This is an optimization exercise on Yosys and OpenROAD, whose aim is small area, not a production implementation.
Where RTL was checked, it was by simulation tests only, not by an equivalence proof against the original.
The series may have gaps, and a smaller design here may also do less where the tests do not look.
The RTL of runs 2, 3, 10 and 11 was laid out without a check of its function.
In runs 12 to 14 the design's own scripts or RTL, not TritonCTS, make the clock network.
The clock input has no modelled driver; a real chip could not lean on it and would need a root buffer or a full tree.

File: flow/design.v
module Adder1(a_in, b_in, c_in, s_out, c_out);
  input   a_in, b_in, c_in;
  output  s_out, c_out;
  assign s_out = a_in ^ b_in ^ c_in;
  assign c_out = (a_in & b_in) | (b_in & c_in) | (c_in & a_in);
endmodule
module Adder6(a_in, b_in, s_out);
  input  [5:0] a_in, b_in;
  output [5:0] s_out;
  wire   [5:0] c_in;
  Adder1 add0(a_in[0], b_in[0], 1'b0, s_out[0], c_in[1]);
  Adder1 add1(a_in[1], b_in[1], c_in[1], s_out[1], c_in[2]);
  Adder1 add2(a_in[2], b_in[2], c_in[2], s_out[2], c_in[3]);
  Adder1 add3(a_in[3], b_in[3], c_in[3], s_out[3], c_in[4]);
  Adder1 add4(a_in[4], b_in[4], c_in[4], s_out[4], c_in[5]);
  Adder1 add5(a_in[5], b_in[5], c_in[5], s_out[5],   c_in[0]);
endmodule
module TwosCompliment(a_in, a_out);
  input  [5:0] a_in;
  output [5:0] a_out;
  Adder6 add(
    .a_in(~a_in),
    .b_in(6'b000001),
    .s_out(a_out)
  );
endmodule
module Multiplier(a_in, b_in, c_out);
  input  [5:0] a_in, b_in;
  output [11:0] c_out;
  reg [5:0] t;
  reg [11:0] accum;
  reg [11:0] sum;
  integer i;
  assign c_out = sum;
  always@(*) begin
    if (a_in[5] == 1) begin
      t = (~a_in) + 1;
    end
    else begin
      t = a_in;
    end
    accum = {{6{b_in[5]}}, b_in};
    sum = 0;
    for (i = 0; i < 6; i = i + 1) begin
      if (t[0] == 1) begin
        sum = sum + accum;
      end
      accum = accum << 1;
      t = t >> 1;
    end
	 if (a_in[5] == 1) begin
		sum = 1 + ~sum;
	 end
  end
endmodule
module Divider(a_in, b_in, c_out);
  input  [5:0] a_in, b_in;
  output [11:0] c_out;
  reg [5:0] quotient, remainder;
  assign c_out = {remainder, quotient};
  reg [5:0] accum;
  integer msb, i;
  always@(*) begin
    msb = 0;
    accum = 6'b0;
    if (a_in[5] | b_in[5] | b_in == 6'b0) begin
      remainder = 6'b0;
      quotient = 6'b0;
    end
    else begin
      if (b_in[4]) msb = 0;
      else if (b_in[3]) msb = 1;
      else if (b_in[2]) msb = 2;
      else if (b_in[1]) msb = 3;
      else if (b_in[0]) msb = 4;
      else msb = 0;
      accum = b_in << msb;
      remainder = a_in;
      quotient = 6'b0;
      for (i = 4; i >= 0; i = i - 1) begin
        if (i <= msb) begin
          if (remainder >= accum) begin
            remainder = remainder - accum;
            quotient = quotient + (1 << i);
          end
          accum = accum >> 1;
        end
      end
    end
  end
endmodule
module Mux1(a_in, b_in, s_in, s_out);
  parameter WIDTH = 1;
  input  [WIDTH-1:0] a_in, b_in;
  input  s_in;
  output [WIDTH-1:0] s_out;
  assign s_out = s_in ? b_in : a_in;
endmodule
module Mux2(a_in, b_in, c_in, d_in, s_in, s_out);
  parameter WIDTH = 1;
  input  [WIDTH-1:0] a_in, b_in, c_in, d_in;
  input  [1:0] s_in;
  output [WIDTH-1:0] s_out;
  wire   [WIDTH-1:0] mux00_out, mux01_out;
  Mux1 #(WIDTH) mux00 (
    .a_in(a_in),
    .b_in(b_in),
    .s_in(s_in[0]),
    .s_out(mux00_out)
  );
  Mux1 #(WIDTH) mux01 (
    .a_in(c_in),
    .b_in(d_in),
    .s_in(s_in[0]),
    .s_out(mux01_out)
  );
  Mux1 #(WIDTH) mux10 (
    .a_in(mux00_out),
    .b_in(mux01_out),
    .s_in(s_in[1]),
    .s_out(s_out)
  );
endmodule
module ALU(a_in, b_in, op_in, c_out, overflow);
  input  [5:0] a_in, b_in;
  input  [1:0] op_in;
  output [11:0] c_out;
  output overflow;
  wire  [5:0]  adder_out, suber_out;
  wire  [11:0] muler_out, diver_out;
  Adder6 adder(
    .a_in(a_in),
    .b_in(b_in),
    .s_out(adder_out)
  );
  wire  [5:0] tc_a_out;
  TwosCompliment tc(
    .a_in(b_in),
    .a_out(tc_a_out)
  );
  Adder6 suber(
    .a_in(a_in),
    .b_in(tc_a_out),
    .s_out(suber_out)
  );
  Multiplier muler(
    .a_in(a_in),
    .b_in(b_in),
    .c_out(muler_out)
  );
  Divider diver(
    .a_in(a_in),
    .b_in(b_in),
    .c_out(diver_out)
  );
  Mux2 #(12) muxResult (
    .a_in({6'b0, adder_out}),
    .b_in({6'b0, suber_out}),
    .c_in(muler_out),
    .d_in(diver_out),
    .s_in(op_in),
    .s_out(c_out)
  );
  Mux2 #(1) muxOverflow (
    .a_in((a_in[5] & b_in[5] & ~c_out[5])
        | (~a_in[5] & ~b_in[5] & c_out[5])),
    .b_in((a_in[5] & tc_a_out[5] & ~c_out[5])
        | (~a_in[5] & ~tc_a_out[5] & c_out[5])),
    .c_in(1'b0),
    .d_in(1'b0),
    .s_in(op_in),
    .s_out(overflow)
  );
endmodule
module Bin2dec(a_in , c_out);
  input [11:0] a_in;
  output [16:0] c_out;  
  reg [11:0] decnum;
  reg [16:0] result;
  assign c_out = result;
  always@(*) begin
    result = 17'b0;
    decnum = a_in;
    if (a_in[11]) begin
    	result[16] = 1;
    	decnum = 1 + ~decnum;
    end
    else begin
    	result[16] = 0;
    end
    result[3:0] = decnum % 10; decnum = decnum / 10;
    result[7:4] = decnum % 10; decnum = decnum / 10;
    result[11:8] = decnum % 10; decnum = decnum / 10;
    result[15:12] = decnum % 10; decnum = decnum / 10;
  end
endmodule
module Display7seg(a_in , s_out);
  input [11:0] a_in;
  output [39:0] s_out;  
  wire [16:0] c_out;
  Bin2dec bin2dec(
  	.a_in(a_in),
  	.c_out(c_out)
  );
  Seg7 seg7(
  	.c_in(c_out),
  	.s_out(s_out)
  );
endmodule
module Seg7_integer(a_in , s_out);
  input [3:0] a_in;
  output [7:0] s_out;
  reg [7:0] temp;
  assign s_out = temp;
  always @(*) begin
  	case (a_in)
  	  4'b0000: temp = 8'b00111111;
  	  4'b0001: temp = 8'b00000110;
  	  4'b0010: temp = 8'b01011011;
  	  4'b0011: temp = 8'b01001111;
  	  4'b0100: temp = 8'b01100110;
  	  4'b0101: temp = 8'b01101101;
  	  4'b0110: temp = 8'b01111101;
  	  4'b0111: temp = 8'b00100111;
  	  4'b1000: temp = 8'b01111111;
  	  4'b1001: temp = 8'b01101111;
  	  default: temp = 8'b00000000;
  	endcase
  end
endmodule
module Seg7_sign(a_in , s_out);
  input a_in;
  output [7:0] s_out;
  reg [7:0] temp;
  assign s_out = temp;
  always @(*) begin
  	if(a_in == 1) begin
  	    temp = 8'b01000000;
  	end
  	else begin
  		temp = 8'b00000000;
  	end
  end
endmodule
module Seg7(c_in , s_out);
  input [16:0] c_in;
  output [39:0] s_out;
  Seg7_sign seg7_1(
  	.a_in(c_in[16]),
  	.s_out(s_out[39:32])
  );
  Seg7_integer seg7_2(
  	.a_in(c_in[15:12]),
  	.s_out(s_out[31:24])
  );
  Seg7_integer seg7_3(
  	.a_in(c_in[11:8]),
  	.s_out(s_out[23:16])
  );
  Seg7_integer seg7_4(
  	.a_in(c_in[7:4]),
  	.s_out(s_out[15:8])
  );
  Seg7_integer seg7_5(
  	.a_in(c_in[3:0]),
  	.s_out(s_out[7:0])
  );
endmodule
module TopLevel(sw, ledr, ledg, seg7_out);
  input  [17:0] sw;
  output [17:0] ledr;
  output [8:0]  ledg;
  wire [5:0] a_in, b_in;
  wire [1:0] op_in;
  wire led_in;
  assign a_in = sw[17:12];
  assign b_in = sw[11: 6];
  assign op_in = sw[1:0];
  assign led_in = sw[2];
  wire [11:0] c_out;
  wire overflow_out;
  output wire [39:0] seg7_out;
  assign ledg[8] = overflow_out;
  assign ledg[7:0] = 8'b0;
  assign ledr[5:0] = 6'b0;
  ALU alu(
    .a_in(a_in),
    .b_in(b_in),
    .c_out(c_out),
    .op_in(op_in),
    .overflow(overflow_out)
  );
  Mux1 #(12) mux(
    .a_in({a_in, b_in}),
    .b_in(c_out),
    .s_in(led_in),
    .s_out(ledr[17:6])
  );
  wire [39:0] display7seg_out;
  assign  seg7_out = ~display7seg_out;
  wire [11:0] display7seg_in;
  assign display7seg_in = op_in[1] ? c_out : {{6{c_out[5]}}, c_out[5:0]};
  Display7seg display7seg(
    .a_in(display7seg_in),
    .s_out(display7seg_out)
  );
endmodule
module Lab1Top(clk, sw, ledr, ledg, seg7_out);
  input         clk;
  input  [17:0] sw;
  output reg [17:0] ledr;
  output reg [8:0]  ledg;
  output reg [39:0] seg7_out;
  reg  [17:0] sw_q;
  wire [17:0] ledr_d;
  wire [8:0]  ledg_d;
  wire [39:0] seg7_d;
  TopLevel core(
    .sw(sw_q),
    .ledr(ledr_d),
    .ledg(ledg_d),
    .seg7_out(seg7_d)
  );
  always @(posedge clk) begin
    sw_q     <= sw;
    ledr     <= ledr_d;
    ledg     <= ledg_d;
    seg7_out <= seg7_d;
  end
endmodule
File: flow/run.sh
#!/bin/bash
# synth_recipe.tcl (not shown) runs the flow's synth.tcl, then flattens the netlist and writes it again
# the make line also repeats each setting of config.mk as NAME=value (left out here)
make -C /OpenROAD-flow-scripts/flow DESIGN_CONFIG=/design/flow/config.mk WORK_HOME=/design/flow/orfs CLKGATE_MAP_FILE= SYNTH_SCRIPT=/design/flow/synth_recipe.tcl finish
File: flow/constraint.sdc
create_clock -name core_clock -period 18.0 [get_ports {clk}]
set_input_delay 3.6000 -clock core_clock [delete_from_list [all_inputs] [get_ports {clk}]]
set_output_delay 3.6000 -clock core_clock [all_outputs]
set_load 0.01 [all_outputs]
File: flow/config.mk
export PLATFORM = sky130hd
export DESIGN_NAME = Lab1Top
export DESIGN_NICKNAME = Lab1Top
export VERILOG_FILES = /design/flow/design.v
export SDC_FILE = /design/flow/constraint.sdc
export NUM_CORES = 4
export LEC_CHECK = 0
export CAP_MARGIN = 20
export CORE_MARGIN = 2
export CORE_UTILIZATION = 40
export SLEW_MARGIN = 20
Run 1, the metal 1 layer:
The bar under the picture is 50 µm long. Supply wires on this layer in gray.
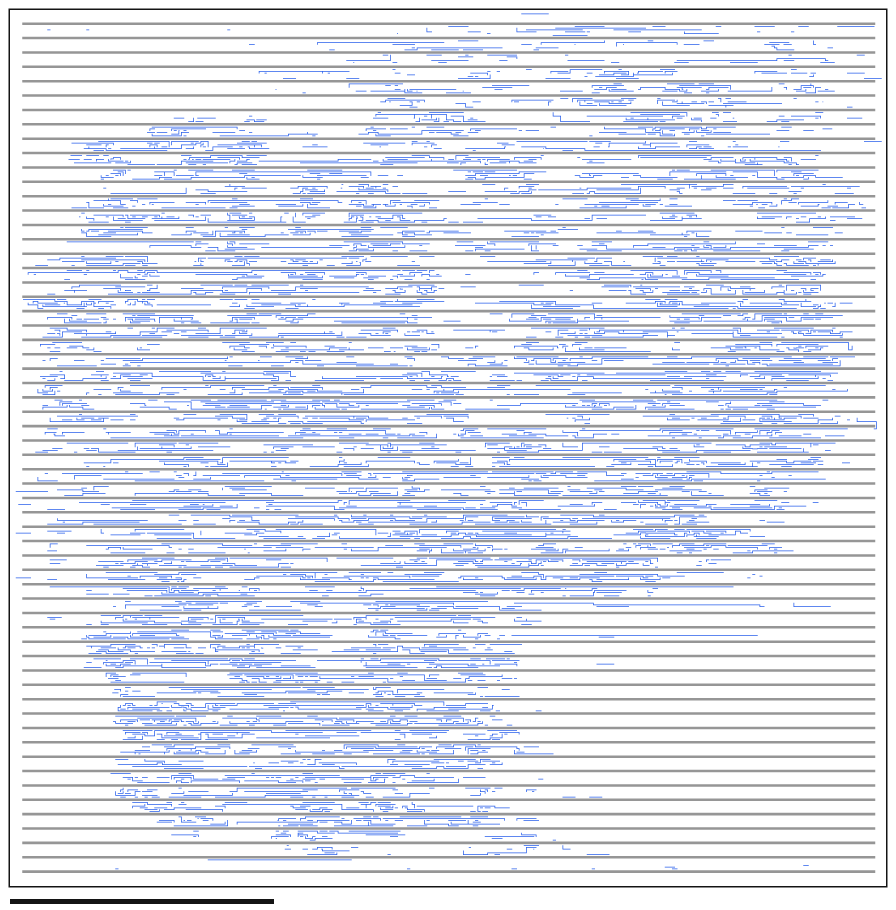
The layer holds 48% of the routed length. The layer carries 14800 µm of wire. The longest straight run is 56.1 µm. 1489 nets have wire on it. The wires run mostly horizontal.

Run 1, clock routing:
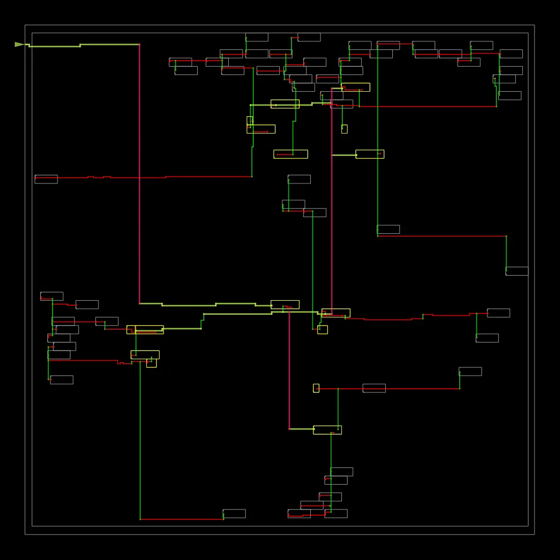
clock buffers: 9
worst skew pair latency: 0.35 ns
FFs & Latches: 57

Run 1, gate-type map:
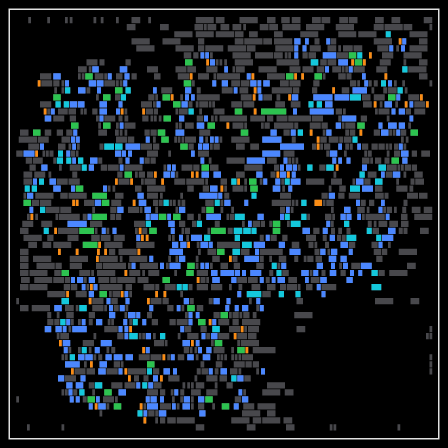
Key: orange = inv cells [cells 85, most used inv_1, where spread over the die]; green = xor and xnor cells [cells 62, most used xnor2_1]; cyan = and/or cells [cells 82, most used or3_1]; blue = aoi and oai cells [cells 347, most used a21oi_1, where spread over the die]

Run 1, routed clock nets over the placement:
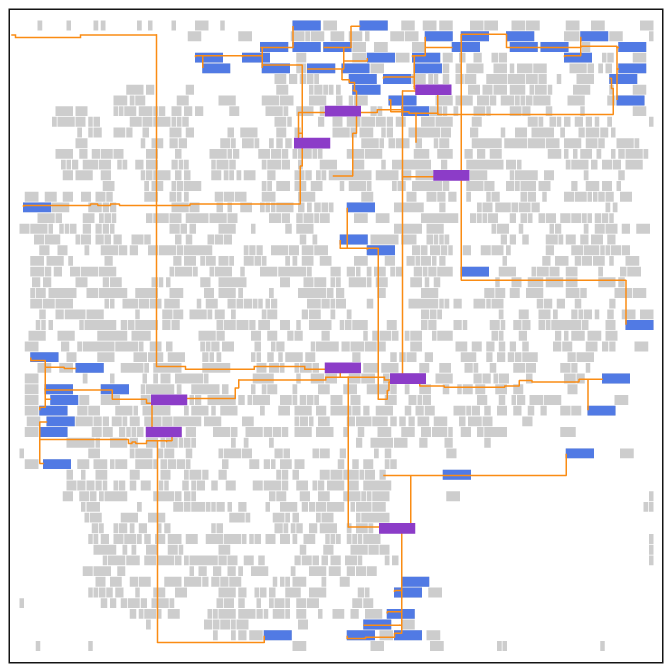
Key: orange = clock wires [length 1420 µm]; purple = clock drivers [count 9]; blue = flip-flops [count 57]
There are 10 routed clock nets.

==> impl_metrics.json, run 1 <==
{
  "run_status": "no timing/DRC/antenna violations",
  "drive_above_1_share_pct": 12.7,
  "die_w_um": 166,
  "final_core_util_pct": 45.8,
  "portBuffers": 57,
  "h-tree-depth": 3,
  "final_net_count": 1592,
  "grt_pass1_vias": 9723,
  "fin_crit_ns": 17.01,
  "hold_path_end": "ledr[8]",
  "well_tap_count": 335,
  "critPathRequiredTime_ns": 18.24,
  "crit_path_start_kind": "register",
  "synth_top_area_cell": "ha_1",
  "ys.flop_type": "dfxtp_1",
  "synth.area.mux_share_pct": 4.35,
  "largest_class": "multi-input gates",
  "setup_ws_ns": 0.995,
  "r2r_slack_ns": 0.99,
  "setup_viol": 0,
  "core_region_area_um2": 25900,
  "seq_share_pct": 9.61,
  "grt.busiest_layer": "met2",
  "slew_headroom_pct": 26.9,
  "gr-usage-met3_pct": 2.22,
  "final_cell_area_um2": 11900,
  "synth_edf_count": 0,
  "path_max_fanout": 17,
  "row_count": 59,
  "cp.buffers_inverters": 10,
  "synth.avg_cell_area_um2": 7.60,
  "synthXorXnorAreaFrac_pct": 5.72,
  "seqCellArea_um2": 1140,
  "pre_cts_slack_ns": 0.666,
  "final_cell_mix": "nor2_1, nand2_1, ha_1",
  "cp_top_family": "compound AO/OA/AOI/OAI gates",
  "place_area_um2": 11500,
  "multi_input_area_share_pct": 73.5,
  "multiInputGateArea_um2": 8720,
  "r2r-end": "seg7_out[22]",
  "synth_compound_area_share_pct": 31.8,
  "postRouteAntennaNets": 0,
  "use_met2_pct": 37.1,
  "dp_hpwl_mm": 24.6,
  "buf_share_pct": 8.14,
  "antenna_found_initial": 0,
  "clk_pin_slew_ns": 0.07,
  "grt_first_pass_wirelength_mm": 50.3,
  "post_cts_buffers": 0,
  "fin_skew_ns": 0.0137,
  "timing.fmax_mhz": 58.8,
  "synthTopCellsByArea": "ha_1, dfxtp_1, nor2_1, a21oi_1, nand2_1",
  "rr_worst_depth": 70,
  "cts_tree": "done",
  "final_common_cell": "nor2_1",
  "fillers": 2593,
  "routed_via_density": 5.83,
  "min_delay_path_depth": 3,
  "regMostFlops": "seg7_out",
  "area_delta_synth_final_pct": 13.4,
  "yosysSeqAreaShare_pct": 10.9,
  "cp_slowest_cell": "dfxtp_1",
  "drv_slew": 0,
  "clock_area_share_pct": 2.49,
  "first_pass_iters": 5,
  "hold_viol": 0,
  "clockBufferDepth": 2,
  "synthAdderAreaFrac_pct": 15.9,
  "highest_layer": "met4",
  "critPathCapture": "seg7_out[22]",
  "cts-root-buf": "clkbuf_16",
  "netlist.area_leader.share_pct": 12.7,
  "synth_top_family_by_area": "compound AO/OA/AOI/OAI gates",
  "top_regs": "seg7_out (29), sw_q (15), ledr (12)"
}
--- run 2 (diff from run 1) ---
==> flow/design.v (replaced) <==
module Lab1Top(clk, sw, ledr, ledg, seg7_out);
  input         clk;
  input  [17:0] sw;
  output [17:0] ledr;
  output [8:0]  ledg;
  output [39:0] seg7_out;
  reg [14:0] s1, s2;
  always @(posedge clk) begin
    s1 <= {sw[17:6], sw[2:0]};
    s2 <= s1;
  end
  wire [5:0] a = s2[14:9];
  wire [5:0] b = s2[8:3];
  wire show = s2[2];
  wire [1:0] op = s2[1:0];
  wire [5:0] bx = b ^ {6{op[0]}};
  wire [5:0] s = a + bx + op[0];
  wire bs = b[5] ^ (op[0] & (|b[4:0]));
  wire ovf = ~op[1] & (a[5] == bs) & (s[5] != a[5]);
  wire signed [11:0] p = $signed(a) * $signed(b);
  reg [4:0] q, r;
  reg [5:0] t;
  integer i;
  always @(*) begin
    r = 5'd0;
    q = 5'd0;
    for (i = 4; i >= 0; i = i - 1) begin
      t = {r, a[i]} - {1'b0, b[4:0]};
      q[i] = ~t[5];
      r = t[5] ? {r[3:0], a[i]} : t[4:0];
    end
  end
  wire dv = ~a[5] & ~b[5] & (|b[4:0]);
  wire [11:0] d = dv ? {1'b0, r, 1'b0, q} : 12'd0;
  reg [11:0] c;
  always @(*)
    case (op)
      2'b00, 2'b01: c = {6'd0, s};
      2'b10: c = p;
      default: c = d;
    endcase
  wire neg = op[1] ? (~op[0] & p[11]) : s[5];
  wire [11:0] v = op[1] ? c : {{6{s[5]}}, s};
  wire [10:0] m = neg ? -v[10:0] : v[10:0];
  reg [14:0] bcd;
  integer k;
  always @(*) begin
    bcd = 15'd0;
    for (k = 10; k >= 0; k = k - 1) begin
      if (bcd[3:0] >= 5) bcd[3:0] = bcd[3:0] + 3;
      if (bcd[7:4] >= 5) bcd[7:4] = bcd[7:4] + 3;
      if (bcd[11:8] >= 5) bcd[11:8] = bcd[11:8] + 3;
      bcd = {bcd[13:0], m[k]};
    end
  end
  function [6:0] seg;
    input [3:0] x;
    case (x)
      4'd0: seg = 7'h3f; 4'd1: seg = 7'h06; 4'd2: seg = 7'h5b; 4'd3: seg = 7'h4f;
      4'd4: seg = 7'h66; 4'd5: seg = 7'h6d; 4'd6: seg = 7'h7d; 4'd7: seg = 7'h27;
      4'd8: seg = 7'h7f; 4'd9: seg = 7'h6f; default: seg = 7'h00;
    endcase
  endfunction
  assign ledr = {show ? c : {a, b}, 6'd0};
  assign ledg = {ovf, 8'd0};
  assign seg7_out = ~{1'b0, neg, 6'd0,
                      1'b0, seg(bcd[15-3 +: 4] & 4'b0001),
                      1'b0, seg(bcd[11:8]),
                      1'b0, seg(bcd[7:4]),
                      1'b0, seg(bcd[3:0])};
endmodule
==> run 2 against run 1 <==
Against the previous run:
- now fails the layout checks on setup timing
- worst setup slack worse by 3.4 ns
- first-iteration DRC count is 59% lower
- routed wire length is 24% lower
- global-route usage is 0.62 points higher
- core utilization is 19 points higher
- cell count is 8.8% lower
- highest routed layer unchanged
==> impl_metrics.json, run 2 <==
{
  "cts-root-buf": "clkbuf_16",
  "grt.busiest_layer": "met2",
  "critPathCapture": "seg7_out[9]",
  "well_tap_count": 260,
  "synthXorXnorAreaFrac_pct": 6.19,
  "postRouteAntennaNets": 0,
  "routed_via_density": 5.15,
  "rr_worst_depth": 0,
  "first_pass_iters": 5,
  "portBuffers": 54,
  "final_cell_mix": "buf_4, inv_1, nor2_1",
  "synthAdderAreaFrac_pct": 22.2,
  "clock_area_share_pct": 1.08,
  "highest_layer": "met4",
  "r2r_start": "s1[0]",
  "cts_tree": "done",
  "multiInputGateArea_um2": 7580,
  "final_net_count": 1510,
  "antenna_found_initial": 0,
  "top_regs": "s1 (15), s2 (15)",
  "grt_max_degree": 23,
  "clockBufferDepth": 2,
  "place_area_um2": 11200,
  "seq_share_pct": 4.94,
  "timing.fmax_mhz": 49.0,
  "synth_edf_count": 0,
  "design.seq.count": 30,
  "crit_path_start_kind": "register",
  "largest_class": "multi-input gates",
  "final_core_util_pct": 65.0,
  "netlist.area_leader.share_pct": 14.2,
  "post_cts_buffers": 42,
  "synth_common_cells": "ha_1, inv_1, nor2_1, nand2_1, a21oi_1",
  "cp.buffers_inverters": 14,
  "final_common_cell": "buf_4",
  "die_w_um": 143,
  "so_faults": "setup timing",
  "cp_top_family": "simple AND/OR/NAND/NOR gates",
  "drv_slew": 0,
  "yosysSeqAreaShare_pct": 7.76,
  "clk_pin_slew_ns": 0.04,
  "buf_share_pct": 26.5,
  "synth_top_family_by_area": "compound AO/OA/AOI/OAI gates",
  "use_met2_pct": 39.4,
  "grt_first_pass_wirelength_mm": 38.6,
  "route.detailed.drc": 0,
  "fin_skew_ns": 0.000922,
  "row_count": 50,
  "slew_headroom_pct": 41.5,
  "fin_cells": 1632,
  "h-tree-depth": 2,
  "fillers": 1595,
  "insertion_delay_ns": 0.26,
  "run_status": "finished with violations",
  "tightestPinTransition_ns": 0.871,
  "r2r-end": "s2[0]",
  "path_max_fanout": 5,
  "area_delta_synth_final_pct": 58.1,
  "drive_above_1_share_pct": 47.1,
  "hold_viol": 0,
  "cp_slowest_cell": "or4_4",
  "fin_crit_ns": 20.41,
  "setup_viol": 25,
  "synthTopCellsByArea": "ha_1, fa_1, dfxtp_1, inv_1, nor2_1",
  "synth.avg_cell_area_um2": 8.00,
  "final_cell_area_um2": 12200,
  "synth_compound_area_share_pct": 26.1,
  "pre_cts_slack_ns": -2.88,
  "min_delay_path_depth": 0,
  "clock_buffers": 7,
  "hold_path_end": "s2[11]",
  "critPathRequiredTime_ns": 14.40,
  "grt_pass1_vias": 8336,
  "grt_use_met1_pct": 30.7,
  "synth_top_area_cell": "ha_1",
  "r2r_slack_ns": 17.59,
  "ys.flop_type": "dfxtp_1",
  "setup_ws_ns": -2.41
}
Run 2, close-up of the layout:
Window x 97 to 117, y 26 to 46 µm. Cells in gray, sequential cells in the stronger gray; small squares are vias.
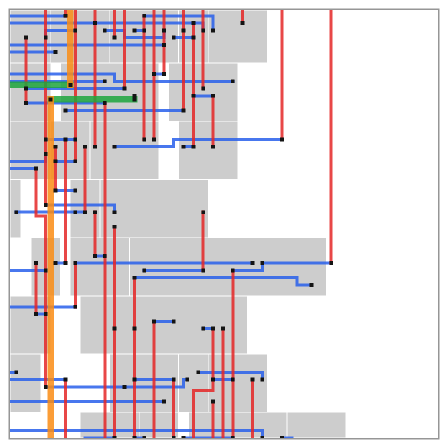
Key: blue = metal 1; orange = metal 4; red = metal 2; green = metal 3
Most frequent: buf_4 (5), xnor2_1 (3). Sequential cells in the window: 0. 21 logic cells have their middle in the window.

Run 2, routed clock nets over the placement:
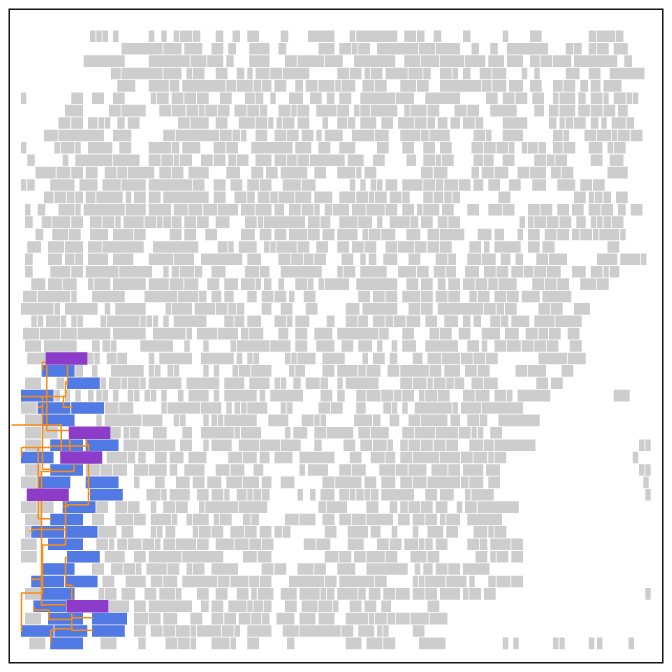
Key: blue = flip-flops [count 30]; orange = clock wires [length 313 µm]; purple = clock drivers [count 5]
Position of the flops: bottom left.

Run 2, gate-type map:
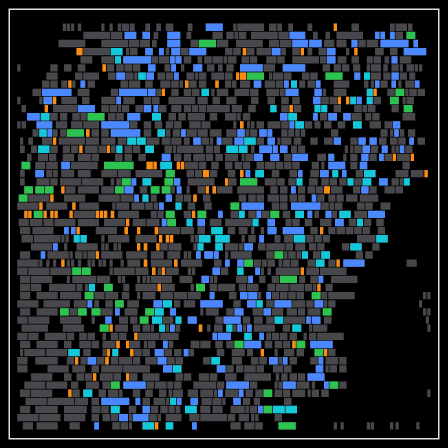

--- run 3 (diff from run 2) ---
--- a/flow/design.v
+++ b/flow/design.v
@@ -4,15 +4,12 @@
   output [17:0] ledr;
   output [8:0]  ledg;
   output [39:0] seg7_out;
-  reg [14:0] s1, s2;
-  always @(posedge clk) begin
-    s1 <= {sw[17:6], sw[2:0]};
-    s2 <= s1;
-  end
-  wire [5:0] a = s2[14:9];
-  wire [5:0] b = s2[8:3];
-  wire show = s2[2];
-  wire [1:0] op = s2[1:0];
+  reg [14:0] s1;
+  always @(posedge clk) s1 <= {sw[17:6], sw[2:0]};
+  wire [5:0] a = s1[14:9];
+  wire [5:0] b = s1[8:3];
+  wire show = s1[2];
+  wire [1:0] op = s1[1:0];
   wire [5:0] bx = b ^ {6{op[0]}};
   wire [5:0] s = a + bx + op[0];
   wire bs = b[5] ^ (op[0] & (|b[4:0]));
@@ -42,6 +39,15 @@
   wire neg = op[1] ? (~op[0] & p[11]) : s[5];
   wire [11:0] v = op[1] ? c : {{6{s[5]}}, s};
   wire [10:0] m = neg ? -v[10:0] : v[10:0];
+  reg [11:0] ledr_q;
+  reg ovf_q, neg_q;
+  reg [10:0] m_q;
+  always @(posedge clk) begin
+    ledr_q <= show ? c : {a, b};
+    ovf_q <= ovf;
+    neg_q <= neg;
+    m_q <= m;
+  end
   reg [14:0] bcd;
   integer k;
   always @(*) begin
@@ -50,7 +56,7 @@
       if (bcd[3:0] >= 5) bcd[3:0] = bcd[3:0] + 3;
       if (bcd[7:4] >= 5) bcd[7:4] = bcd[7:4] + 3;
       if (bcd[11:8] >= 5) bcd[11:8] = bcd[11:8] + 3;
-      bcd = {bcd[13:0], m[k]};
+      bcd = {bcd[13:0], m_q[k]};
     end
   end
   function [6:0] seg;
@@ -61,10 +67,10 @@
       4'd8: seg = 7'h7f; 4'd9: seg = 7'h6f; default: seg = 7'h00;
     endcase
   endfunction
-  assign ledr = {show ? c : {a, b}, 6'd0};
-  assign ledg = {ovf, 8'd0};
-  assign seg7_out = ~{1'b0, neg, 6'd0,
-                      1'b0, seg(bcd[15-3 +: 4] & 4'b0001),
+  assign ledr = {ledr_q, 6'd0};
+  assign ledg = {ovf_q, 8'd0};
+  assign seg7_out = ~{1'b0, neg_q, 6'd0,
+                      1'b0, seg({3'd0, bcd[12]}),
                       1'b0, seg(bcd[11:8]),
                       1'b0, seg(bcd[7:4]),
                       1'b0, seg(bcd[3:0])};
Run 3, gate-type map:
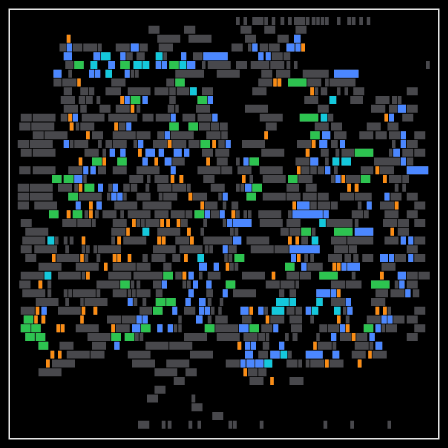
Key: orange = inv cells [cells 98, most used inv_1]; cyan = and/or cells [cells 26, most used and2_1]; blue = aoi and oai cells [cells 140, most used a21oi_1, where spread over the die]; green = xor and xnor cells [cells 51, most used xnor2_1]
multi-input combinational area share: 71.2%
most common cell after layout, fill and taps aside: ha_1
fin cells: 1057

Run 3, clock routing:
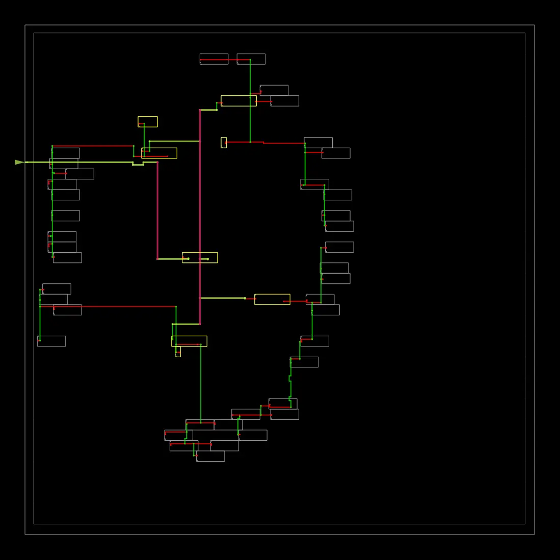
FFs & Latches: 40
worst clock skew: 0.00748 ns
Num CTS Buffers: 5
clock buffers: 8

==> run 3 against run 2 <==
Against the previous run:
- the run now finishes clean
- global-route usage down 7.6 points
- core utilization down 20 points
- cell count down 35%
- sequential share of layout area up 5.9 points
- critical path depth down 52
- worst setup slack better by 6.7 ns
==> impl_metrics.json, run 3 <==
{
  "r2r_slack_ns": 7.33,
  "synth_top_area_cell": "ha_1",
  "cts_tree": "done",
  "gr-usage-met3_pct": 1.34,
  "regMostFlops": "s1",
  "highest_layer": "met4",
  "well_tap_count": 220,
  "setup_ws_ns": 4.28,
  "synth.avg_cell_area_um2": 8.37,
  "r2r_start": "s1[4]",
  "pre_cts_slack_ns": 4.57,
  "use_met2_pct": 28.4,
  "rr_worst_depth": 47,
  "portBuffers": 54,
  "synthTopCellsByArea": "ha_1, dfxtp_1, fa_1, inv_1, mux2i_1",
  "buf_share_pct": 7.31,
  "route.detailed.drc": 0,
  "synth_edf_count": 0,
  "h-tree-depth": 2,
  "run_status": "no timing/DRC/antenna violations",
  "grt_use_met1_pct": 18.7,
  "dp_hpwl_mm": 11.1,
  "grt_pass1_vias": 4942,
  "insertion_delay_ns": 0.29,
  "post_cts_buffers": 0,
  "place_area_um2": 7250,
  "drv_slew": 0,
  "postRouteAntennaNets": 0,
  "seq_share_pct": 10.8,
  "grt_max_degree": 22,
  "synth.area.mux_share_pct": 9.81,
  "largest_class": "multi-input gates",
  "hold_path_end": "ledr_q[3]",
  "final_cell_mix": "ha_1, inv_1, nor2_1",
  "grt.busiest_layer": "met2",
  "clock_area_share_pct": 1.98,
  "crit_path_start_kind": "register",
  "cts-root-buf": "clkbuf_16",
  "final_net_count": 984,
  "fillers": 1684,
  "min_delay_path_depth": 2,
  "top_regs": "s1 (15), ledr_q (12), m_q (11)",
  "cp_top_family": "adder cells",
  "row_count": 47,
  "critPathRequiredTime_ns": 14.40,
  "core_region_area_um2": 16300,
  "r2r-end": "m_q[9]",
  "synth_common_cells": "ha_1, inv_1, nor2_1, nand2_1, a21oi_1",
  "netlist.area_leader.share_pct": 18.5,
  "tightestPinTransition_ns": 0.766,
  "area_delta_synth_final_pct": 11.7,
  "synthXorXnorAreaFrac_pct": 7.43,
  "yosysSeqAreaShare_pct": 12.1,
  "antenna_found_initial": 0,
  "grt_first_pass_wirelength_mm": 22.4,
  "critPathCapture": "seg7_out[5]",
  "ys.flop_type": "dfxtp_1",
  "synthAdderAreaFrac_pct": 27.9,
  "fin_crit_ns": 13.72,
  "synth_top_family_by_area": "adder cells",
  "final_cell_area_um2": 7390
}
==> run 4: a larger rewrite; changed files in full <==
==> flow/design.v <==
module Lab1Top(clk, sw, ledr, ledg, seg7_out);
  input         clk;
  input  [17:0] sw;
  output [17:0] ledr;
  output [8:0]  ledg;
  output [39:0] seg7_out;
  reg [14:0] s1;
  always @(posedge clk) s1 <= {sw[17:6], sw[2:0]};
  wire [5:0] a = s1[14:9];
  wire [5:0] b = s1[8:3];
  wire show = s1[2];
  wire [1:0] op = s1[1:0];
  wire n170 = b[0] ^ op[0];
  wire n171 = a[0] ^ n170 ^ op[0];
  wire n172 = (a[0] & n170) | (a[0] & op[0]) | (n170 & op[0]);
  wire n173 = b[1] ^ op[0];
  wire n174 = a[1] ^ n173 ^ n172;
  wire n175 = (a[1] & n173) | (a[1] & n172) | (n173 & n172);
  wire n176 = b[2] ^ op[0];
  wire n177 = a[2] ^ n176 ^ n175;
  wire n178 = (a[2] & n176) | (a[2] & n175) | (n176 & n175);
  wire n179 = b[3] ^ op[0];
  wire n180 = a[3] ^ n179 ^ n178;
  wire n181 = (a[3] & n179) | (a[3] & n178) | (n179 & n178);
  wire n182 = b[4] ^ op[0];
  wire n183 = a[4] ^ n182 ^ n181;
  wire n184 = (a[4] & n182) | (a[4] & n181) | (n182 & n181);
  wire n185 = b[5] ^ op[0];
  wire n186 = a[5] ^ n185 ^ n184;
  wire [5:0] s = {n186, n183, n180, n177, n174, n171};
  wire bs = b[5] ^ (op[0] & (|b[4:0]));
  wire ovf = ~op[1] & ~(a[5] ^ bs) & (s[5] ^ a[5]);
  wire n1 = a[0] & b[0];
  wire n2 = a[1] & b[0];
  wire n3 = a[2] & b[0];
  wire n4 = a[3] & b[0];
  wire n5 = a[4] & b[0];
  wire n6 = ~(a[5] & b[0]);
  wire n7 = a[0] & b[1];
  wire n8 = a[1] & b[1];
  wire n9 = a[2] & b[1];
  wire n10 = a[3] & b[1];
  wire n11 = a[4] & b[1];
  wire n12 = ~(a[5] & b[1]);
  wire n13 = a[0] & b[2];
  wire n14 = a[1] & b[2];
  wire n15 = a[2] & b[2];
  wire n16 = a[3] & b[2];
  wire n17 = a[4] & b[2];
  wire n18 = ~(a[5] & b[2]);
  wire n19 = a[0] & b[3];
  wire n20 = a[1] & b[3];
  wire n21 = a[2] & b[3];
  wire n22 = a[3] & b[3];
  wire n23 = a[4] & b[3];
  wire n24 = ~(a[5] & b[3]);
  wire n25 = a[0] & b[4];
  wire n26 = a[1] & b[4];
  wire n27 = a[2] & b[4];
  wire n28 = a[3] & b[4];
  wire n29 = a[4] & b[4];
  wire n30 = ~(a[5] & b[4]);
  wire n31 = ~(a[0] & b[5]);
  wire n32 = ~(a[1] & b[5]);
  wire n33 = ~(a[2] & b[5]);
  wire n34 = ~(a[3] & b[5]);
  wire n35 = ~(a[4] & b[5]);
  wire n36 = a[5] & b[5];
  wire n37 = n2 ^ n7;
  wire n38 = n2 & n7;
  wire n39 = n3 ^ n8 ^ n13;
  wire n40 = (n3 & n8) | (n3 & n13) | (n8 & n13);
  wire n41 = n38 ^ n39;
  wire n42 = n38 & n39;
  wire n43 = n4 ^ n9 ^ n14;
  wire n44 = (n4 & n9) | (n4 & n14) | (n9 & n14);
  wire n45 = n19 ^ n40 ^ n43;
  wire n46 = (n19 & n40) | (n19 & n43) | (n40 & n43);
  wire n47 = n42 ^ n45;
  wire n48 = n42 & n45;
  wire n49 = n5 ^ n10 ^ n15;
  wire n50 = (n5 & n10) | (n5 & n15) | (n10 & n15);
  wire n51 = n20 ^ n25 ^ n44;
  wire n52 = (n20 & n25) | (n20 & n44) | (n25 & n44);
  wire n53 = n49 ^ n46 ^ n51;
  wire n54 = (n49 & n46) | (n49 & n51) | (n46 & n51);
  wire n55 = n48 ^ n53;
  wire n56 = n48 & n53;
  wire n57 = n6 ^ n11 ^ n16;
  wire n58 = (n6 & n11) | (n6 & n16) | (n11 & n16);
  wire n59 = n21 ^ n26 ^ n31;
  wire n60 = (n21 & n26) | (n21 & n31) | (n26 & n31);
  wire n61 = n50 ^ n57 ^ n59;
  wire n62 = (n50 & n57) | (n50 & n59) | (n57 & n59);
  wire n63 = n52 ^ n61 ^ n54;
  wire n64 = (n52 & n61) | (n52 & n54) | (n61 & n54);
  wire n65 = n56 ^ n63;
  wire n66 = n56 & n63;
  wire n67 = ~(n12 ^ n17);
  wire n68 = n12 | n17;
  wire n69 = n22 ^ n27 ^ n32;
  wire n70 = (n22 & n27) | (n22 & n32) | (n27 & n32);
  wire n71 = n58 ^ n60 ^ n67;
  wire n72 = (n58 & n60) | (n58 & n67) | (n60 & n67);
  wire n73 = n69 ^ n62 ^ n71;
  wire n74 = (n69 & n62) | (n69 & n71) | (n62 & n71);
  wire n75 = n73 ^ n64 ^ n66;
  wire n76 = (n73 & n64) | (n73 & n66) | (n64 & n66);
  wire n77 = n18 ^ n23 ^ n28;
  wire n78 = (n18 & n23) | (n18 & n28) | (n23 & n28);
  wire n79 = n33 ^ n68 ^ n70;
  wire n80 = (n33 & n68) | (n33 & n70) | (n68 & n70);
  wire n81 = n77 ^ n72 ^ n79;
  wire n82 = (n77 & n72) | (n77 & n79) | (n72 & n79);
  wire n83 = n74 ^ n81 ^ n76;
  wire n84 = (n74 & n81) | (n74 & n76) | (n81 & n76);
  wire n85 = n24 ^ n29 ^ n34;
  wire n86 = (n24 & n29) | (n24 & n34) | (n29 & n34);
  wire n87 = n78 ^ n85 ^ n80;
  wire n88 = (n78 & n85) | (n78 & n80) | (n85 & n80);
  wire n89 = n82 ^ n87 ^ n84;
  wire n90 = (n82 & n87) | (n82 & n84) | (n87 & n84);
  wire n91 = n30 ^ n35 ^ n86;
  wire n92 = (n30 & n35) | (n30 & n86) | (n35 & n86);
  wire n93 = n91 ^ n88 ^ n90;
  wire n94 = (n91 & n88) | (n91 & n90) | (n88 & n90);
  wire n95 = n36 ^ n92 ^ n94;
  wire n96 = (n36 & n92) | (n36 & n94) | (n92 & n94);
  wire n97 = ~n96;
  wire [11:0] p = {n97, n95, n93, n89, n83, n75, n65, n55, n47, n41, n37, n1};
  wire dv = ~a[5] & ~b[5] & (|b[4:0]);
  wire n99 = a[0] & dv;
  wire n100 = a[1] & dv;
  wire n101 = a[2] & dv;
  wire n102 = a[3] & dv;
  wire n103 = a[4] & dv;
  wire n104 = b[0] | ~dv;
  wire n105 = ~n104;
  wire n106 = ~(n103 ^ n105);
  wire n107 = n103 | n105;
  wire n108 = n107 & ~(b[1] | b[2] | b[3] | b[4]);
  wire n109 = n108 ? n106 : n103;
  wire n110 = ~n104;
  wire n111 = ~(n102 ^ n110);
  wire n112 = n102 | n110;
  wire n113 = ~b[1];
  wire n114 = n109 ^ n113 ^ n112;
  wire n115 = (n109 & n113) | (n109 & n112) | (n113 & n112);
  wire n116 = n115 & ~(b[2] | b[3] | b[4]);
  wire n117 = n116 ? n111 : n102;
  wire n118 = n116 ? n114 : n109;
  wire n119 = ~n104;
  wire n120 = ~(n101 ^ n119);
  wire n121 = n101 | n119;
  wire n122 = ~b[1];
  wire n123 = n117 ^ n122 ^ n121;
  wire n124 = (n117 & n122) | (n117 & n121) | (n122 & n121);
  wire n125 = ~b[2];
  wire n126 = n118 ^ n125 ^ n124;
  wire n127 = (n118 & n125) | (n118 & n124) | (n125 & n124);
  wire n128 = n127 & ~(b[3] | b[4]);
  wire n129 = n128 ? n120 : n101;
  wire n130 = n128 ? n123 : n117;
  wire n131 = n128 ? n126 : n118;
  wire n132 = ~n104;
  wire n133 = ~(n100 ^ n132);
  wire n134 = n100 | n132;
  wire n135 = ~b[1];
  wire n136 = n129 ^ n135 ^ n134;
  wire n137 = (n129 & n135) | (n129 & n134) | (n135 & n134);
  wire n138 = ~b[2];
  wire n139 = n130 ^ n138 ^ n137;
  wire n140 = (n130 & n138) | (n130 & n137) | (n138 & n137);
  wire n141 = ~b[3];
  wire n142 = n131 ^ n141 ^ n140;
  wire n143 = (n131 & n141) | (n131 & n140) | (n141 & n140);
  wire n144 = n143 & ~(b[4]);
  wire n145 = n144 ? n133 : n100;
  wire n146 = n144 ? n136 : n129;
  wire n147 = n144 ? n139 : n130;
  wire n148 = n144 ? n142 : n131;
  wire n149 = ~n104;
  wire n150 = ~(n99 ^ n149);
  wire n151 = n99 | n149;
  wire n152 = ~b[1];
  wire n153 = n145 ^ n152 ^ n151;
  wire n154 = (n145 & n152) | (n145 & n151) | (n152 & n151);
  wire n155 = ~b[2];
  wire n156 = n146 ^ n155 ^ n154;
  wire n157 = (n146 & n155) | (n146 & n154) | (n155 & n154);
  wire n158 = ~b[3];
  wire n159 = n147 ^ n158 ^ n157;
  wire n160 = (n147 & n158) | (n147 & n157) | (n158 & n157);
  wire n161 = ~b[4];
  wire n162 = n148 ^ n161 ^ n160;
  wire n163 = (n148 & n161) | (n148 & n160) | (n161 & n160);
  wire n164 = n163;
  wire n165 = n164 ? n150 : n99;
  wire n166 = n164 ? n153 : n145;
  wire n167 = n164 ? n156 : n146;
  wire n168 = n164 ? n159 : n147;
  wire n169 = n164 ? n162 : n148;
  wire [4:0] q = {n108, n116, n128, n144, n164};
  wire [4:0] r = {n169, n168, n167, n166, n165};
  wire [11:0] c = op[1] ? (op[0] ? {1'b0, r, 1'b0, q} : p) : {6'd0, s};
  wire [10:0] v = op[1] ? c[10:0] : {{5{s[5]}}, s};
  wire neg = op[1] ? (~op[0] & p[11]) : s[5];
  reg [10:0] m;
  reg nz;
  integer i;
  always @(*) begin
    nz = 1'b0;
    for (i = 0; i < 11; i = i + 1) begin
      m[i] = v[i] ^ (neg & nz);
      nz = nz | v[i];
    end
  end
  reg [11:0] ledr_q;
  reg ovf_q, neg_q;
  reg [10:0] m_q;
  always @(posedge clk) begin
    ledr_q <= show ? c : {a, b};
    ovf_q <= ovf;
    neg_q <= neg;
    m_q <= m;
  end
  function [3:0] add3;
    input [3:0] x;
    begin
      add3[3] = x[3] | (x[2] & x[0]) | (x[2] & x[1]);
      add3[2] = (x[2] & ~x[1] & ~x[0]) | (x[3] & x[0]);
      add3[1] = (~x[2] & x[1]) | (x[1] & x[0]) | (x[3] & ~x[0]);
      add3[0] = (~x[3] & ~x[2] & x[0]) | (x[2] & x[1] & ~x[0]) | (x[3] & ~x[0]);
    end
  endfunction
  reg [12:0] bcd;
  integer k;
  always @(*) begin
    bcd = 13'd0;
    for (k = 10; k >= 0; k = k - 1) begin
      bcd[3:0] = add3(bcd[3:0]);
      bcd[7:4] = add3(bcd[7:4]);
      bcd[11:8] = add3(bcd[11:8]);
      bcd = {bcd[11:0], m_q[k]};
    end
  end
  function [6:0] seg;
    input [3:0] x;
    begin
      seg[0] = x[3] | x[1] | (x[2] ~^ x[0]);
      seg[1] = ~x[2] | (x[1] ~^ x[0]);
      seg[2] = x[2] | ~x[1] | x[0];
      seg[3] = x[3] | (~x[2] & ~x[0]) | (x[1] & ~x[0]) | (~x[2] & x[1]) | (x[2] & ~x[1] & x[0]);
      seg[4] = ~x[0] & (~x[2] | x[1]);
      seg[5] = x[3] | x[2] | (~x[1] & ~x[0]);
      seg[6] = x[3] | (x[2] ^ x[1]) | (x[1] & ~x[0]);
    end
  endfunction
  assign ledr = {ledr_q, 6'd0};
  assign ledg = {ovf_q, 8'd0};
  assign seg7_out = ~{1'b0, neg_q, 6'd0,
                      1'b0, seg({3'd0, bcd[12]}),
                      1'b0, seg(bcd[11:8]),
                      1'b0, seg(bcd[7:4]),
                      1'b0, seg(bcd[3:0])};
endmodule
Run 4, clock routing:
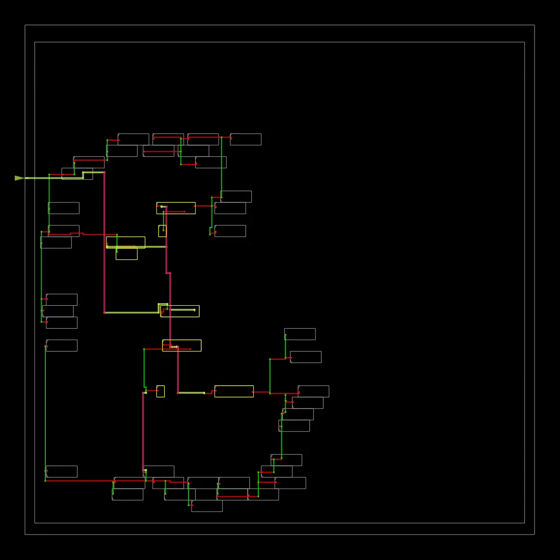
worst skew pair latency: 0.28 ns
clock sinks: 40
worst clock skew: 0.00653 ns

Run 4, gate-type map:
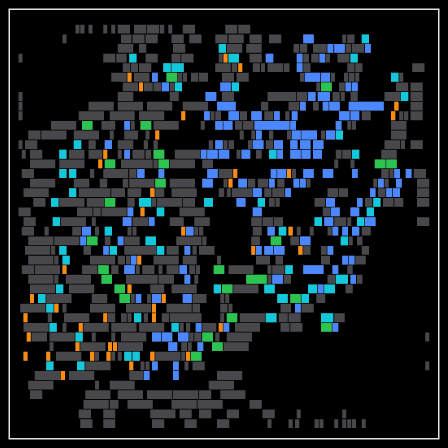
Key: green = xor and xnor cells [cells 26, most used xnor2_1]; blue = aoi and oai cells [cells 131, most used a21oi_1]; cyan = and/or cells [cells 58, most used and2_1, where spread over the die]; orange = inv cells [cells 43, most used inv_1]
fin cells: 866
multi-input combinational area share: 68.8%
most common cell after layout, fill and taps aside: nand2_1

==> run 4 against run 3 <==
Against the previous run:
- still clean
- sequential cell count did not move
- worst hold slack improved by 0.067 ns
- core utilization rose by 0.24 points
- cell count fell by 18%
- first-iteration DRC count rose by 110%
- worst setup slack improved by 3.0 ns
- synthesized cell count fell by 14%
- critical path type is now register to register
==> impl_metrics.json, run 4 <==
{
  "design.seq.count": 40,
  "grt_max_degree": 30,
  "run_status": "no timing/DRC/antenna violations",
  "synth_top_family_by_area": "simple AND/OR/NAND/NOR gates",
  "drv_slew": 0,
  "highest_layer": "met4",
  "cp_slowest_cell": "dfxtp_1",
  "portBuffers": 54,
  "final_net_count": 773,
  "pre_cts_slack_ns": 7.35,
  "cp.buffers_inverters": 3,
  "min_delay_path_depth": 2,
  "regMostFlops": "s1",
  "postRouteAntennaNets": 0,
  "well_tap_count": 176,
  "multiInputGateArea_um2": 4160,
  "area_delta_synth_final_pct": 10.3,
  "first_pass_iters": 5,
  "final_cell_mix": "nand2_1, clkdlybuf4s50_1, nor2_1",
  "use_met2_pct": 33.1,
  "grt_pass1_vias": 4685,
  "yosysMostFrequentCell": "nand2_1",
  "hold_viol": 0,
  "final_core_util_pct": 45.5,
  "clk_pin_slew_ns": 0.06,
  "crit_path_start_kind": "register",
  "fin_crit_ns": 10.75,
  "clockBufferDepth": 2,
  "row_count": 42,
  "post_cts_buffers": 0,
  "netlist.area_leader.share_pct": 14.6,
  "die_w_um": 121,
  "cts-root-buf": "clkbuf_16",
  "synth.avg_cell_area_um2": 8.08,
  "r2r_start": "s1[4]",
  "grt_use_met1_pct": 23.9,
  "synthXorXnorAreaFrac_pct": 4.29,
  "tightestPinTransition_ns": 1.04,
  "slew_headroom_pct": 30.6,
  "antenna_found_initial": 0,
  "cp_top_family": "adder cells",
  "synth_edf_count": 0,
  "dp_hpwl_mm": 10.1,
  "die_h_um": 121,
  "clock_buffers": 6,
  "critPathCapture": "m_q[10]",
  "grt_first_pass_wirelength_mm": 22.6,
  "numCtsBuffers": 5,
  "setup_ws_ns": 7.25,
  "seq_share_pct": 13.2,
  "place_area_um2": 5900,
  "synth_top_area_cell": "dfxtp_1",
  "routed_via_density": 5.58,
  "synth_common_cells": "nand2_1, nor2_1, inv_1, dfxtp_1, fa_1",
  "path_max_fanout": 13,
  "min_period_over_period_pct": 59.7,
  "grt.busiest_layer": "met2",
  "r2r_slack_ns": 7.25,
  "synth_compound_area_share_pct": 21.9,
  "fillers": 1314,
  "seqCellArea_um2": 801,
  "largest_class": "multi-input gates",
  "clock_area_share_pct": 2.46,
  "rr_worst_depth": 37,
  "cts_tree": "done",
  "gr-usage-met3_pct": 1.60,
  "setup_viol": 0,
  "final_cell_area_um2": 6040,
  "finalSetupTns_ns": 0,
  "cp-end-kind": "register",
  "h-tree-depth": 2,
  "rsz0062_at_grt": "false",
  "route.detailed.drc": 0,
  "synthTopCellsByArea": "dfxtp_1, fa_1, ha_1, buf_4, nand2_1",
  "timing.fmax_mhz": 93.0,
  "hold_path_end": "ledr_q[5]"
}
--- run 5 (diff from run 4) ---
==> flow/flow/run.sh (new file) <==
#!/bin/bash
# Standard ORFS layout, with three changes to how the layout is made:
# port buffers are buf_1 cells, the clock tree uses small clock buffers
# without dummy loads, and constant outputs share the synthesized tie cells.
set -euo pipefail
export BUFFER_PORTS_ARGS="-buffer_cell sky130_fd_sc_hd__buf_1"
export CTS_ARGS="-sink_clustering_enable -repair_clock_nets -buf_list {sky130_fd_sc_hd__clkbuf_2 sky130_fd_sc_hd__clkbuf_4 sky130_fd_sc_hd__clkbuf_8} -dont_use_dummy_load"
export SKIP_REPAIR_TIE_FANOUT=1
bash standard.sh > make_flow.log 2>&1
==> flow/standard.sh (new file) <==
#!/bin/bash
# synth_recipe.tcl (not shown) runs the flow's synth.tcl, then flattens the netlist and writes it again
# the make line also repeats each setting of config.mk as NAME=value (left out here)
make -C /OpenROAD-flow-scripts/flow DESIGN_CONFIG=/design/flow/config.mk WORK_HOME=/design/flow/orfs CLKGATE_MAP_FILE= SYNTH_SCRIPT=/design/flow/synth_recipe.tcl "${@:-finish}"
removed: flow/run.sh
==> run 5 against run 4 <==
Against the previous run:
- critical path depth unchanged
- largest cell class unchanged
- core utilization shrank 3.9 points
- cell area down 8.5%
- cell count is 3.3% lower
- routed wire length fell by 1.8%
- register-to-register slack improved by 0.12 ns
==> impl_metrics.json, run 5 <==
{
  "numCtsBuffers": 5,
  "setup_viol": 0,
  "ys.flop_type": "dfxtp_1",
  "area_delta_synth_final_pct": 0.936,
  "min_period_over_period_pct": 59.0,
  "h-tree-depth": 2,
  "grt_max_degree": 30,
  "synthXorXnorAreaFrac_pct": 4.29,
  "synth_common_cells": "nand2_1, nor2_1, inv_1, dfxtp_1, fa_1",
  "clockBufferDepth": 2,
  "hold_viol": 0,
  "post_cts_buffers": 0,
  "fin_crit_ns": 10.63,
  "routed_via_density": 5.73,
  "r2r-end": "m_q[10]",
  "regMostFlops": "s1",
  "finalSetupTns_ns": 0,
  "seq_share_pct": 14.5,
  "postRouteAntennaNets": 0,
  "clock_area_share_pct": 1.24,
  "cts_tree": "done",
  "synth_top_area_cell": "dfxtp_1",
  "final_cell_area_um2": 5530,
  "final_common_cell": "nand2_1",
  "cp-end-kind": "register",
  "r2r_start": "s1[5]",
  "fillers": 1380,
  "synthAdderAreaFrac_pct": 20.1,
  "die_w_um": 121,
  "yosysMostFrequentCell": "nand2_1",
  "use_met2_pct": 34.0,
  "grt.busiest_layer": "met2",
  "dp_hpwl_mm": 9.93,
  "row_count": 42,
  "tightestPinTransition_ns": 1.03,
  "multiInputGateArea_um2": 4060,
  "critPathRequiredTime_ns": 18.17,
  "path_max_fanout": 13,
  "cp_slowest_cell": "dfxtp_1",
  "largest_class": "multi-input gates",
  "hold_path_end": "ledr_q[10]",
  "seqCellArea_um2": 801,
  "portBuffers": 54,
  "setup_ws_ns": 7.37,
  "rsz0062_at_grt": "false",
  "r2r_slack_ns": 7.37,
  "slew_headroom_pct": 31.5,
  "drv_slew": 0,
  "top_regs": "s1 (15), ledr_q (12), m_q (11)",
  "well_tap_count": 176,
  "design.seq.count": 40,
  "netlist.area_leader.share_pct": 14.6,
  "final_core_util_pct": 41.6,
  "drive_above_1_share_pct": 6.96,
  "pre_cts_slack_ns": 7.45,
  "place_area_um2": 5460,
  "critPathCapture": "m_q[10]",
  "run_status": "no timing/DRC/antenna violations",
  "synth_top_family_by_area": "simple AND/OR/NAND/NOR gates",
  "gr-usage-met3_pct": 1.64,
  "clk_pin_slew_ns": 0.08,
  "grt_pass1_vias": 4576
}
Run 5, clock routing:
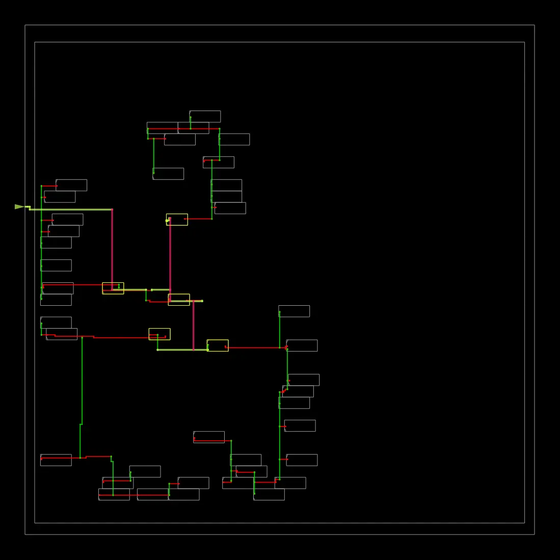
clock buffers: 5
worst clock skew: 0.0197 ns
worst skew pair latency: 0.30 ns

Run 5, close-up of the layout:
Window x 81 to 101, y 20 to 40 µm. Cells in gray, sequential cells in the stronger gray; small squares are vias.
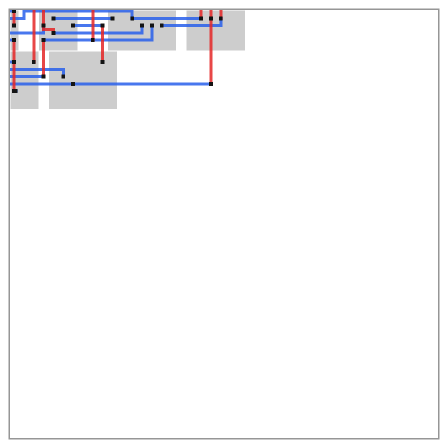
Key: blue = metal 1; red = metal 2
Sequential cells in the window: 0. 5 logic cells have their middle in the window.

Run 5, routed clock nets over the placement:
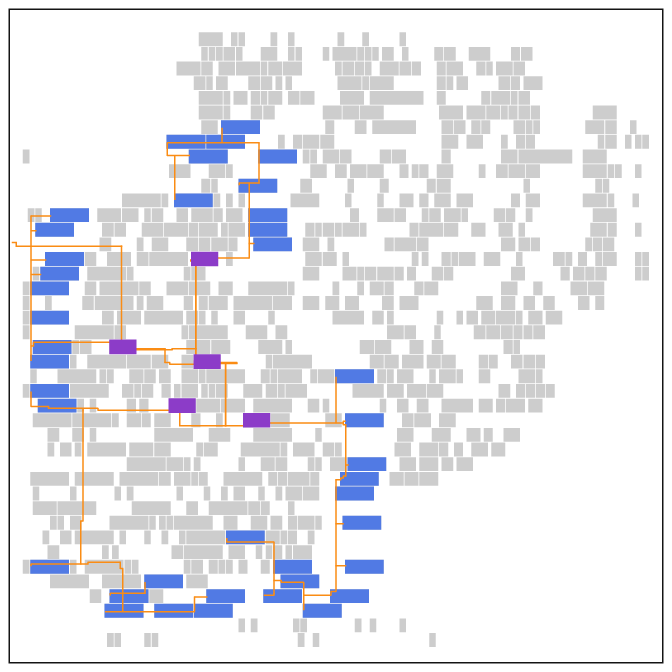

--- run 6 (diff from run 5) ---
==> flow/flow/run.sh (replaced) <==
#!/bin/bash
# The standard ORFS layout (standard.sh) with these changes to how the
# layout is made:
# - synthesis runs the standard synthesis script, but Yosys's abc step uses
#   the area-oriented ABC script flow/area.abc, and half adders are left to
#   abc (the ha cells are added to DONT_USE_CELLS);
# - port buffers are buf_1 cells;
# - the clock tree uses small clock buffers and no dummy loads;
# - constant outputs share the synthesized tie cells.
# make's output goes to make_flow.log here; each step's log is in orfs/logs/.
set -euo pipefail
W=$PWD
sed "s#@ABC@#$W/flow/area.abc#; s#@FLOW_SYNTH@#$W/synth_recipe.tcl#" flow/synth.tcl.in > my_synth.tcl
sed "s#SYNTH_SCRIPT=[^ ]*#SYNTH_SCRIPT=$W/my_synth.tcl#" standard.sh > my_standard.sh
grep -q "SYNTH_SCRIPT=$W/my_synth.tcl" my_standard.sh
PLATFORM_DONT_USE=$(make -s -C "$FLOW_HOME" DESIGN_CONFIG="$W/config.mk" print-DONT_USE_CELLS | sed -n 's/^DONT_USE_CELLS: *//p')
echo "$PLATFORM_DONT_USE" | grep -q probe_p_8
export BUFFER_PORTS_ARGS="-buffer_cell sky130_fd_sc_hd__buf_1"
export CTS_ARGS="-repair_clock_nets -buf_list {sky130_fd_sc_hd__clkbuf_4} -dont_use_dummy_load"
export SKIP_REPAIR_TIE_FANOUT=1
bash my_standard.sh "DONT_USE_CELLS=$PLATFORM_DONT_USE sky130_fd_sc_hd__ha_1 sky130_fd_sc_hd__ha_2 sky130_fd_sc_hd__ha_4" finish > make_flow.log 2>&1
==> flow/flow/area.abc (new file) <==
strash
&get -n
&deepsyn -T 30
&put
dch -f
amap
topo
==> flow/flow/synth.tcl.in (new file) <==
# The standard synthesis (synth_recipe.tcl), with Yosys's abc step given the
# area-oriented script @ABC@ in place of the one ORFS picks.
proc abc {args} {
  set i [lsearch -exact $args -script]
  if { $i >= 0 } { lset args [expr { $i + 1 }] @ABC@ }
  yosys abc {*}$args
}
source @FLOW_SYNTH@
Run 6, routed clock nets over the placement:
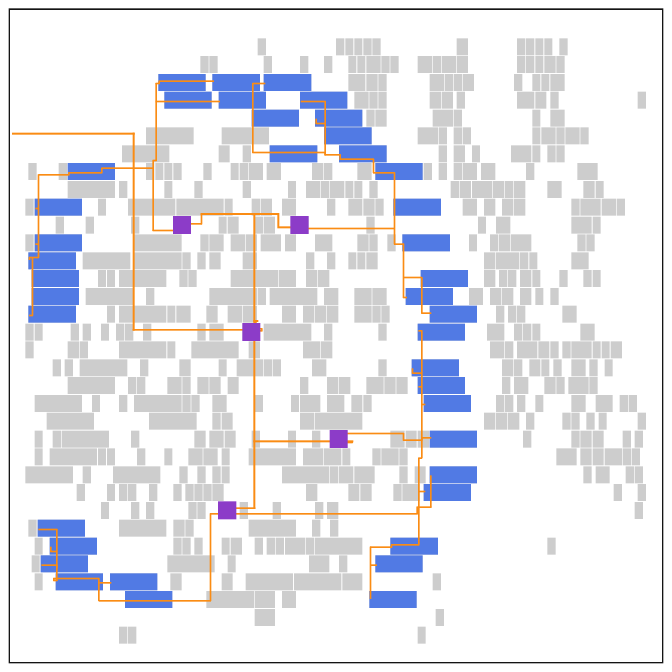
Key: orange = clock wires [length 510 µm]; purple = clock drivers [count 5]; blue = flip-flops [count 40]
There are 6 routed clock nets.

Run 6, gate-type map:
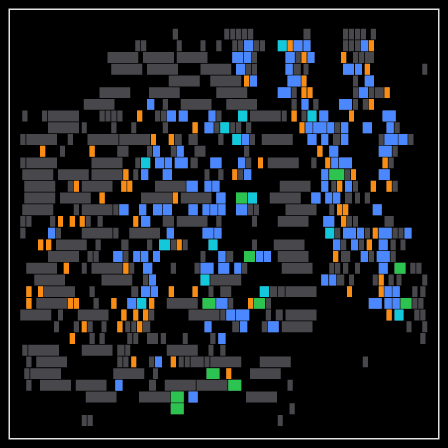
Key: green = non-inverting ao/oa cells [cells 11]; cyan = and/or cells [cells 14]; blue = aoi and oai cells [cells 121, most used o21ai_0]; orange = inv cells [cells 74, most used clkinv_1]

==> run 6 against run 5 <==
Against the previous run:
- clock skew increased by 0.0061 ns
- sequential share of layout area up 6.8 points
- fmax shrank 7.8%
- worst setup slack worse by 0.90 ns
- via count down 29%
- critical path type unchanged
- critical endpoint unchanged
- largest cell class unchanged
- highest routed layer unchanged
==> impl_metrics.json, run 6 <==
{
  "crit_path_start_kind": "register",
  "ys.flop_type": "dfxtp_1",
  "slew_headroom_pct": 47.5,
  "r2r-end": "m_q[10]",
  "numCtsBuffers": 5,
  "yosysMostFrequentCell": "nor2_1",
  "finalSetupTns_ns": 0,
  "seqCellArea_um2": 801,
  "final_core_util_pct": 43.0,
  "cp_top_family": "simple AND/OR/NAND/NOR gates",
  "place_area_um2": 3730,
  "top_regs": "s1 (15), ledr_q (12), m_q (11)",
  "postRouteAntennaNets": 0,
  "path_max_fanout": 8,
  "pre_cts_slack_ns": 6.51,
  "tightestPinTransition_ns": 0.787,
  "clk_pin_slew_ns": 0.09,
  "clock_area_share_pct": 0.995,
  "post_cts_buffers": 0,
  "synth_edf_count": 0,
  "route.detailed.drc": 0,
  "timing.fmax_mhz": 86.7,
  "synthAdderAreaFrac_pct": 20.9,
  "dp_hpwl_mm": 7.48,
  "fin_cells": 627,
  "drv_slew": 0,
  "buf_share_pct": 5.37,
  "synth_top_family_by_area": "compound AO/OA/AOI/OAI gates",
  "drive_above_1_share_pct": 0.963,
  "cts-root-buf": "clkbuf_4",
  "worst-setup-path-type": "register to register",
  "cts_tree": "done",
  "grt_use_met1_pct": 23.2,
  "design.seq.count": 40,
  "synth_top_area_cell": "dfxtp_1",
  "holdWs_ns": 0.613,
  "overflow": 0,
  "synth_common_cells": "nor2_1, clkinv_1, nand2_1, dfxtp_1, fa_1",
  "rsz0062_at_grt": "false",
  "final_net_count": 578,
  "cts_num_sinks": 40,
  "synth.area.mux_share_pct": 0,
  "row_count": 34,
  "critPathRequiredTime_ns": 18.26,
  "seq_share_pct": 21.2,
  "insertion_delay_ns": 0.35,
  "h-tree-depth": 2,
  "fin_skew_ns": 0.0258,
  "die_w_um": 99.4,
  "ys_types": 36,
  "area_delta_synth_final_pct": 3.50,
  "die_h_um": 99.4,
  "min_delay_path_depth": 2,
  "antenna_found_initial": 0,
  "grt.busiest_layer": "met2",
  "fin_crit_ns": 11.53,
  "grt_first_pass_wirelength_mm": 15.3,
  "hold_viol": 0,
  "min_period_over_period_pct": 64.1,
  "cp_slowest_cell": "dfxtp_1",
  "use_met2_pct": 34.8,
  "netlist.area_leader.share_pct": 22.0,
  "largest_class": "multi-input gates",
  "core_region_area_um2": 8760,
  "multi_input_area_share_pct": 61.4,
  "setup_viol": 0,
  "yosysSeqAreaShare_pct": 22.0,
  "multiInputGateArea_um2": 2320,
  "highest_layer": "met4",
  "gr-usage-met3_pct": 2.95,
  "synthXorXnorAreaFrac_pct": 0.240,
  "hold_buffers": 0,
  "maxCapViolations": 0,
  "clock_buffers": 5,
  "final_cell_mix": "nor2_1, clkinv_1, buf_1",
  "rr_worst_depth": 51,
  "fillers": 954,
  "synth_compound_area_share_pct": 22.5,
  "synth.avg_cell_area_um2": 7.39,
  "grt_max_degree": 17,
  "first_pass_iters": 5,
  "critPathCapture": "m_q[10]",
  "final_cell_area_um2": 3770,
  "setup_ws_ns": 6.47,
  "well_tap_count": 108,
  "hold_path_end": "ledr_q[9]",
  "r2r_slack_ns": 6.47,
  "dr.first_iter.drc_count": 161,
  "routed_via_density": 5.45,
  "synthTopCellsByArea": "dfxtp_1, fa_1, nor2_1, clkinv_1, buf_4",
  "r2r_start": "s1[5]",
  "portBuffers": 54,
  "grt_pass1_vias": 3345,
  "cp-end-kind": "register",
  "cp.buffers_inverters": 6,
  "final_common_cell": "nor2_1",
  "run_status": "no timing/DRC/antenna violations",
  "regMostFlops": "s1",
  "clockBufferDepth": 2
}
--- run 7 (diff from run 6) ---
--- a/flow/flow/run.sh
+++ b/flow/flow/run.sh
@@ -16,6 +16,6 @@
 PLATFORM_DONT_USE=$(make -s -C "$FLOW_HOME" DESIGN_CONFIG="$W/config.mk" print-DONT_USE_CELLS | sed -n 's/^DONT_USE_CELLS: *//p')
 echo "$PLATFORM_DONT_USE" | grep -q probe_p_8
 export BUFFER_PORTS_ARGS="-buffer_cell sky130_fd_sc_hd__buf_1"
-export CTS_ARGS="-repair_clock_nets -buf_list {sky130_fd_sc_hd__clkbuf_4} -dont_use_dummy_load"
+export CTS_ARGS="-sink_clustering_enable -sink_clustering_size 40 -sink_clustering_max_diameter 200 -repair_clock_nets -buf_list {sky130_fd_sc_hd__clkbuf_4 sky130_fd_sc_hd__clkbuf_8} -dont_use_dummy_load"
 export SKIP_REPAIR_TIE_FANOUT=1
 bash my_standard.sh "DONT_USE_CELLS=$PLATFORM_DONT_USE sky130_fd_sc_hd__ha_1 sky130_fd_sc_hd__ha_2 sky130_fd_sc_hd__ha_4" finish > make_flow.log 2>&1
Run 7, routed clock nets over the placement:
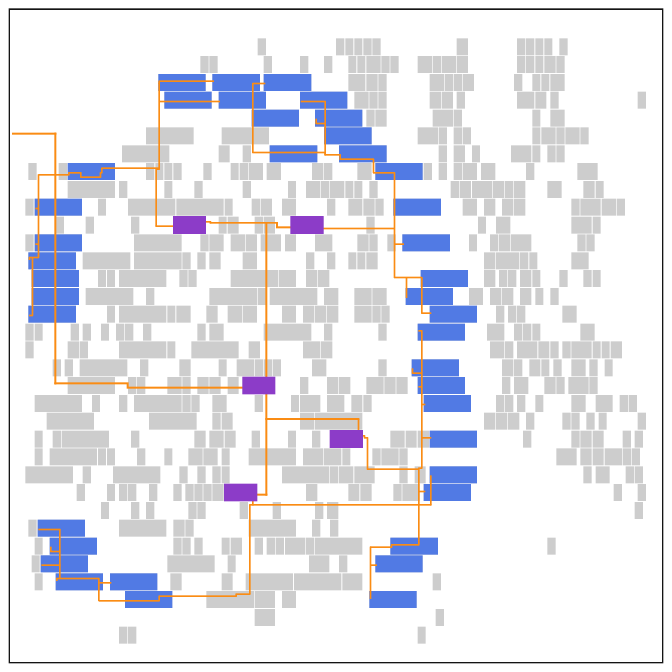
Key: orange = clock wires [length 521 µm]; blue = flip-flops [count 40]; purple = clock drivers [count 5]
There are 6 routed clock nets.
worst skew pair latency: 0.29 ns
worst clock skew: 0.0125 ns

==> run 7 against run 6 <==
Against the previous run:
- non-clock buffer count is the same
- synthesized cell count unchanged
- count of clock-buffer cells in the layout stayed put
- register-to-register slack got worse by 0.06 ns
- global-route usage rose by 0.059 points
- critical path depth did not move
- routed wire length about the same
- synthesized area unchanged
- sequential share of layout area shrank 0.17 points
- critical endpoint unchanged
- largest cell class unchanged
==> impl_metrics.json, run 7 <==
{
  "well_tap_count": 108,
  "final_common_cell": "nor2_1",
  "r2r-end": "m_q[10]",
  "synth_compound_area_share_pct": 22.5,
  "slew_headroom_pct": 47.8,
  "grt_max_degree": 17,
  "postRouteAntennaNets": 0,
  "cts-root-buf": "clkbuf_8",
  "gr-usage-met3_pct": 2.95,
  "overflow": 0,
  "route.detailed.drc": 0,
  "seq_share_pct": 21.1,
  "synthAdderAreaFrac_pct": 20.9,
  "crit_path_start_kind": "register",
  "clock_area_share_pct": 1.81,
  "dp_hpwl_mm": 7.48,
  "timing.fmax_mhz": 86.3,
  "fin_cells": 627,
  "synth.avg_cell_area_um2": 7.39,
  "die_w_um": 99.4,
  "run_status": "no timing/DRC/antenna violations",
  "grt_use_met1_pct": 23.2,
  "antenna_found_initial": 0,
  "buf_share_pct": 5.33,
  "clock_buffers": 5,
  "hold_path_end": "ledr_q[9]",
  "routed_via_density": 5.44,
  "min_delay_path_depth": 2,
  "finalSetupTns_ns": 0,
  "yosysMostFrequentCell": "nor2_1",
  "h-tree-depth": 2,
  "clockBufferDepth": 2,
  "critPathRequiredTime_ns": 18.21,
  "multi_input_area_share_pct": 60.9,
  "r2r_slack_ns": 6.41,
  "pre_cts_slack_ns": 6.51,
  "cp.buffers_inverters": 6,
  "ys.flop_type": "dfxtp_1",
  "cts_num_sinks": 40,
  "path_max_fanout": 8,
  "clk_pin_slew_ns": 0.06,
  "first_pass_iters": 4,
  "core_region_area_um2": 8760,
  "rr_worst_depth": 51,
  "fillers": 948,
  "synth.area.mux_share_pct": 0,
  "multiInputGateArea_um2": 2320,
  "place_area_um2": 3730,
  "row_count": 34,
  "critPathCapture": "m_q[10]",
  "dr.first_iter.drc_count": 183,
  "use_met2_pct": 34.8
}
Run 7, clock routing:
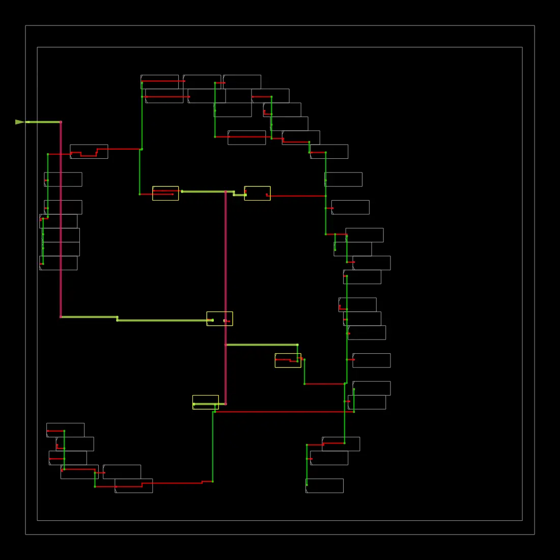

--- run 8 (diff from run 7) ---
--- a/flow/flow/run.sh
+++ b/flow/flow/run.sh
@@ -16,6 +16,6 @@
 PLATFORM_DONT_USE=$(make -s -C "$FLOW_HOME" DESIGN_CONFIG="$W/config.mk" print-DONT_USE_CELLS | sed -n 's/^DONT_USE_CELLS: *//p')
 echo "$PLATFORM_DONT_USE" | grep -q probe_p_8
 export BUFFER_PORTS_ARGS="-buffer_cell sky130_fd_sc_hd__buf_1"
-export CTS_ARGS="-sink_clustering_enable -sink_clustering_size 40 -sink_clustering_max_diameter 200 -repair_clock_nets -buf_list {sky130_fd_sc_hd__clkbuf_4 sky130_fd_sc_hd__clkbuf_8} -dont_use_dummy_load"
+export CTS_ARGS="-sink_clustering_enable -sink_clustering_size 40 -sink_clustering_max_diameter 300 -sink_buffer_max_cap_derate 1.0 -repair_clock_nets -buf_list {sky130_fd_sc_hd__clkbuf_4 sky130_fd_sc_hd__clkbuf_8} -dont_use_dummy_load"
 export SKIP_REPAIR_TIE_FANOUT=1
 bash my_standard.sh "DONT_USE_CELLS=$PLATFORM_DONT_USE sky130_fd_sc_hd__ha_1 sky130_fd_sc_hd__ha_2 sky130_fd_sc_hd__ha_4" finish > make_flow.log 2>&1
Run 8, clock routing:
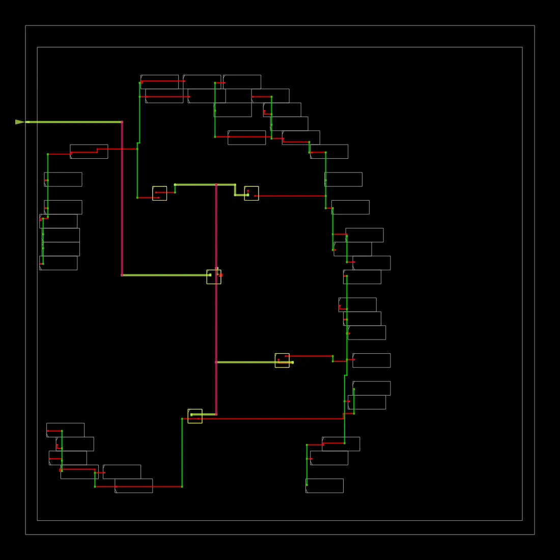
worst clock skew: 0.0258 ns
worst skew pair latency: 0.35 ns

==> run 8 against run 7 <==
Against the previous run:
- still clean on timing, DRC and antenna
- highest routed layer unchanged
- core utilization decreased by 0.36 points
- synthesized area is the same
- routed wire length about the same
- critical path type unchanged
==> impl_metrics.json, run 8 <==
{
  "hold_viol": 0,
  "die_w_um": 99.4,
  "overflow": 0,
  "clock_buffers": 5,
  "netlist.area_leader.share_pct": 22.0,
  "multi_input_area_share_pct": 61.4,
  "cts_num_sinks": 40,
  "setup_viol": 0,
  "setup_ws_ns": 6.47,
  "final_common_cell": "nor2_1",
  "grt_first_pass_wirelength_mm": 15.3,
  "antenna_found_initial": 0,
  "drv_slew": 0,
  "fillers": 954,
  "synth.avg_cell_area_um2": 7.39,
  "final_net_count": 578,
  "cp.buffers_inverters": 6,
  "dp_hpwl_mm": 7.48,
  "critPathRequiredTime_ns": 18.26,
  "synth_common_cells": "nor2_1, clkinv_1, nand2_1, dfxtp_1, fa_1",
  "clk_pin_slew_ns": 0.09,
  "tightestPinTransition_ns": 0.787,
  "ys.flop_type": "dfxtp_1",
  "synth_edf_count": 0,
  "fin_crit_ns": 11.53,
  "cts_tree": "done",
  "path_max_fanout": 8,
  "yosysMostFrequentCell": "nor2_1",
  "final_cell_mix": "nor2_1, clkinv_1, buf_1",
  "pre_cts_slack_ns": 6.51,
  "multiInputGateArea_um2": 2320,
  "timing.fmax_mhz": 86.7,
  "seq_share_pct": 21.2,
  "critPathCapture": "m_q[10]",
  "yosysSeqAreaShare_pct": 22.0,
  "synth.area.mux_share_pct": 0,
  "fin_cells": 627,
  "cp_top_family": "simple AND/OR/NAND/NOR gates",
  "hold_path_end": "ledr_q[9]",
  "seqCellArea_um2": 801,
  "largest_class": "multi-input gates",
  "top_regs": "s1 (15), ledr_q (12), m_q (11)",
  "design.seq.count": 40,
  "drive_above_1_share_pct": 0.963,
  "portBuffers": 54,
  "grt_use_met1_pct": 23.2,
  "run_status": "no timing/DRC/antenna violations",
  "regMostFlops": "s1",
  "synthXorXnorAreaFrac_pct": 0.240,
  "synth_top_area_cell": "dfxtp_1",
  "cp_slowest_cell": "dfxtp_1",
  "highest_layer": "met4",
  "synthTopCellsByArea": "dfxtp_1, fa_1, nor2_1, clkinv_1, buf_4",
  "synth_top_family_by_area": "compound AO/OA/AOI/OAI gates",
  "synth_compound_area_share_pct": 22.5,
  "ys_types": 36,
  "slew_headroom_pct": 47.5,
  "r2r_slack_ns": 6.47,
  "holdWs_ns": 0.613,
  "rsz0062_at_grt": "false",
  "min_delay_path_depth": 2,
  "well_tap_count": 108,
  "rr_worst_depth": 51,
  "die_h_um": 99.4,
  "clockBufferDepth": 2,
  "grt_max_degree": 17,
  "hold_buffers": 0,
  "worst-setup-path-type": "register to register",
  "post_cts_buffers": 0,
  "r2r-end": "m_q[10]",
  "first_pass_iters": 5,
  "crit_path_start_kind": "register",
  "place_area_um2": 3730,
  "maxCapViolations": 0,
  "route.detailed.drc": 0,
  "use_met2_pct": 34.8,
  "final_cell_area_um2": 3770,
  "cp-end-kind": "register",
  "clock_area_share_pct": 0.995
}
Run 8, the metal 1 layer:
The bar under the picture is 20 µm long. Supply wires on this layer in gray.
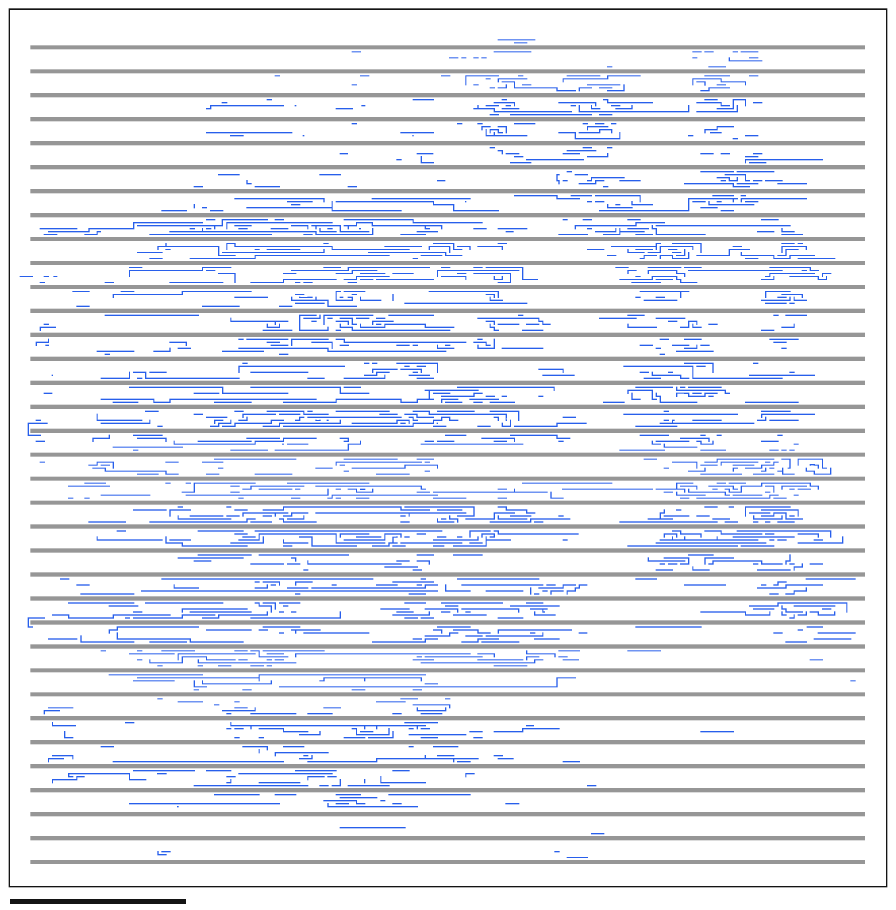
The longest straight run is 33.6 µm. 508 nets have wire on it.

--- run 9 (diff from run 8) ---
--- a/flow/flow/run.sh
+++ b/flow/flow/run.sh
@@ -16,6 +16,6 @@
 PLATFORM_DONT_USE=$(make -s -C "$FLOW_HOME" DESIGN_CONFIG="$W/config.mk" print-DONT_USE_CELLS | sed -n 's/^DONT_USE_CELLS: *//p')
 echo "$PLATFORM_DONT_USE" | grep -q probe_p_8
 export BUFFER_PORTS_ARGS="-buffer_cell sky130_fd_sc_hd__buf_1"
-export CTS_ARGS="-sink_clustering_enable -sink_clustering_size 40 -sink_clustering_max_diameter 300 -sink_buffer_max_cap_derate 1.0 -repair_clock_nets -buf_list {sky130_fd_sc_hd__clkbuf_4 sky130_fd_sc_hd__clkbuf_8} -dont_use_dummy_load"
+export CTS_ARGS="-sink_clustering_enable -repair_clock_nets -buf_list {sky130_fd_sc_hd__clkbuf_2 sky130_fd_sc_hd__clkbuf_4 sky130_fd_sc_hd__clkbuf_8} -dont_use_dummy_load"
 export SKIP_REPAIR_TIE_FANOUT=1
 bash my_standard.sh "DONT_USE_CELLS=$PLATFORM_DONT_USE sky130_fd_sc_hd__ha_1 sky130_fd_sc_hd__ha_2 sky130_fd_sc_hd__ha_4" finish > make_flow.log 2>&1
Run 9, close-up of the layout:
Window x 65 to 85, y 15 to 35 µm. Cells in gray, sequential cells in the stronger gray; small squares are vias.
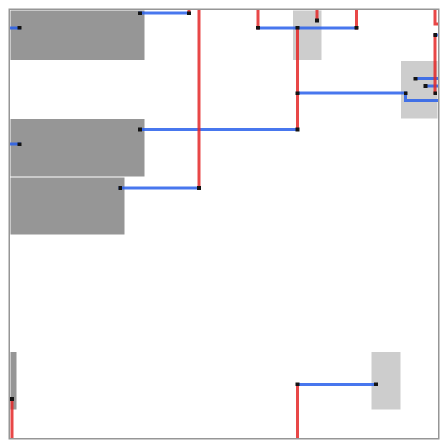
Key: blue = metal 1; red = metal 2
Netlist names of flops here include `m_q` (3). Sequential cells in the window: 3. Most frequent: dfxtp_1 (3). 6 logic cells have their middle in the window.

==> run 9 against run 8 <==
Against the previous run:
- non-clock buffer count stayed put
- count of clock-buffer cells in the layout stayed put
- still clean on timing, DRC and antenna
- critical path type unchanged
- cell count stayed put
- critical path depth stayed put
==> impl_metrics.json, run 9 <==
{
  "run_status": "no timing/DRC/antenna violations",
  "route.detailed.drc": 0,
  "ys.flop_type": "dfxtp_1",
  "synth_edf_count": 0,
  "rsz0062_at_grt": "false",
  "fin_crit_ns": 11.59,
  "portBuffers": 54,
  "r2r-end": "m_q[10]",
  "cp-end-kind": "register",
  "hold_path_end": "ledr_q[9]",
  "r2r_start": "s1[5]",
  "regMostFlops": "s1",
  "worst-setup-path-type": "register to register",
  "final_common_cell": "nor2_1",
  "r2r_slack_ns": 6.41,
  "fin_skew_ns": 0.0125,
  "final_net_count": 578,
  "largest_class": "multi-input gates",
  "clk_pin_slew_ns": 0.06,
  "synth.area.mux_share_pct": 0,
  "maxCapViolations": 0,
  "synth.avg_cell_area_um2": 7.39,
  "rr_worst_depth": 51,
  "synthXorXnorAreaFrac_pct": 0.240,
  "die_h_um": 99.4,
  "crit_path_start_kind": "register",
  "final_cell_area_um2": 3800,
  "post_cts_buffers": 0,
  "cp.buffers_inverters": 6,
  "pre_cts_slack_ns": 6.51,
  "critPathCapture": "m_q[10]",
  "cts-root-buf": "clkbuf_8",
  "ys_types": 36,
  "synthTopCellsByArea": "dfxtp_1, fa_1, nor2_1, clkinv_1, buf_4",
  "grt_use_met1_pct": 23.2,
  "hold_buffers": 0,
  "final_core_util_pct": 43.4,
  "grt_max_degree": 17,
  "antenna_found_initial": 0,
  "fin_cells": 627,
  "path_max_fanout": 8,
  "netlist.area_leader.share_pct": 22.0,
  "synthAdderAreaFrac_pct": 20.9,
  "min_period_over_period_pct": 64.4,
  "drive_above_1_share_pct": 0.963,
  "overflow": 0,
  "min_delay_path_depth": 2,
  "numCtsBuffers": 5,
  "clockBufferDepth": 2,
  "area_delta_synth_final_pct": 4.36,
  "yosysMostFrequentCell": "nor2_1",
  "grt_first_pass_wirelength_mm": 15.3
}
Run 9, the metal 1 layer:
The bar under the picture is 20 µm long. Supply wires on this layer in gray.
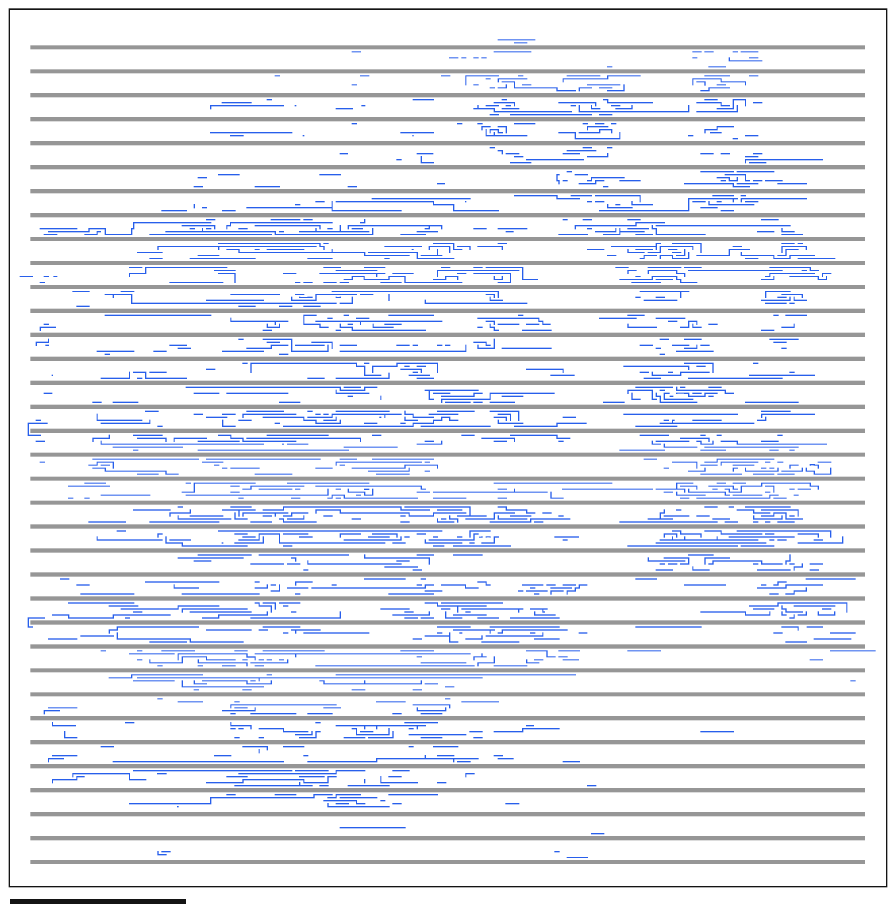
The layer holds 41% of the routed length. The wires run mostly horizontal.

Run 9, gate-type map:
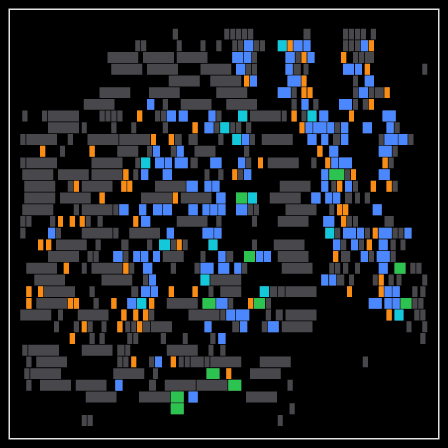

--- run 10 (diff from run 9) ---
--- a/flow/design.v
+++ b/flow/design.v
@@ -10,26 +10,6 @@
   wire [5:0] b = s1[8:3];
   wire show = s1[2];
   wire [1:0] op = s1[1:0];
-  wire n170 = b[0] ^ op[0];
-  wire n171 = a[0] ^ n170 ^ op[0];
-  wire n172 = (a[0] & n170) | (a[0] & op[0]) | (n170 & op[0]);
-  wire n173 = b[1] ^ op[0];
-  wire n174 = a[1] ^ n173 ^ n172;
-  wire n175 = (a[1] & n173) | (a[1] & n172) | (n173 & n172);
-  wire n176 = b[2] ^ op[0];
-  wire n177 = a[2] ^ n176 ^ n175;
-  wire n178 = (a[2] & n176) | (a[2] & n175) | (n176 & n175);
-  wire n179 = b[3] ^ op[0];
-  wire n180 = a[3] ^ n179 ^ n178;
-  wire n181 = (a[3] & n179) | (a[3] & n178) | (n179 & n178);
-  wire n182 = b[4] ^ op[0];
-  wire n183 = a[4] ^ n182 ^ n181;
-  wire n184 = (a[4] & n182) | (a[4] & n181) | (n182 & n181);
-  wire n185 = b[5] ^ op[0];
-  wire n186 = a[5] ^ n185 ^ n184;
-  wire [5:0] s = {n186, n183, n180, n177, n174, n171};
-  wire bs = b[5] ^ (op[0] & (|b[4:0]));
-  wire ovf = ~op[1] & ~(a[5] ^ bs) & (s[5] ^ a[5]);
   wire n1 = a[0] & b[0];
   wire n2 = a[1] & b[0];
   wire n3 = a[2] & b[0];
@@ -179,29 +159,38 @@
   wire n146 = n144 ? n136 : n129;
   wire n147 = n144 ? n139 : n130;
   wire n148 = n144 ? n142 : n131;
-  wire n149 = ~n104;
-  wire n150 = ~(n99 ^ n149);
-  wire n151 = n99 | n149;
-  wire n152 = ~b[1];
-  wire n153 = n145 ^ n152 ^ n151;
-  wire n154 = (n145 & n152) | (n145 & n151) | (n152 & n151);
-  wire n155 = ~b[2];
-  wire n156 = n146 ^ n155 ^ n154;
-  wire n157 = (n146 & n155) | (n146 & n154) | (n155 & n154);
-  wire n158 = ~b[3];
-  wire n159 = n147 ^ n158 ^ n157;
-  wire n160 = (n147 & n158) | (n147 & n157) | (n158 & n157);
-  wire n161 = ~b[4];
-  wire n162 = n148 ^ n161 ^ n160;
-  wire n163 = (n148 & n161) | (n148 & n160) | (n161 & n160);
-  wire n164 = n163;
-  wire n165 = n164 ? n150 : n99;
-  wire n166 = n164 ? n153 : n145;
-  wire n167 = n164 ? n156 : n146;
-  wire n168 = n164 ? n159 : n147;
-  wire n169 = n164 ? n162 : n148;
-  wire [4:0] q = {n108, n116, n128, n144, n164};
-  wire [4:0] r = {n169, n168, n167, n166, n165};
+  wire n149 = op[1] ? n99 : a[0];
+  wire n150 = op[1] ? n145 : a[1];
+  wire n151 = op[1] ? n146 : a[2];
+  wire n152 = op[1] ? n147 : a[3];
+  wire n153 = op[1] ? n148 : a[4];
+  wire n154 = op[1] ? (~b[0] & dv) : (b[0] ^ op[0]);
+  wire n155 = b[1] ^ op[0];
+  wire n156 = b[2] ^ op[0];
+  wire n157 = b[3] ^ op[0];
+  wire n158 = b[4] ^ op[0];
+  wire n159 = b[5] ^ op[0];
+  wire n160 = n149 ^ n154 ^ op[0];
+  wire n161 = (n149 & n154) | (n149 & op[0]) | (n154 & op[0]);
+  wire n162 = n150 ^ n155 ^ n161;
+  wire n163 = (n150 & n155) | (n150 & n161) | (n155 & n161);
+  wire n164 = n151 ^ n156 ^ n163;
+  wire n165 = (n151 & n156) | (n151 & n163) | (n156 & n163);
+  wire n166 = n152 ^ n157 ^ n165;
+  wire n167 = (n152 & n157) | (n152 & n165) | (n157 & n165);
+  wire n168 = n153 ^ n158 ^ n167;
+  wire n169 = (n153 & n158) | (n153 & n167) | (n158 & n167);
+  wire n170 = a[5] ^ n159 ^ n169;
+  wire n171 = n169 ? n160 : n99;
+  wire n172 = n169 ? n162 : n145;
+  wire n173 = n169 ? n164 : n146;
+  wire n174 = n169 ? n166 : n147;
+  wire n175 = n169 ? n168 : n148;
+  wire [4:0] q = {n108, n116, n128, n144, n169};
+  wire [4:0] r = {n175, n174, n173, n172, n171};
+  wire [5:0] s = {n170, n168, n166, n164, n162, n160};
+  wire bs = b[5] ^ (op[0] & (|b[4:0]));
+  wire ovf = ~op[1] & ~(a[5] ^ bs) & (s[5] ^ a[5]);
   wire [11:0] c = op[1] ? (op[0] ? {1'b0, r, 1'b0, q} : p) : {6'd0, s};
   wire [10:0] v = op[1] ? c[10:0] : {{5{s[5]}}, s};
   wire neg = op[1] ? (~op[0] & p[11]) : s[5];
@@ -224,24 +213,30 @@
     neg_q <= neg;
     m_q <= m;
   end
-  function [3:0] add3;
-    input [3:0] x;
+  function [3:0] dd;
+    input [3:0] d;
+    reg c;
     begin
-      add3[3] = x[3] | (x[2] & x[0]) | (x[2] & x[1]);
-      add3[2] = (x[2] & ~x[1] & ~x[0]) | (x[3] & x[0]);
-      add3[1] = (~x[2] & x[1]) | (x[1] & x[0]) | (x[3] & ~x[0]);
-      add3[0] = (~x[3] & ~x[2] & x[0]) | (x[2] & x[1] & ~x[0]) | (x[3] & ~x[0]);
+      c = d[3] | (d[2] & d[1]) | (d[2] & d[0]);
+      dd[3] = c;
+      dd[0] = d[0] ^ c;
+      dd[1] = c ? ((d[1] & d[0]) | (d[3] & ~d[0])) : d[1];
+      dd[2] = (d[2] & ~d[1] & ~d[0]) | (d[3] & d[0]);
     end
   endfunction
-  reg [12:0] bcd;
+  reg [3:0] du, dt, dh, cu, ct, ch;
+  reg th;
   integer k;
   always @(*) begin
-    bcd = 13'd0;
+    du = 4'd0; dt = 4'd0; dh = 4'd0; th = 1'b0;
     for (k = 10; k >= 0; k = k - 1) begin
-      bcd[3:0] = add3(bcd[3:0]);
-      bcd[7:4] = add3(bcd[7:4]);
-      bcd[11:8] = add3(bcd[11:8]);
-      bcd = {bcd[11:0], m_q[k]};
+      cu = dd(du);
+      ct = dd(dt);
+      ch = dd(dh);
+      du = {cu[2:0], m_q[k]};
+      dt = {ct[2:0], cu[3]};
+      dh = {ch[2:0], ct[3]};
+      th = th | ch[3];
     end
   end
   function [6:0] seg;
@@ -259,8 +254,8 @@
   assign ledr = {ledr_q, 6'd0};
   assign ledg = {ovf_q, 8'd0};
   assign seg7_out = ~{1'b0, neg_q, 6'd0,
-                      1'b0, seg({3'd0, bcd[12]}),
-                      1'b0, seg(bcd[11:8]),
-                      1'b0, seg(bcd[7:4]),
-                      1'b0, seg(bcd[3:0])};
+                      1'b0, seg({3'd0, th}),
+                      1'b0, seg(dh),
+                      1'b0, seg(dt),
+                      1'b0, seg(du)};
 endmodule
Run 10, gate-type map:
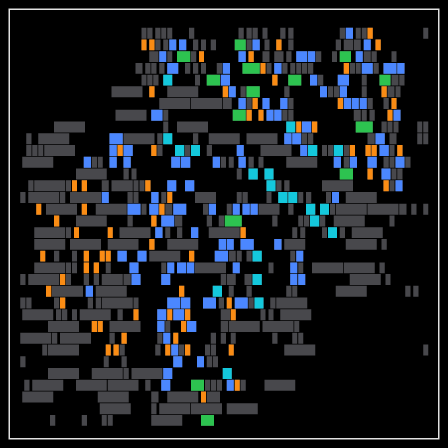
Key: cyan = and/or cells [cells 21, most used or2_0]; orange = inv cells [cells 70, most used clkinv_1, where spread over the die]; blue = aoi and oai cells [cells 104, most used o21ai_0]; green = non-inverting ao/oa cells [cells 14, most used o22a_1]

Run 10, close-up of the layout:
Window x 64 to 84, y 15 to 35 µm. Cells in gray, sequential cells in the stronger gray; small squares are vias.
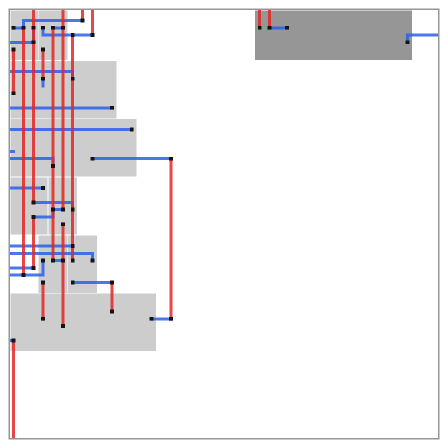
Key: red = metal 2; blue = metal 1
Netlist names of flops here include `ledr_q` (1). 9 logic cells have their middle in the window. Most frequent: nor2_1 (5), fa_1 (3), dfxtp_1 (1). Sequential cells in the window: 1.

==> run 10 against run 9 <==
Against the previous run:
- critical path type unchanged
- sequential cell count stayed put
- via count is 0.53% lower
- sequential share of layout area is 0.097 points higher
- largest cell class unchanged
- worst hold slack worse by 0.0076 ns
- still clean
- core utilization is 0.20 points lower
- fmax is 14% lower
- clock skew is 0.012 ns higher
- global-route usage is 0.33 points lower
- cell area is 0.46% lower
- cell count is 2.7% higher
==> impl_metrics.json, run 10 <==
{
  "buf_share_pct": 5.36,
  "rsz0062_at_grt": "false",
  "synth.area.mux_share_pct": 0,
  "regMostFlops": "s1",
  "fillers": 959,
  "cts_tree": "done",
  "synth_top_family_by_area": "simple AND/OR/NAND/NOR gates",
  "critPathRequiredTime_ns": 18.17,
  "die_h_um": 99.2,
  "dp_hpwl_mm": 7.12,
  "die_w_um": 99.2,
  "final_cell_area_um2": 3780,
  "final_cell_mix": "nor2_1, clkinv_1, buf_1",
  "cts-root-buf": "clkbuf_8",
  "drv_slew": 0,
  "min_delay_path_depth": 1,
  "grt_pass1_vias": 3341,
  "h-tree-depth": 2,
  "final_core_util_pct": 43.2,
  "hold_buffers": 0,
  "cp-end-kind": "register",
  "overflow": 0,
  "hold_viol": 0,
  "synthAdderAreaFrac_pct": 18.8,
  "setup_viol": 0,
  "synthTopCellsByArea": "dfxtp_1, fa_1, nor2_1, clkinv_1, buf_4",
  "top_regs": "s1 (15), ledr_q (12), m_q (11)",
  "rr_worst_depth": 62,
  "area_delta_synth_final_pct": 4.38,
  "run_status": "no timing/DRC/antenna violations",
  "synth_common_cells": "nor2_1, clkinv_1, dfxtp_1, nand2_1, fa_1",
  "setup_ws_ns": 4.58,
  "grt_first_pass_wirelength_mm": 15.4,
  "worst-setup-path-type": "register to register",
  "fin_crit_ns": 13.42,
  "path_max_fanout": 9,
  "design.seq.count": 40,
  "grt_max_degree": 19
}
--- run 11 (diff from run 10) ---
--- a/flow/flow/run.sh
+++ b/flow/flow/run.sh
@@ -2,8 +2,8 @@
 # The standard ORFS layout (standard.sh) with these changes to how the
 # layout is made:
 # - synthesis runs the standard synthesis script, but Yosys's abc step uses
-#   the area-oriented ABC script flow/area.abc, and half adders are left to
-#   abc (the ha cells are added to DONT_USE_CELLS);
+#   the area-oriented ABC script flow/area.abc, and half and full adders are left to
+#   abc (the ha and fa cells are added to DONT_USE_CELLS);
 # - port buffers are buf_1 cells;
 # - the clock tree uses small clock buffers and no dummy loads;
 # - constant outputs share the synthesized tie cells.
@@ -18,4 +18,4 @@
 export BUFFER_PORTS_ARGS="-buffer_cell sky130_fd_sc_hd__buf_1"
 export CTS_ARGS="-sink_clustering_enable -repair_clock_nets -buf_list {sky130_fd_sc_hd__clkbuf_2 sky130_fd_sc_hd__clkbuf_4 sky130_fd_sc_hd__clkbuf_8} -dont_use_dummy_load"
 export SKIP_REPAIR_TIE_FANOUT=1
-bash my_standard.sh "DONT_USE_CELLS=$PLATFORM_DONT_USE sky130_fd_sc_hd__ha_1 sky130_fd_sc_hd__ha_2 sky130_fd_sc_hd__ha_4" finish > make_flow.log 2>&1
+bash my_standard.sh "DONT_USE_CELLS=$PLATFORM_DONT_USE sky130_fd_sc_hd__ha_1 sky130_fd_sc_hd__ha_2 sky130_fd_sc_hd__ha_4 sky130_fd_sc_hd__fa_1 sky130_fd_sc_hd__fa_2 sky130_fd_sc_hd__fa_4" finish > make_flow.log 2>&1
Run 11, close-up of the layout:
Window x 64 to 84, y 15 to 35 µm. Cells in gray, sequential cells in the stronger gray; small squares are vias.
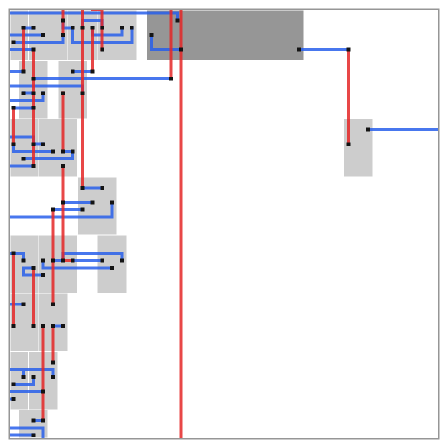
Key: red = metal 2; blue = metal 1
Netlist names of flops here include `ovf_q` (1). 16 logic cells have their middle in the window. Sequential cells in the window: 1. Most frequent: nand2_1 (6), nor2_1 (3), o21ai_0 (3).

==> run 11 against run 10 <==
Against the previous run:
- still clean on timing, DRC and antenna
- sequential share of layout area rose by 0.34 points
- sequential cell count did not move
- synthesized cell count rose by 19%
- non-clock buffer count rose by 1
- first-iteration DRC count rose by 39%
==> impl_metrics.json, run 11 <==
{
  "synth_compound_area_share_pct": 32.9,
  "clock_buffers": 5,
  "numCtsBuffers": 5,
  "critPathRequiredTime_ns": 14.40,
  "setup_ws_ns": 5.90,
  "synth_common_cells": "nor2_1, nand2_1, o21ai_0, clkinv_1, a21oi_1",
  "synth_edf_count": 0,
  "final_net_count": 653,
  "post_cts_buffers": 0,
  "well_tap_count": 108,
  "yosysSeqAreaShare_pct": 22.5,
  "run_status": "no timing/DRC/antenna violations",
  "buf_share_pct": 5.64,
  "route.detailed.drc": 0,
  "synthAdderAreaFrac_pct": 0,
  "dp_hpwl_mm": 7.42,
  "antenna_found_initial": 0,
  "netlist.area_leader.share_pct": 22.5,
  "fin_cells": 740,
  "worst-setup-path-type": "register to output port",
  "routed_via_density": 5.28,
  "slew_headroom_pct": 54.4,
  "final_cell_mix": "nor2_1, nand2_1, o21ai_0",
  "maxCapViolations": 0,
  "regMostFlops": "s1",
  "die_h_um": 98.3,
  "multi_input_cells": 469,
  "hold_viol": 0,
  "rsz0062_at_grt": "false",
  "grt_max_degree": 21,
  "clock_area_share_pct": 1.85,
  "synth_top_area_cell": "dfxtp_1",
  "gr-usage-met3_pct": 2.79,
  "r2r-end": "m_q[9]",
  "area_delta_synth_final_pct": 4.68,
  "use_met2_pct": 30.9,
  "row_count": 34,
  "highest_layer": "met4",
  "synth_top_family_by_area": "compound AO/OA/AOI/OAI gates",
  "portBuffers": 54,
  "design.seq.count": 40,
  "clk_pin_slew_ns": 0.07,
  "grt_first_pass_wirelength_mm": 15.6,
  "min_delay_path_depth": 1,
  "final_cell_area_um2": 3720,
  "timing.fmax_mhz": 82.6,
  "min_period_over_period_pct": 67.2,
  "seqCellArea_um2": 801,
  "first_pass_iters": 6,
  "overflow": 0,
  "grt_use_met1_pct": 27.6,
  "synthXorXnorAreaFrac_pct": 0.492,
  "yosysMostFrequentCell": "nor2_1",
  "h-tree-depth": 2,
  "holdWs_ns": 0.625,
  "r2r_start": "s1[7]",
  "drive_above_1_share_pct": 0.949,
  "fin_crit_ns": 12.10,
  "ys.flop_type": "dfxtp_1",
  "crit_path_start_kind": "register",
  "cp.buffers_inverters": 12,
  "finalSetupTns_ns": 0,
  "final_core_util_pct": 42.9,
  "cp_top_family": "compound AO/OA/AOI/OAI gates",
  "clockBufferDepth": 2,
  "seq_share_pct": 21.5,
  "dr.first_iter.drc_count": 238,
  "largest_class": "multi-input gates",
  "fillers": 967,
  "final_common_cell": "nor2_1",
  "cts_num_sinks": 40,
  "routed_wirelength_mm": 9.29,
  "core_region_area_um2": 8680,
  "synth.area.mux_share_pct": 0,
  "pre_cts_slack_ns": 6.28,
  "r2r_slack_ns": 7.75,
  "drv_slew": 0,
  "grt.busiest_layer": "met2",
  "setup_viol": 0,
  "place_area_um2": 3660,
  "synthTopCellsByArea": "dfxtp_1, nor2_1, o21ai_0, nand2_1, a21oi_1",
  "critPathCapture": "seg7_out[14]",
  "syn-cell-area_um2": 3560,
  "multi_input_area_share_pct": 61.0,
  "synthArstFlopShare_pct": 0,
  "grt_pass1_vias": 3479,
  "postRouteAntennaNets": 0,
  "hold_path_end": "ledr_q[2]",
  "cp-end-kind": "output port",
  "synth.avg_cell_area_um2": 5.88,
  "rr_worst_depth": 60
}
Run 11, clock routing:
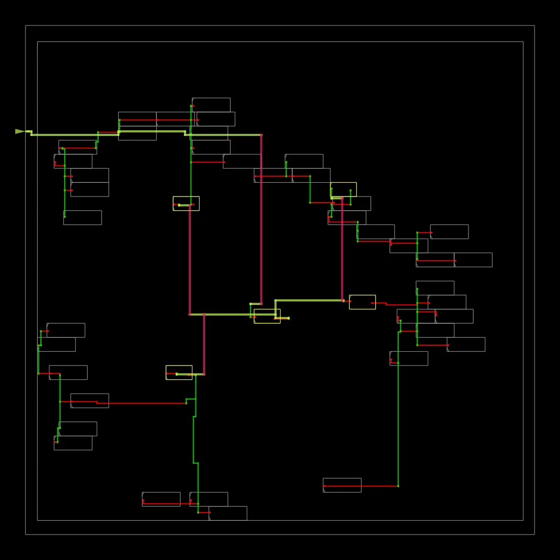
worst clock skew: 0.0122 ns
worst skew pair latency: 0.30 ns

Run 11, routed clock nets over the placement:
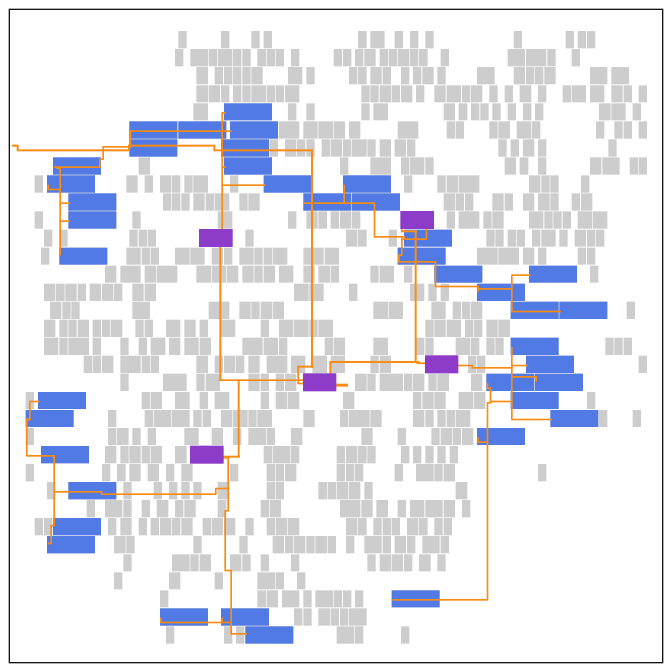

--- run 12 (diff from run 11) ---
--- a/flow/design.v
+++ b/flow/design.v
@@ -221,7 +221,7 @@
       dd[3] = c;
       dd[0] = d[0] ^ c;
       dd[1] = c ? ((d[1] & d[0]) | (d[3] & ~d[0])) : d[1];
-      dd[2] = (d[2] & ~d[1] & ~d[0]) | (d[3] & d[0]);
+      dd[2] = (~c & d[2]) | (d[3] & d[0]);
     end
   endfunction
   reg [3:0] du, dt, dh, cu, ct, ch;
--- a/flow/flow/run.sh
+++ b/flow/flow/run.sh
@@ -5,7 +5,9 @@
 #   the area-oriented ABC script flow/area.abc, and half and full adders are left to
 #   abc (the ha and fa cells are added to DONT_USE_CELLS);
 # - port buffers are buf_1 cells;
-# - the clock tree uses small clock buffers and no dummy loads;
+# - the clock tree is one level of clock buffers, one per group of nearby
+#   registers
+#   (flow/pre_cts.tcl, run before the CTS step, which it then skips);
 # - constant outputs share the synthesized tie cells.
 # make's output goes to make_flow.log here; each step's log is in orfs/logs/.
 set -euo pipefail
@@ -16,6 +18,8 @@
 PLATFORM_DONT_USE=$(make -s -C "$FLOW_HOME" DESIGN_CONFIG="$W/config.mk" print-DONT_USE_CELLS | sed -n 's/^DONT_USE_CELLS: *//p')
 echo "$PLATFORM_DONT_USE" | grep -q probe_p_8
 export BUFFER_PORTS_ARGS="-buffer_cell sky130_fd_sc_hd__buf_1"
-export CTS_ARGS="-sink_clustering_enable -repair_clock_nets -buf_list {sky130_fd_sc_hd__clkbuf_2 sky130_fd_sc_hd__clkbuf_4 sky130_fd_sc_hd__clkbuf_8} -dont_use_dummy_load"
+export PRE_CTS_TCL=$W/flow/pre_cts.tcl
+export CLOCK_BUFFER_CELL=${CLOCK_BUFFER_CELL:-sky130_fd_sc_hd__clkbuf_4}
+export CLOCK_CLUSTERS=${CLOCK_CLUSTERS:-4}
 export SKIP_REPAIR_TIE_FANOUT=1
 bash my_standard.sh "DONT_USE_CELLS=$PLATFORM_DONT_USE sky130_fd_sc_hd__ha_1 sky130_fd_sc_hd__ha_2 sky130_fd_sc_hd__ha_4 sky130_fd_sc_hd__fa_1 sky130_fd_sc_hd__fa_2 sky130_fd_sc_hd__fa_4" finish > make_flow.log 2>&1
==> flow/flow/pre_cts.tcl (new file) <==
# Clock tree: the registers are split into CLOCK_CLUSTERS groups by position
# (k-means); one clock buffer (CLOCK_BUFFER_CELL), placed at the centre of its
# group, drives each group, and the clock port drives only these buffers.
# The standard CTS command is then skipped.
set block [ord::get_db_block]
set k $::env(CLOCK_CLUSTERS)
set regs {}
foreach inst [$block getInsts] {
  if { [string match "*dfxtp*" [[$inst getMaster] getName]] } {
    set box [$inst getBBox]
    lappend regs [list $inst [expr { ([$box xMin] + [$box xMax]) / 2.0 }] \
      [expr { ([$box yMin] + [$box yMax]) / 2.0 }]]
  }
}
# k-means, started from registers spread along the sorted x order
set sorted [lsort -real -index 1 $regs]
set n [llength $sorted]
set centres {}
for { set i 0 } { $i < $k } { incr i } {
  set r [lindex $sorted [expr { int(($i + 0.5) * $n / $k) }]]
  lappend centres [list [lindex $r 1] [lindex $r 2]]
}
for { set iter 0 } { $iter < 50 } { incr iter } {
  set groups [lrepeat $k {}]
  foreach r $regs {
    set best 0
    set bd 1e30
    for { set i 0 } { $i < $k } { incr i } {
      lassign [lindex $centres $i] cx cy
      set d [expr { abs([lindex $r 1] - $cx) + abs([lindex $r 2] - $cy) }]
      if { $d < $bd } { set bd $d; set best $i }
    }
    lset groups $best [concat [lindex $groups $best] [list $r]]
  }
  set new {}
  for { set i 0 } { $i < $k } { incr i } {
    set g [lindex $groups $i]
    if { [llength $g] == 0 } { lappend new [lindex $centres $i]; continue }
    set sx 0.0
    set sy 0.0
    foreach r $g { set sx [expr { $sx + [lindex $r 1] }]; set sy [expr { $sy + [lindex $r 2] }] }
    lappend new [list [expr { $sx / [llength $g] }] [expr { $sy / [llength $g] }]]
  }
  set centres $new
}
set dbu [$block getDefUnits]
set clk [$block findNet clk]
for { set i 0 } { $i < $k } { incr i } {
  set g [lindex $groups $i]
  if { [llength $g] == 0 } { continue }
  set pins {}
  foreach r $g { lappend pins [get_pins -of_objects [get_cells [[lindex $r 0] getName]] -filter "name == CLK"] }
  lassign [lindex $centres $i] cx cy
  puts "Clock buffer $i for [llength $g] registers at ([expr { $cx / $dbu }], [expr { $cy / $dbu }])"
  insert_buffer -buffer_cell $::env(CLOCK_BUFFER_CELL) -net clk -load_pins $pins \
    -buffer_name clkbuf_regs_$i -net_name clk_regs_$i \
    -location [list [expr { $cx / $dbu }] [expr { $cy / $dbu }]]
}
foreach inst [$block getInsts] {
  if { [string match "clkbuf_regs_*" [$inst getName]] } {
    foreach it [$inst getITerms] {
      if { [$it getNet] != "NULL" && [[$it getNet] getName] ni {VPWR VGND} } {
        [$it getNet] setSigType CLOCK
      }
    }
  }
}
proc clock_tree_synthesis { args } {
  puts "clock_tree_synthesis skipped: the clock buffers are already in place"
}
Run 12, routed clock nets over the placement:
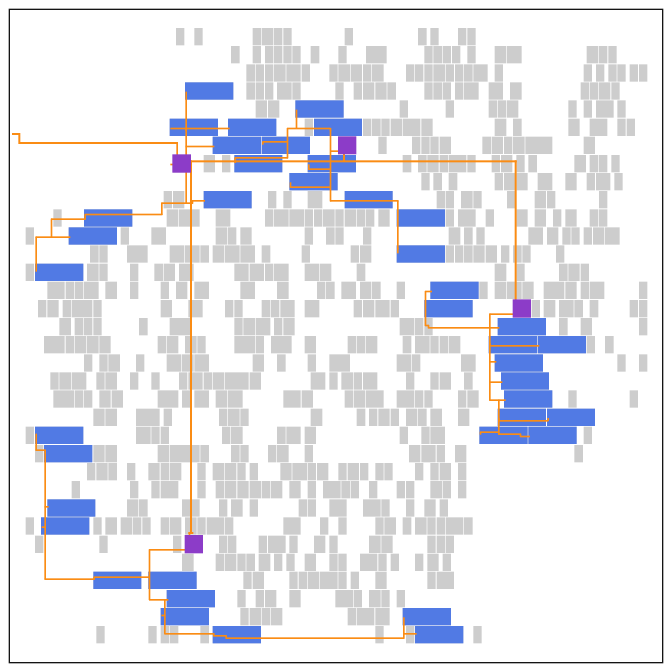
Key: purple = clock drivers [count 4]; orange = clock wires [length 472 µm]; blue = flip-flops [count 40]
Position of the flops: spread over the die. There are 5 routed clock nets.
worst clock skew: 0.0219 ns
worst skew pair latency: 0.17 ns

==> run 12 against run 11 <==
Against the previous run:
- highest routed layer unchanged
- routed wire length fell by 3.0%
- synthesized cell count fell by 0.17%
- sequential share of layout area rose by 0.43 points
- global-route usage fell by 1.0 points
- via count fell by 0.87%
- critical endpoint is now seg7_out[4]
==> impl_metrics.json, run 12 <==
{
  "run_status": "no timing/DRC/antenna violations",
  "cp-end-kind": "output port",
  "setup_ws_ns": 6.45,
  "hold_path_end": "ledr_q[2]",
  "rsz0062_at_grt": "false",
  "synthTopCellsByArea": "dfxtp_1, nor2_1, o21ai_0, nand2_1, a21oi_1",
  "gr-usage-met3_pct": 1.15,
  "place_area_um2": 3620,
  "dr.first_iter.drc_count": 180,
  "well_tap_count": 108,
  "yosysMostFrequentCell": "nor2_1",
  "synth_top_area_cell": "dfxtp_1",
  "hold_viol": 0,
  "setup_viol": 0,
  "holdWs_ns": 0.565,
  "first_pass_iters": 5,
  "final_core_util_pct": 42.3,
  "crit_path_start_kind": "register",
  "clk_pin_slew_ns": 0.11,
  "final_common_cell": "nor2_1",
  "min_delay_path_depth": 1,
  "overflow": 0,
  "grt.busiest_layer": "met2",
  "critPathCapture": "seg7_out[4]",
  "final_cell_area_um2": 3650,
  "slew_headroom_pct": 53.6,
  "min_period_over_period_pct": 64.2,
  "multiInputGateArea_um2": 2270,
  "timing.fmax_mhz": 86.6,
  "synth_edf_count": 0,
  "die_h_um": 97.8,
  "postRouteAntennaNets": 0,
  "r2r_slack_ns": 7.77,
  "path_max_fanout": 6,
  "multi_input_area_share_pct": 62.1,
  "multi_input_cells": 476,
  "synth.avg_cell_area_um2": 5.83,
  "ys.flop_type": "dfxtp_1",
  "worst-setup-path-type": "register to output port",
  "final_net_count": 651,
  "synth.area.mux_share_pct": 0,
  "routed_wirelength_mm": 9.01,
  "row_count": 34,
  "design.seq.count": 40,
  "highest_layer": "met4",
  "final_cell_mix": "nor2_1, nand2_1, o21ai_0",
  "route.detailed.drc": 0,
  "largest_class": "multi-input gates",
  "top_regs": "s1 (15), ledr_q (12), m_q (11)",
  "seqCellArea_um2": 801,
  "regMostFlops": "s1",
  "synthArstFlopShare_pct": 0,
  "core_region_area_um2": 8640,
  "synthAdderAreaFrac_pct": 0,
  "maxCapViolations": 0,
  "r2r-end": "m_q[9]"
}
Run 12, close-up of the layout:
Window x 63 to 83, y 14 to 34 µm. Cells in gray, sequential cells in the stronger gray; small squares are vias.
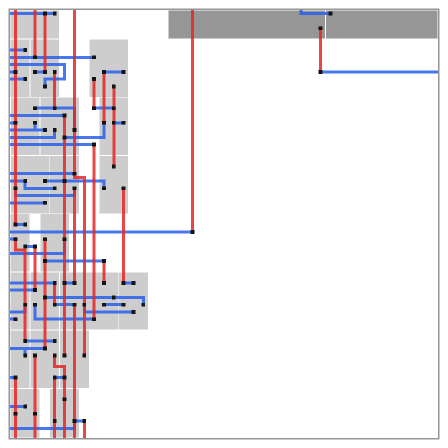
Key: blue = metal 1; red = metal 2
Most frequent: nand2_1 (7), nor2_1 (6), o21ai_0 (4). Sequential cells in the window: 0. 19 logic cells have their middle in the window.

--- run 13 (diff from run 12) ---
--- a/flow/flow/run.sh
+++ b/flow/flow/run.sh
@@ -19,7 +19,7 @@
 echo "$PLATFORM_DONT_USE" | grep -q probe_p_8
 export BUFFER_PORTS_ARGS="-buffer_cell sky130_fd_sc_hd__buf_1"
 export PRE_CTS_TCL=$W/flow/pre_cts.tcl
-export CLOCK_BUFFER_CELL=${CLOCK_BUFFER_CELL:-sky130_fd_sc_hd__clkbuf_4}
-export CLOCK_CLUSTERS=${CLOCK_CLUSTERS:-4}
+export CLOCK_BUFFER_CELL=${CLOCK_BUFFER_CELL:-sky130_fd_sc_hd__clkbuf_8}
+export CLOCK_CLUSTERS=${CLOCK_CLUSTERS:-3}
 export SKIP_REPAIR_TIE_FANOUT=1
 bash my_standard.sh "DONT_USE_CELLS=$PLATFORM_DONT_USE sky130_fd_sc_hd__ha_1 sky130_fd_sc_hd__ha_2 sky130_fd_sc_hd__ha_4 sky130_fd_sc_hd__fa_1 sky130_fd_sc_hd__fa_2 sky130_fd_sc_hd__fa_4" finish > make_flow.log 2>&1
Run 13, gate-type map:
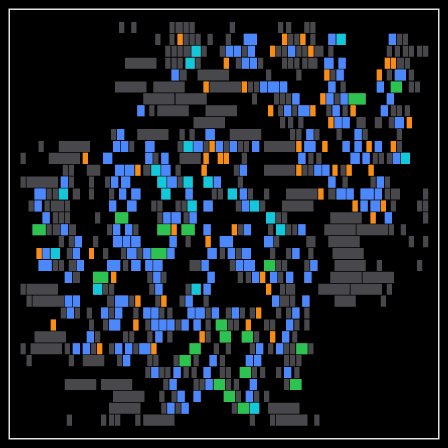
Key: green = non-inverting ao/oa cells [cells 20, most used o21a_1]; blue = aoi and oai cells [cells 177, most used o21ai_0]; orange = inv cells [cells 55, most used clkinv_1]; cyan = and/or cells [cells 20, most used or2_0]

Run 13, close-up of the layout:
Window x 63 to 83, y 14 to 34 µm. Cells in gray, sequential cells in the stronger gray; small squares are vias.
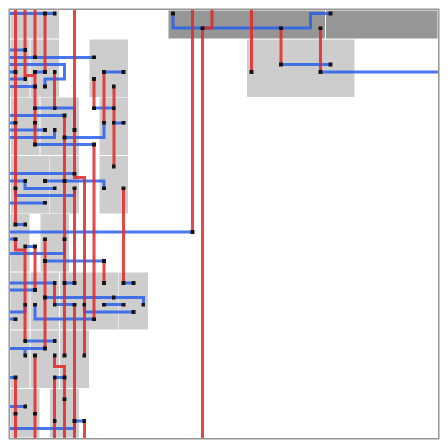
Key: blue = metal 1; red = metal 2
Most frequent: nand2_1 (7), nor2_1 (6), o21ai_0 (4). Sequential cells in the window: 0. 20 logic cells have their middle in the window.

==> run 13 against run 12 <==
Against the previous run:
- core utilization increased by 0.10 points
- first-iteration DRC count decreased by 8.9%
- synthesized area unchanged
- synthesized cell count unchanged
- still clean on timing, DRC and antenna
- register-to-register slack improved by 0.03 ns
- highest routed layer unchanged
- worst hold slack improved by 0.012 ns
- routed wire length increased by 0.67%
- global-route usage about the same
- worst setup slack improved by 0.021 ns
- largest cell class unchanged
==> impl_metrics.json, run 13 <==
{
  "run_status": "no timing/DRC/antenna violations",
  "final_net_count": 650,
  "worst-setup-path-type": "register to output port",
  "synthAdderAreaFrac_pct": 0,
  "seqCellArea_um2": 801,
  "r2r_start": "s1[5]",
  "synthXorXnorAreaFrac_pct": 0.497,
  "synth_edf_count": 0,
  "post_cts_buffers": 0,
  "ys.flop_type": "dfxtp_1",
  "netlist.area_leader.share_pct": 22.7,
  "cp_top_family": "compound AO/OA/AOI/OAI gates",
  "postRouteAntennaNets": 0,
  "grt_first_pass_wirelength_mm": 15.3,
  "dp_hpwl_mm": 7.24,
  "critPathCapture": "seg7_out[4]",
  "final_cell_area_um2": 3660,
  "first_pass_iters": 5,
  "synth.area.mux_share_pct": 0,
  "synth_common_cells": "nor2_1, nand2_1, o21ai_0, a21oi_1, clkinv_1",
  "maxCapViolations": 0,
  "row_count": 34,
  "fin_cells": 737,
  "drive_above_1_share_pct": 0.636,
  "hold_buffers": 0,
  "setup_viol": 0,
  "min_period_over_period_pct": 64.0,
  "pre_cts_slack_ns": 6.73,
  "final_cell_mix": "nor2_1, nand2_1, o21ai_0",
  "critPathRequiredTime_ns": 14.40,
  "insertion_delay_ns": 0.15,
  "crit_path_start_kind": "register",
  "rr_worst_depth": 55,
  "fin_crit_ns": 11.53,
  "grt_max_degree": 20,
  "gr-usage-met3_pct": 1.07,
  "fin_skew_ns": 0.0230,
  "core_region_area_um2": 8640,
  "synth_top_family_by_area": "compound AO/OA/AOI/OAI gates",
  "yosysSeqAreaShare_pct": 22.7,
  "place_area_um2": 3620,
  "synth_compound_area_share_pct": 32.0,
  "synthArstFlopShare_pct": 0,
  "setup_ws_ns": 6.47,
  "synth_top_area_cell": "dfxtp_1",
  "slew_headroom_pct": 52.9,
  "area_delta_synth_final_pct": 3.94,
  "routed_wirelength_mm": 9.07,
  "top_regs": "s1 (15), ledr_q (12), m_q (11)",
  "cp.buffers_inverters": 11,
  "yosysMostFrequentCell": "nor2_1",
  "synthTopCellsByArea": "dfxtp_1, nor2_1, o21ai_0, nand2_1, a21oi_1",
  "multi_input_cells": 476,
  "overflow": 0,
  "portBuffers": 54,
  "hold_viol": 0,
  "min_delay_path_depth": 1,
  "cp-end-kind": "output port",
  "drv_slew": 0,
  "die_h_um": 97.8,
  "largest_class": "multi-input gates",
  "rsz0062_at_grt": "false",
  "route.detailed.drc": 0,
  "ys_types": 34,
  "r2r-end": "m_q[9]",
  "antenna_found_initial": 0,
  "final_core_util_pct": 42.4,
  "design.seq.count": 40,
  "final_common_cell": "nor2_1",
  "clk_pin_slew_ns": 0.09,
  "grt_pass1_vias": 3390,
  "finalSetupTns_ns": 0,
  "tightestPinTransition_ns": 0.699,
  "cp_slowest_cell": "o21ai_0",
  "use_met2_pct": 31.8,
  "highest_layer": "met4",
  "routed_via_density": 5.28,
  "die_w_um": 97.8,
  "r2r_slack_ns": 7.80,
  "dr.first_iter.drc_count": 164,
  "grt.busiest_layer": "met2",
  "path_max_fanout": 6,
  "multi_input_area_share_pct": 61.9,
  "well_tap_count": 108
}
Run 13, the metal 1 layer:
The bar under the picture is 20 µm long. Supply wires on this layer in gray.
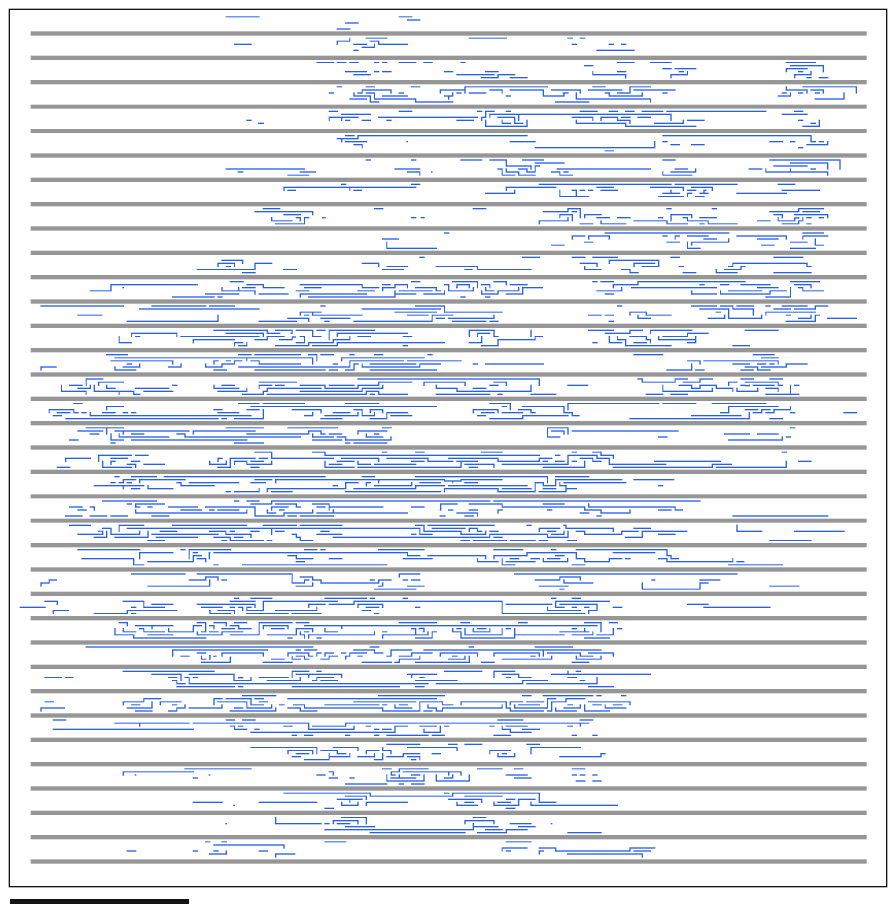

--- run 14 (diff from run 13) ---
==> flow/flow/area.abc (replaced) <==
strash
dc2
&get -n
&deepsyn -T 30
&put
dch -f
amap
topo
Run 14, the metal 1 layer:
The bar under the picture is 20 µm long. Supply wires on this layer in gray.
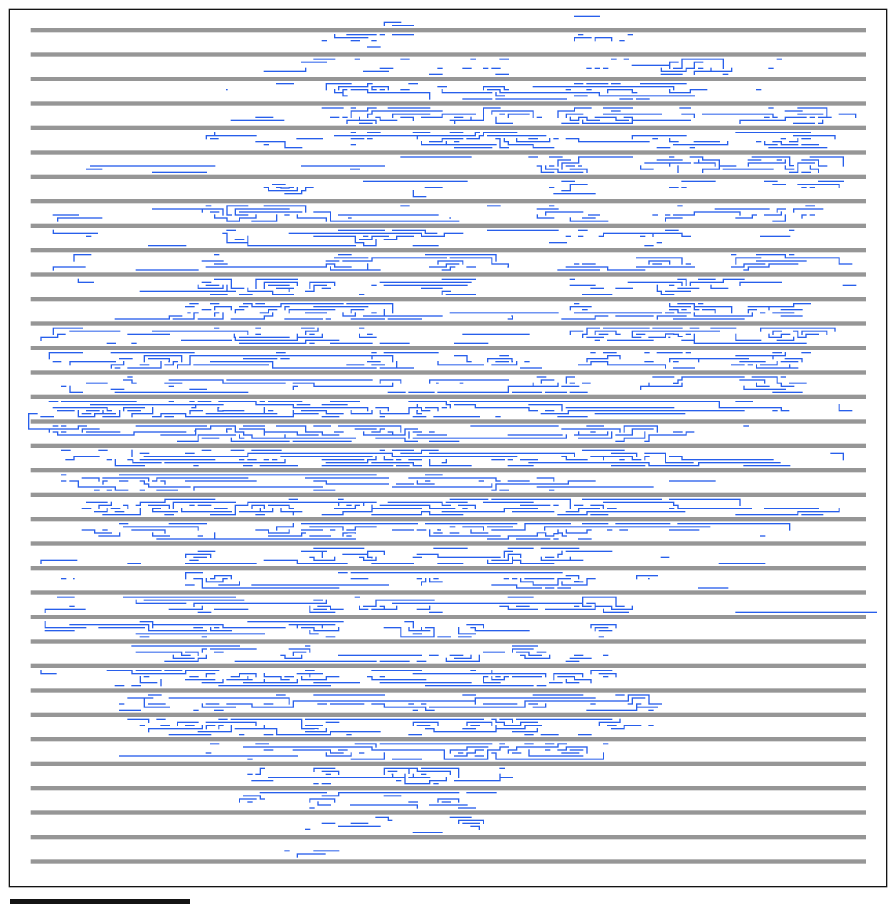
The layer carries 4560 µm of wire. The layer holds 50% of the routed length. The longest straight run is 29.9 µm.
M1 GR Usage: 28.5%
Vias: 3830
Routed WL: 9.17 mm

Run 14, close-up of the layout:
Window x 63 to 83, y 14 to 34 µm. Cells in gray, sequential cells in the stronger gray; small squares are vias.
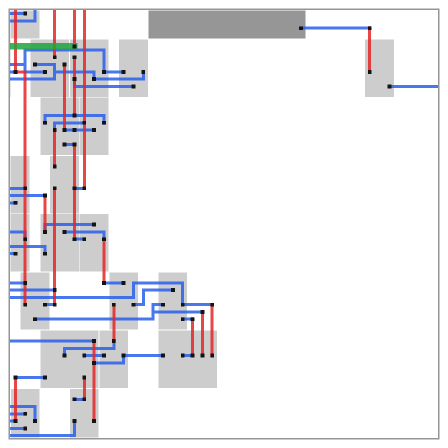
Key: blue = metal 1; red = metal 2; green = metal 3
19 logic cells have their middle in the window. Most frequent: nand2_1 (6), nor2_1 (5), a21oi_1 (3). Sequential cells in the window: 0.

==> run 14 against run 13 <==
Against the previous run:
- still clean on timing, DRC and antenna
- sequential share of layout area grew 0.23 points
- global-route usage rose by 0.61 points
- register-to-register slack improved by 0.19 ns
- first-iteration DRC count increased by 34%
- core utilization decreased by 0.23 points
- routed wire length grew 1.0%
- critical path depth is 2 lower
- worst hold slack improved by 0.057 ns
- via count decreased by 1.6%
- sequential cell count unchanged
- synthesized area decreased by 0.85%
- critical endpoint is now seg7_out[6]
- largest cell class unchanged
==> impl_metrics.json, run 14 <==
{
  "overflow": 0,
  "portBuffers": 54,
  "synth_top_family_by_area": "compound AO/OA/AOI/OAI gates",
  "ys.flop_type": "dfxtp_1",
  "fillers": 950,
  "core_region_area_um2": 8590,
  "grt_pass1_vias": 3330,
  "synth_edf_count": 0,
  "grt.busiest_layer": "met2",
  "run_status": "no timing/DRC/antenna violations",
  "hold_buffers": 0,
  "synthAdderAreaFrac_pct": 0,
  "postRouteAntennaNets": 0,
  "slew_headroom_pct": 50.3,
  "min_period_over_period_pct": 60.1,
  "setup_ws_ns": 7.18,
  "critPathRequiredTime_ns": 14.40,
  "final_common_cell": "nor2_1",
  "cp_slowest_cell": "o21ai_0",
  "largest_class": "multi-input gates",
  "well_tap_count": 108,
  "antenna_found_initial": 0,
  "hold_path_end": "ledr_q[11]",
  "pre_cts_slack_ns": 7.46,
  "drive_above_1_share_pct": 0.480,
  "top_regs": "s1 (15), ledr_q (12), m_q (11)",
  "drv_slew": 0,
  "fin_skew_ns": 0.0258,
  "synth.area.mux_share_pct": 0,
  "timing.fmax_mhz": 92.4,
  "hold_viol": 0,
  "cp-end-kind": "output port",
  "dr.first_iter.drc_count": 220,
  "synthXorXnorAreaFrac_pct": 0,
  "route.detailed.drc": 0,
  "die_h_um": 97.4,
  "grt_first_pass_wirelength_mm": 15.6,
  "clk_pin_slew_ns": 0.09,
  "tightestPinTransition_ns": 0.738,
  "final_cell_area_um2": 3620,
  "synth_compound_area_share_pct": 32.5,
  "r2r-end": "m_q[9]",
  "maxCapViolations": 0,
  "row_count": 34,
  "crit_path_start_kind": "register",
  "yosysSeqAreaShare_pct": 22.9,
  "grt_max_degree": 19,
  "finalSetupTns_ns": 0,
  "cp.buffers_inverters": 8,
  "yosysMostFrequentCell": "nor2_1",
  "synth.avg_cell_area_um2": 5.81,
  "ys_types": 30,
  "final_core_util_pct": 42.2,
  "r2r_slack_ns": 7.99,
  "rr_worst_depth": 62,
  "gr-usage-met3_pct": 0.935,
  "holdWs_ns": 0.634,
  "dp_hpwl_mm": 7.51,
  "cp_top_family": "compound AO/OA/AOI/OAI gates",
  "use_met2_pct": 30.9,
  "post_cts_buffers": 0,
  "setup_viol": 0,
  "highest_layer": "met4"
}

[separate check: timing with driven ports]
The flow's constraints put no driver on any port. The routed layouts listed below were extracted and timed again, unchanged, in two steps.
Step 1 (the two cells are an assumption about what drives the block):
set clk [get_ports {clk}]
set_driving_cell -lib_cell sky130_fd_sc_hd__clkbuf_16 $clk
set_driving_cell -lib_cell sky130_fd_sc_hd__buf_2 [delete_from_list [all_inputs] $clk]
Step 2 adds t to the input delays and takes it off the output delays; t is the mean of the earliest and latest rising clock arrival at the registers after step 1. Input paths then give back, and output paths get back, about the clock's delay inside the block.
Three values: ideal ports, drivers, drivers and shift; two values: the first two.
run	t (ns)	slack for setup (ns)	pins driven straight from the clock port
run 1	0.399	0.995 / 0.995 / 0.995	1
run 2	0.287	-2.406 / -2.429 / -2.142	1
run 3	0.317	4.279 / 4.244 / 4.561	1
run 4	0.316	7.249 / 7.249 / 7.249	1
run 5	0.312	7.372 / 7.372 / 7.372	1
run 6	0.368	6.470 / 6.470 / 6.470	1
run 7	0.318	6.407 / 6.407 / 6.407	1
run 8	0.368	6.470 / 6.470 / 6.470	1
run 9	0.318	6.407 / 6.407 / 6.407	1
run 10	0.310	4.576 / 4.576 / 4.576	1
run 11	0.325	5.896 / 5.864 / 6.189	1
run 12	0.210	6.452 / 6.399 / 6.609	4
run 13	0.199	6.473 / 6.415 / 6.614	3
run 14	0.198	7.180 / 7.124 / 7.321	3
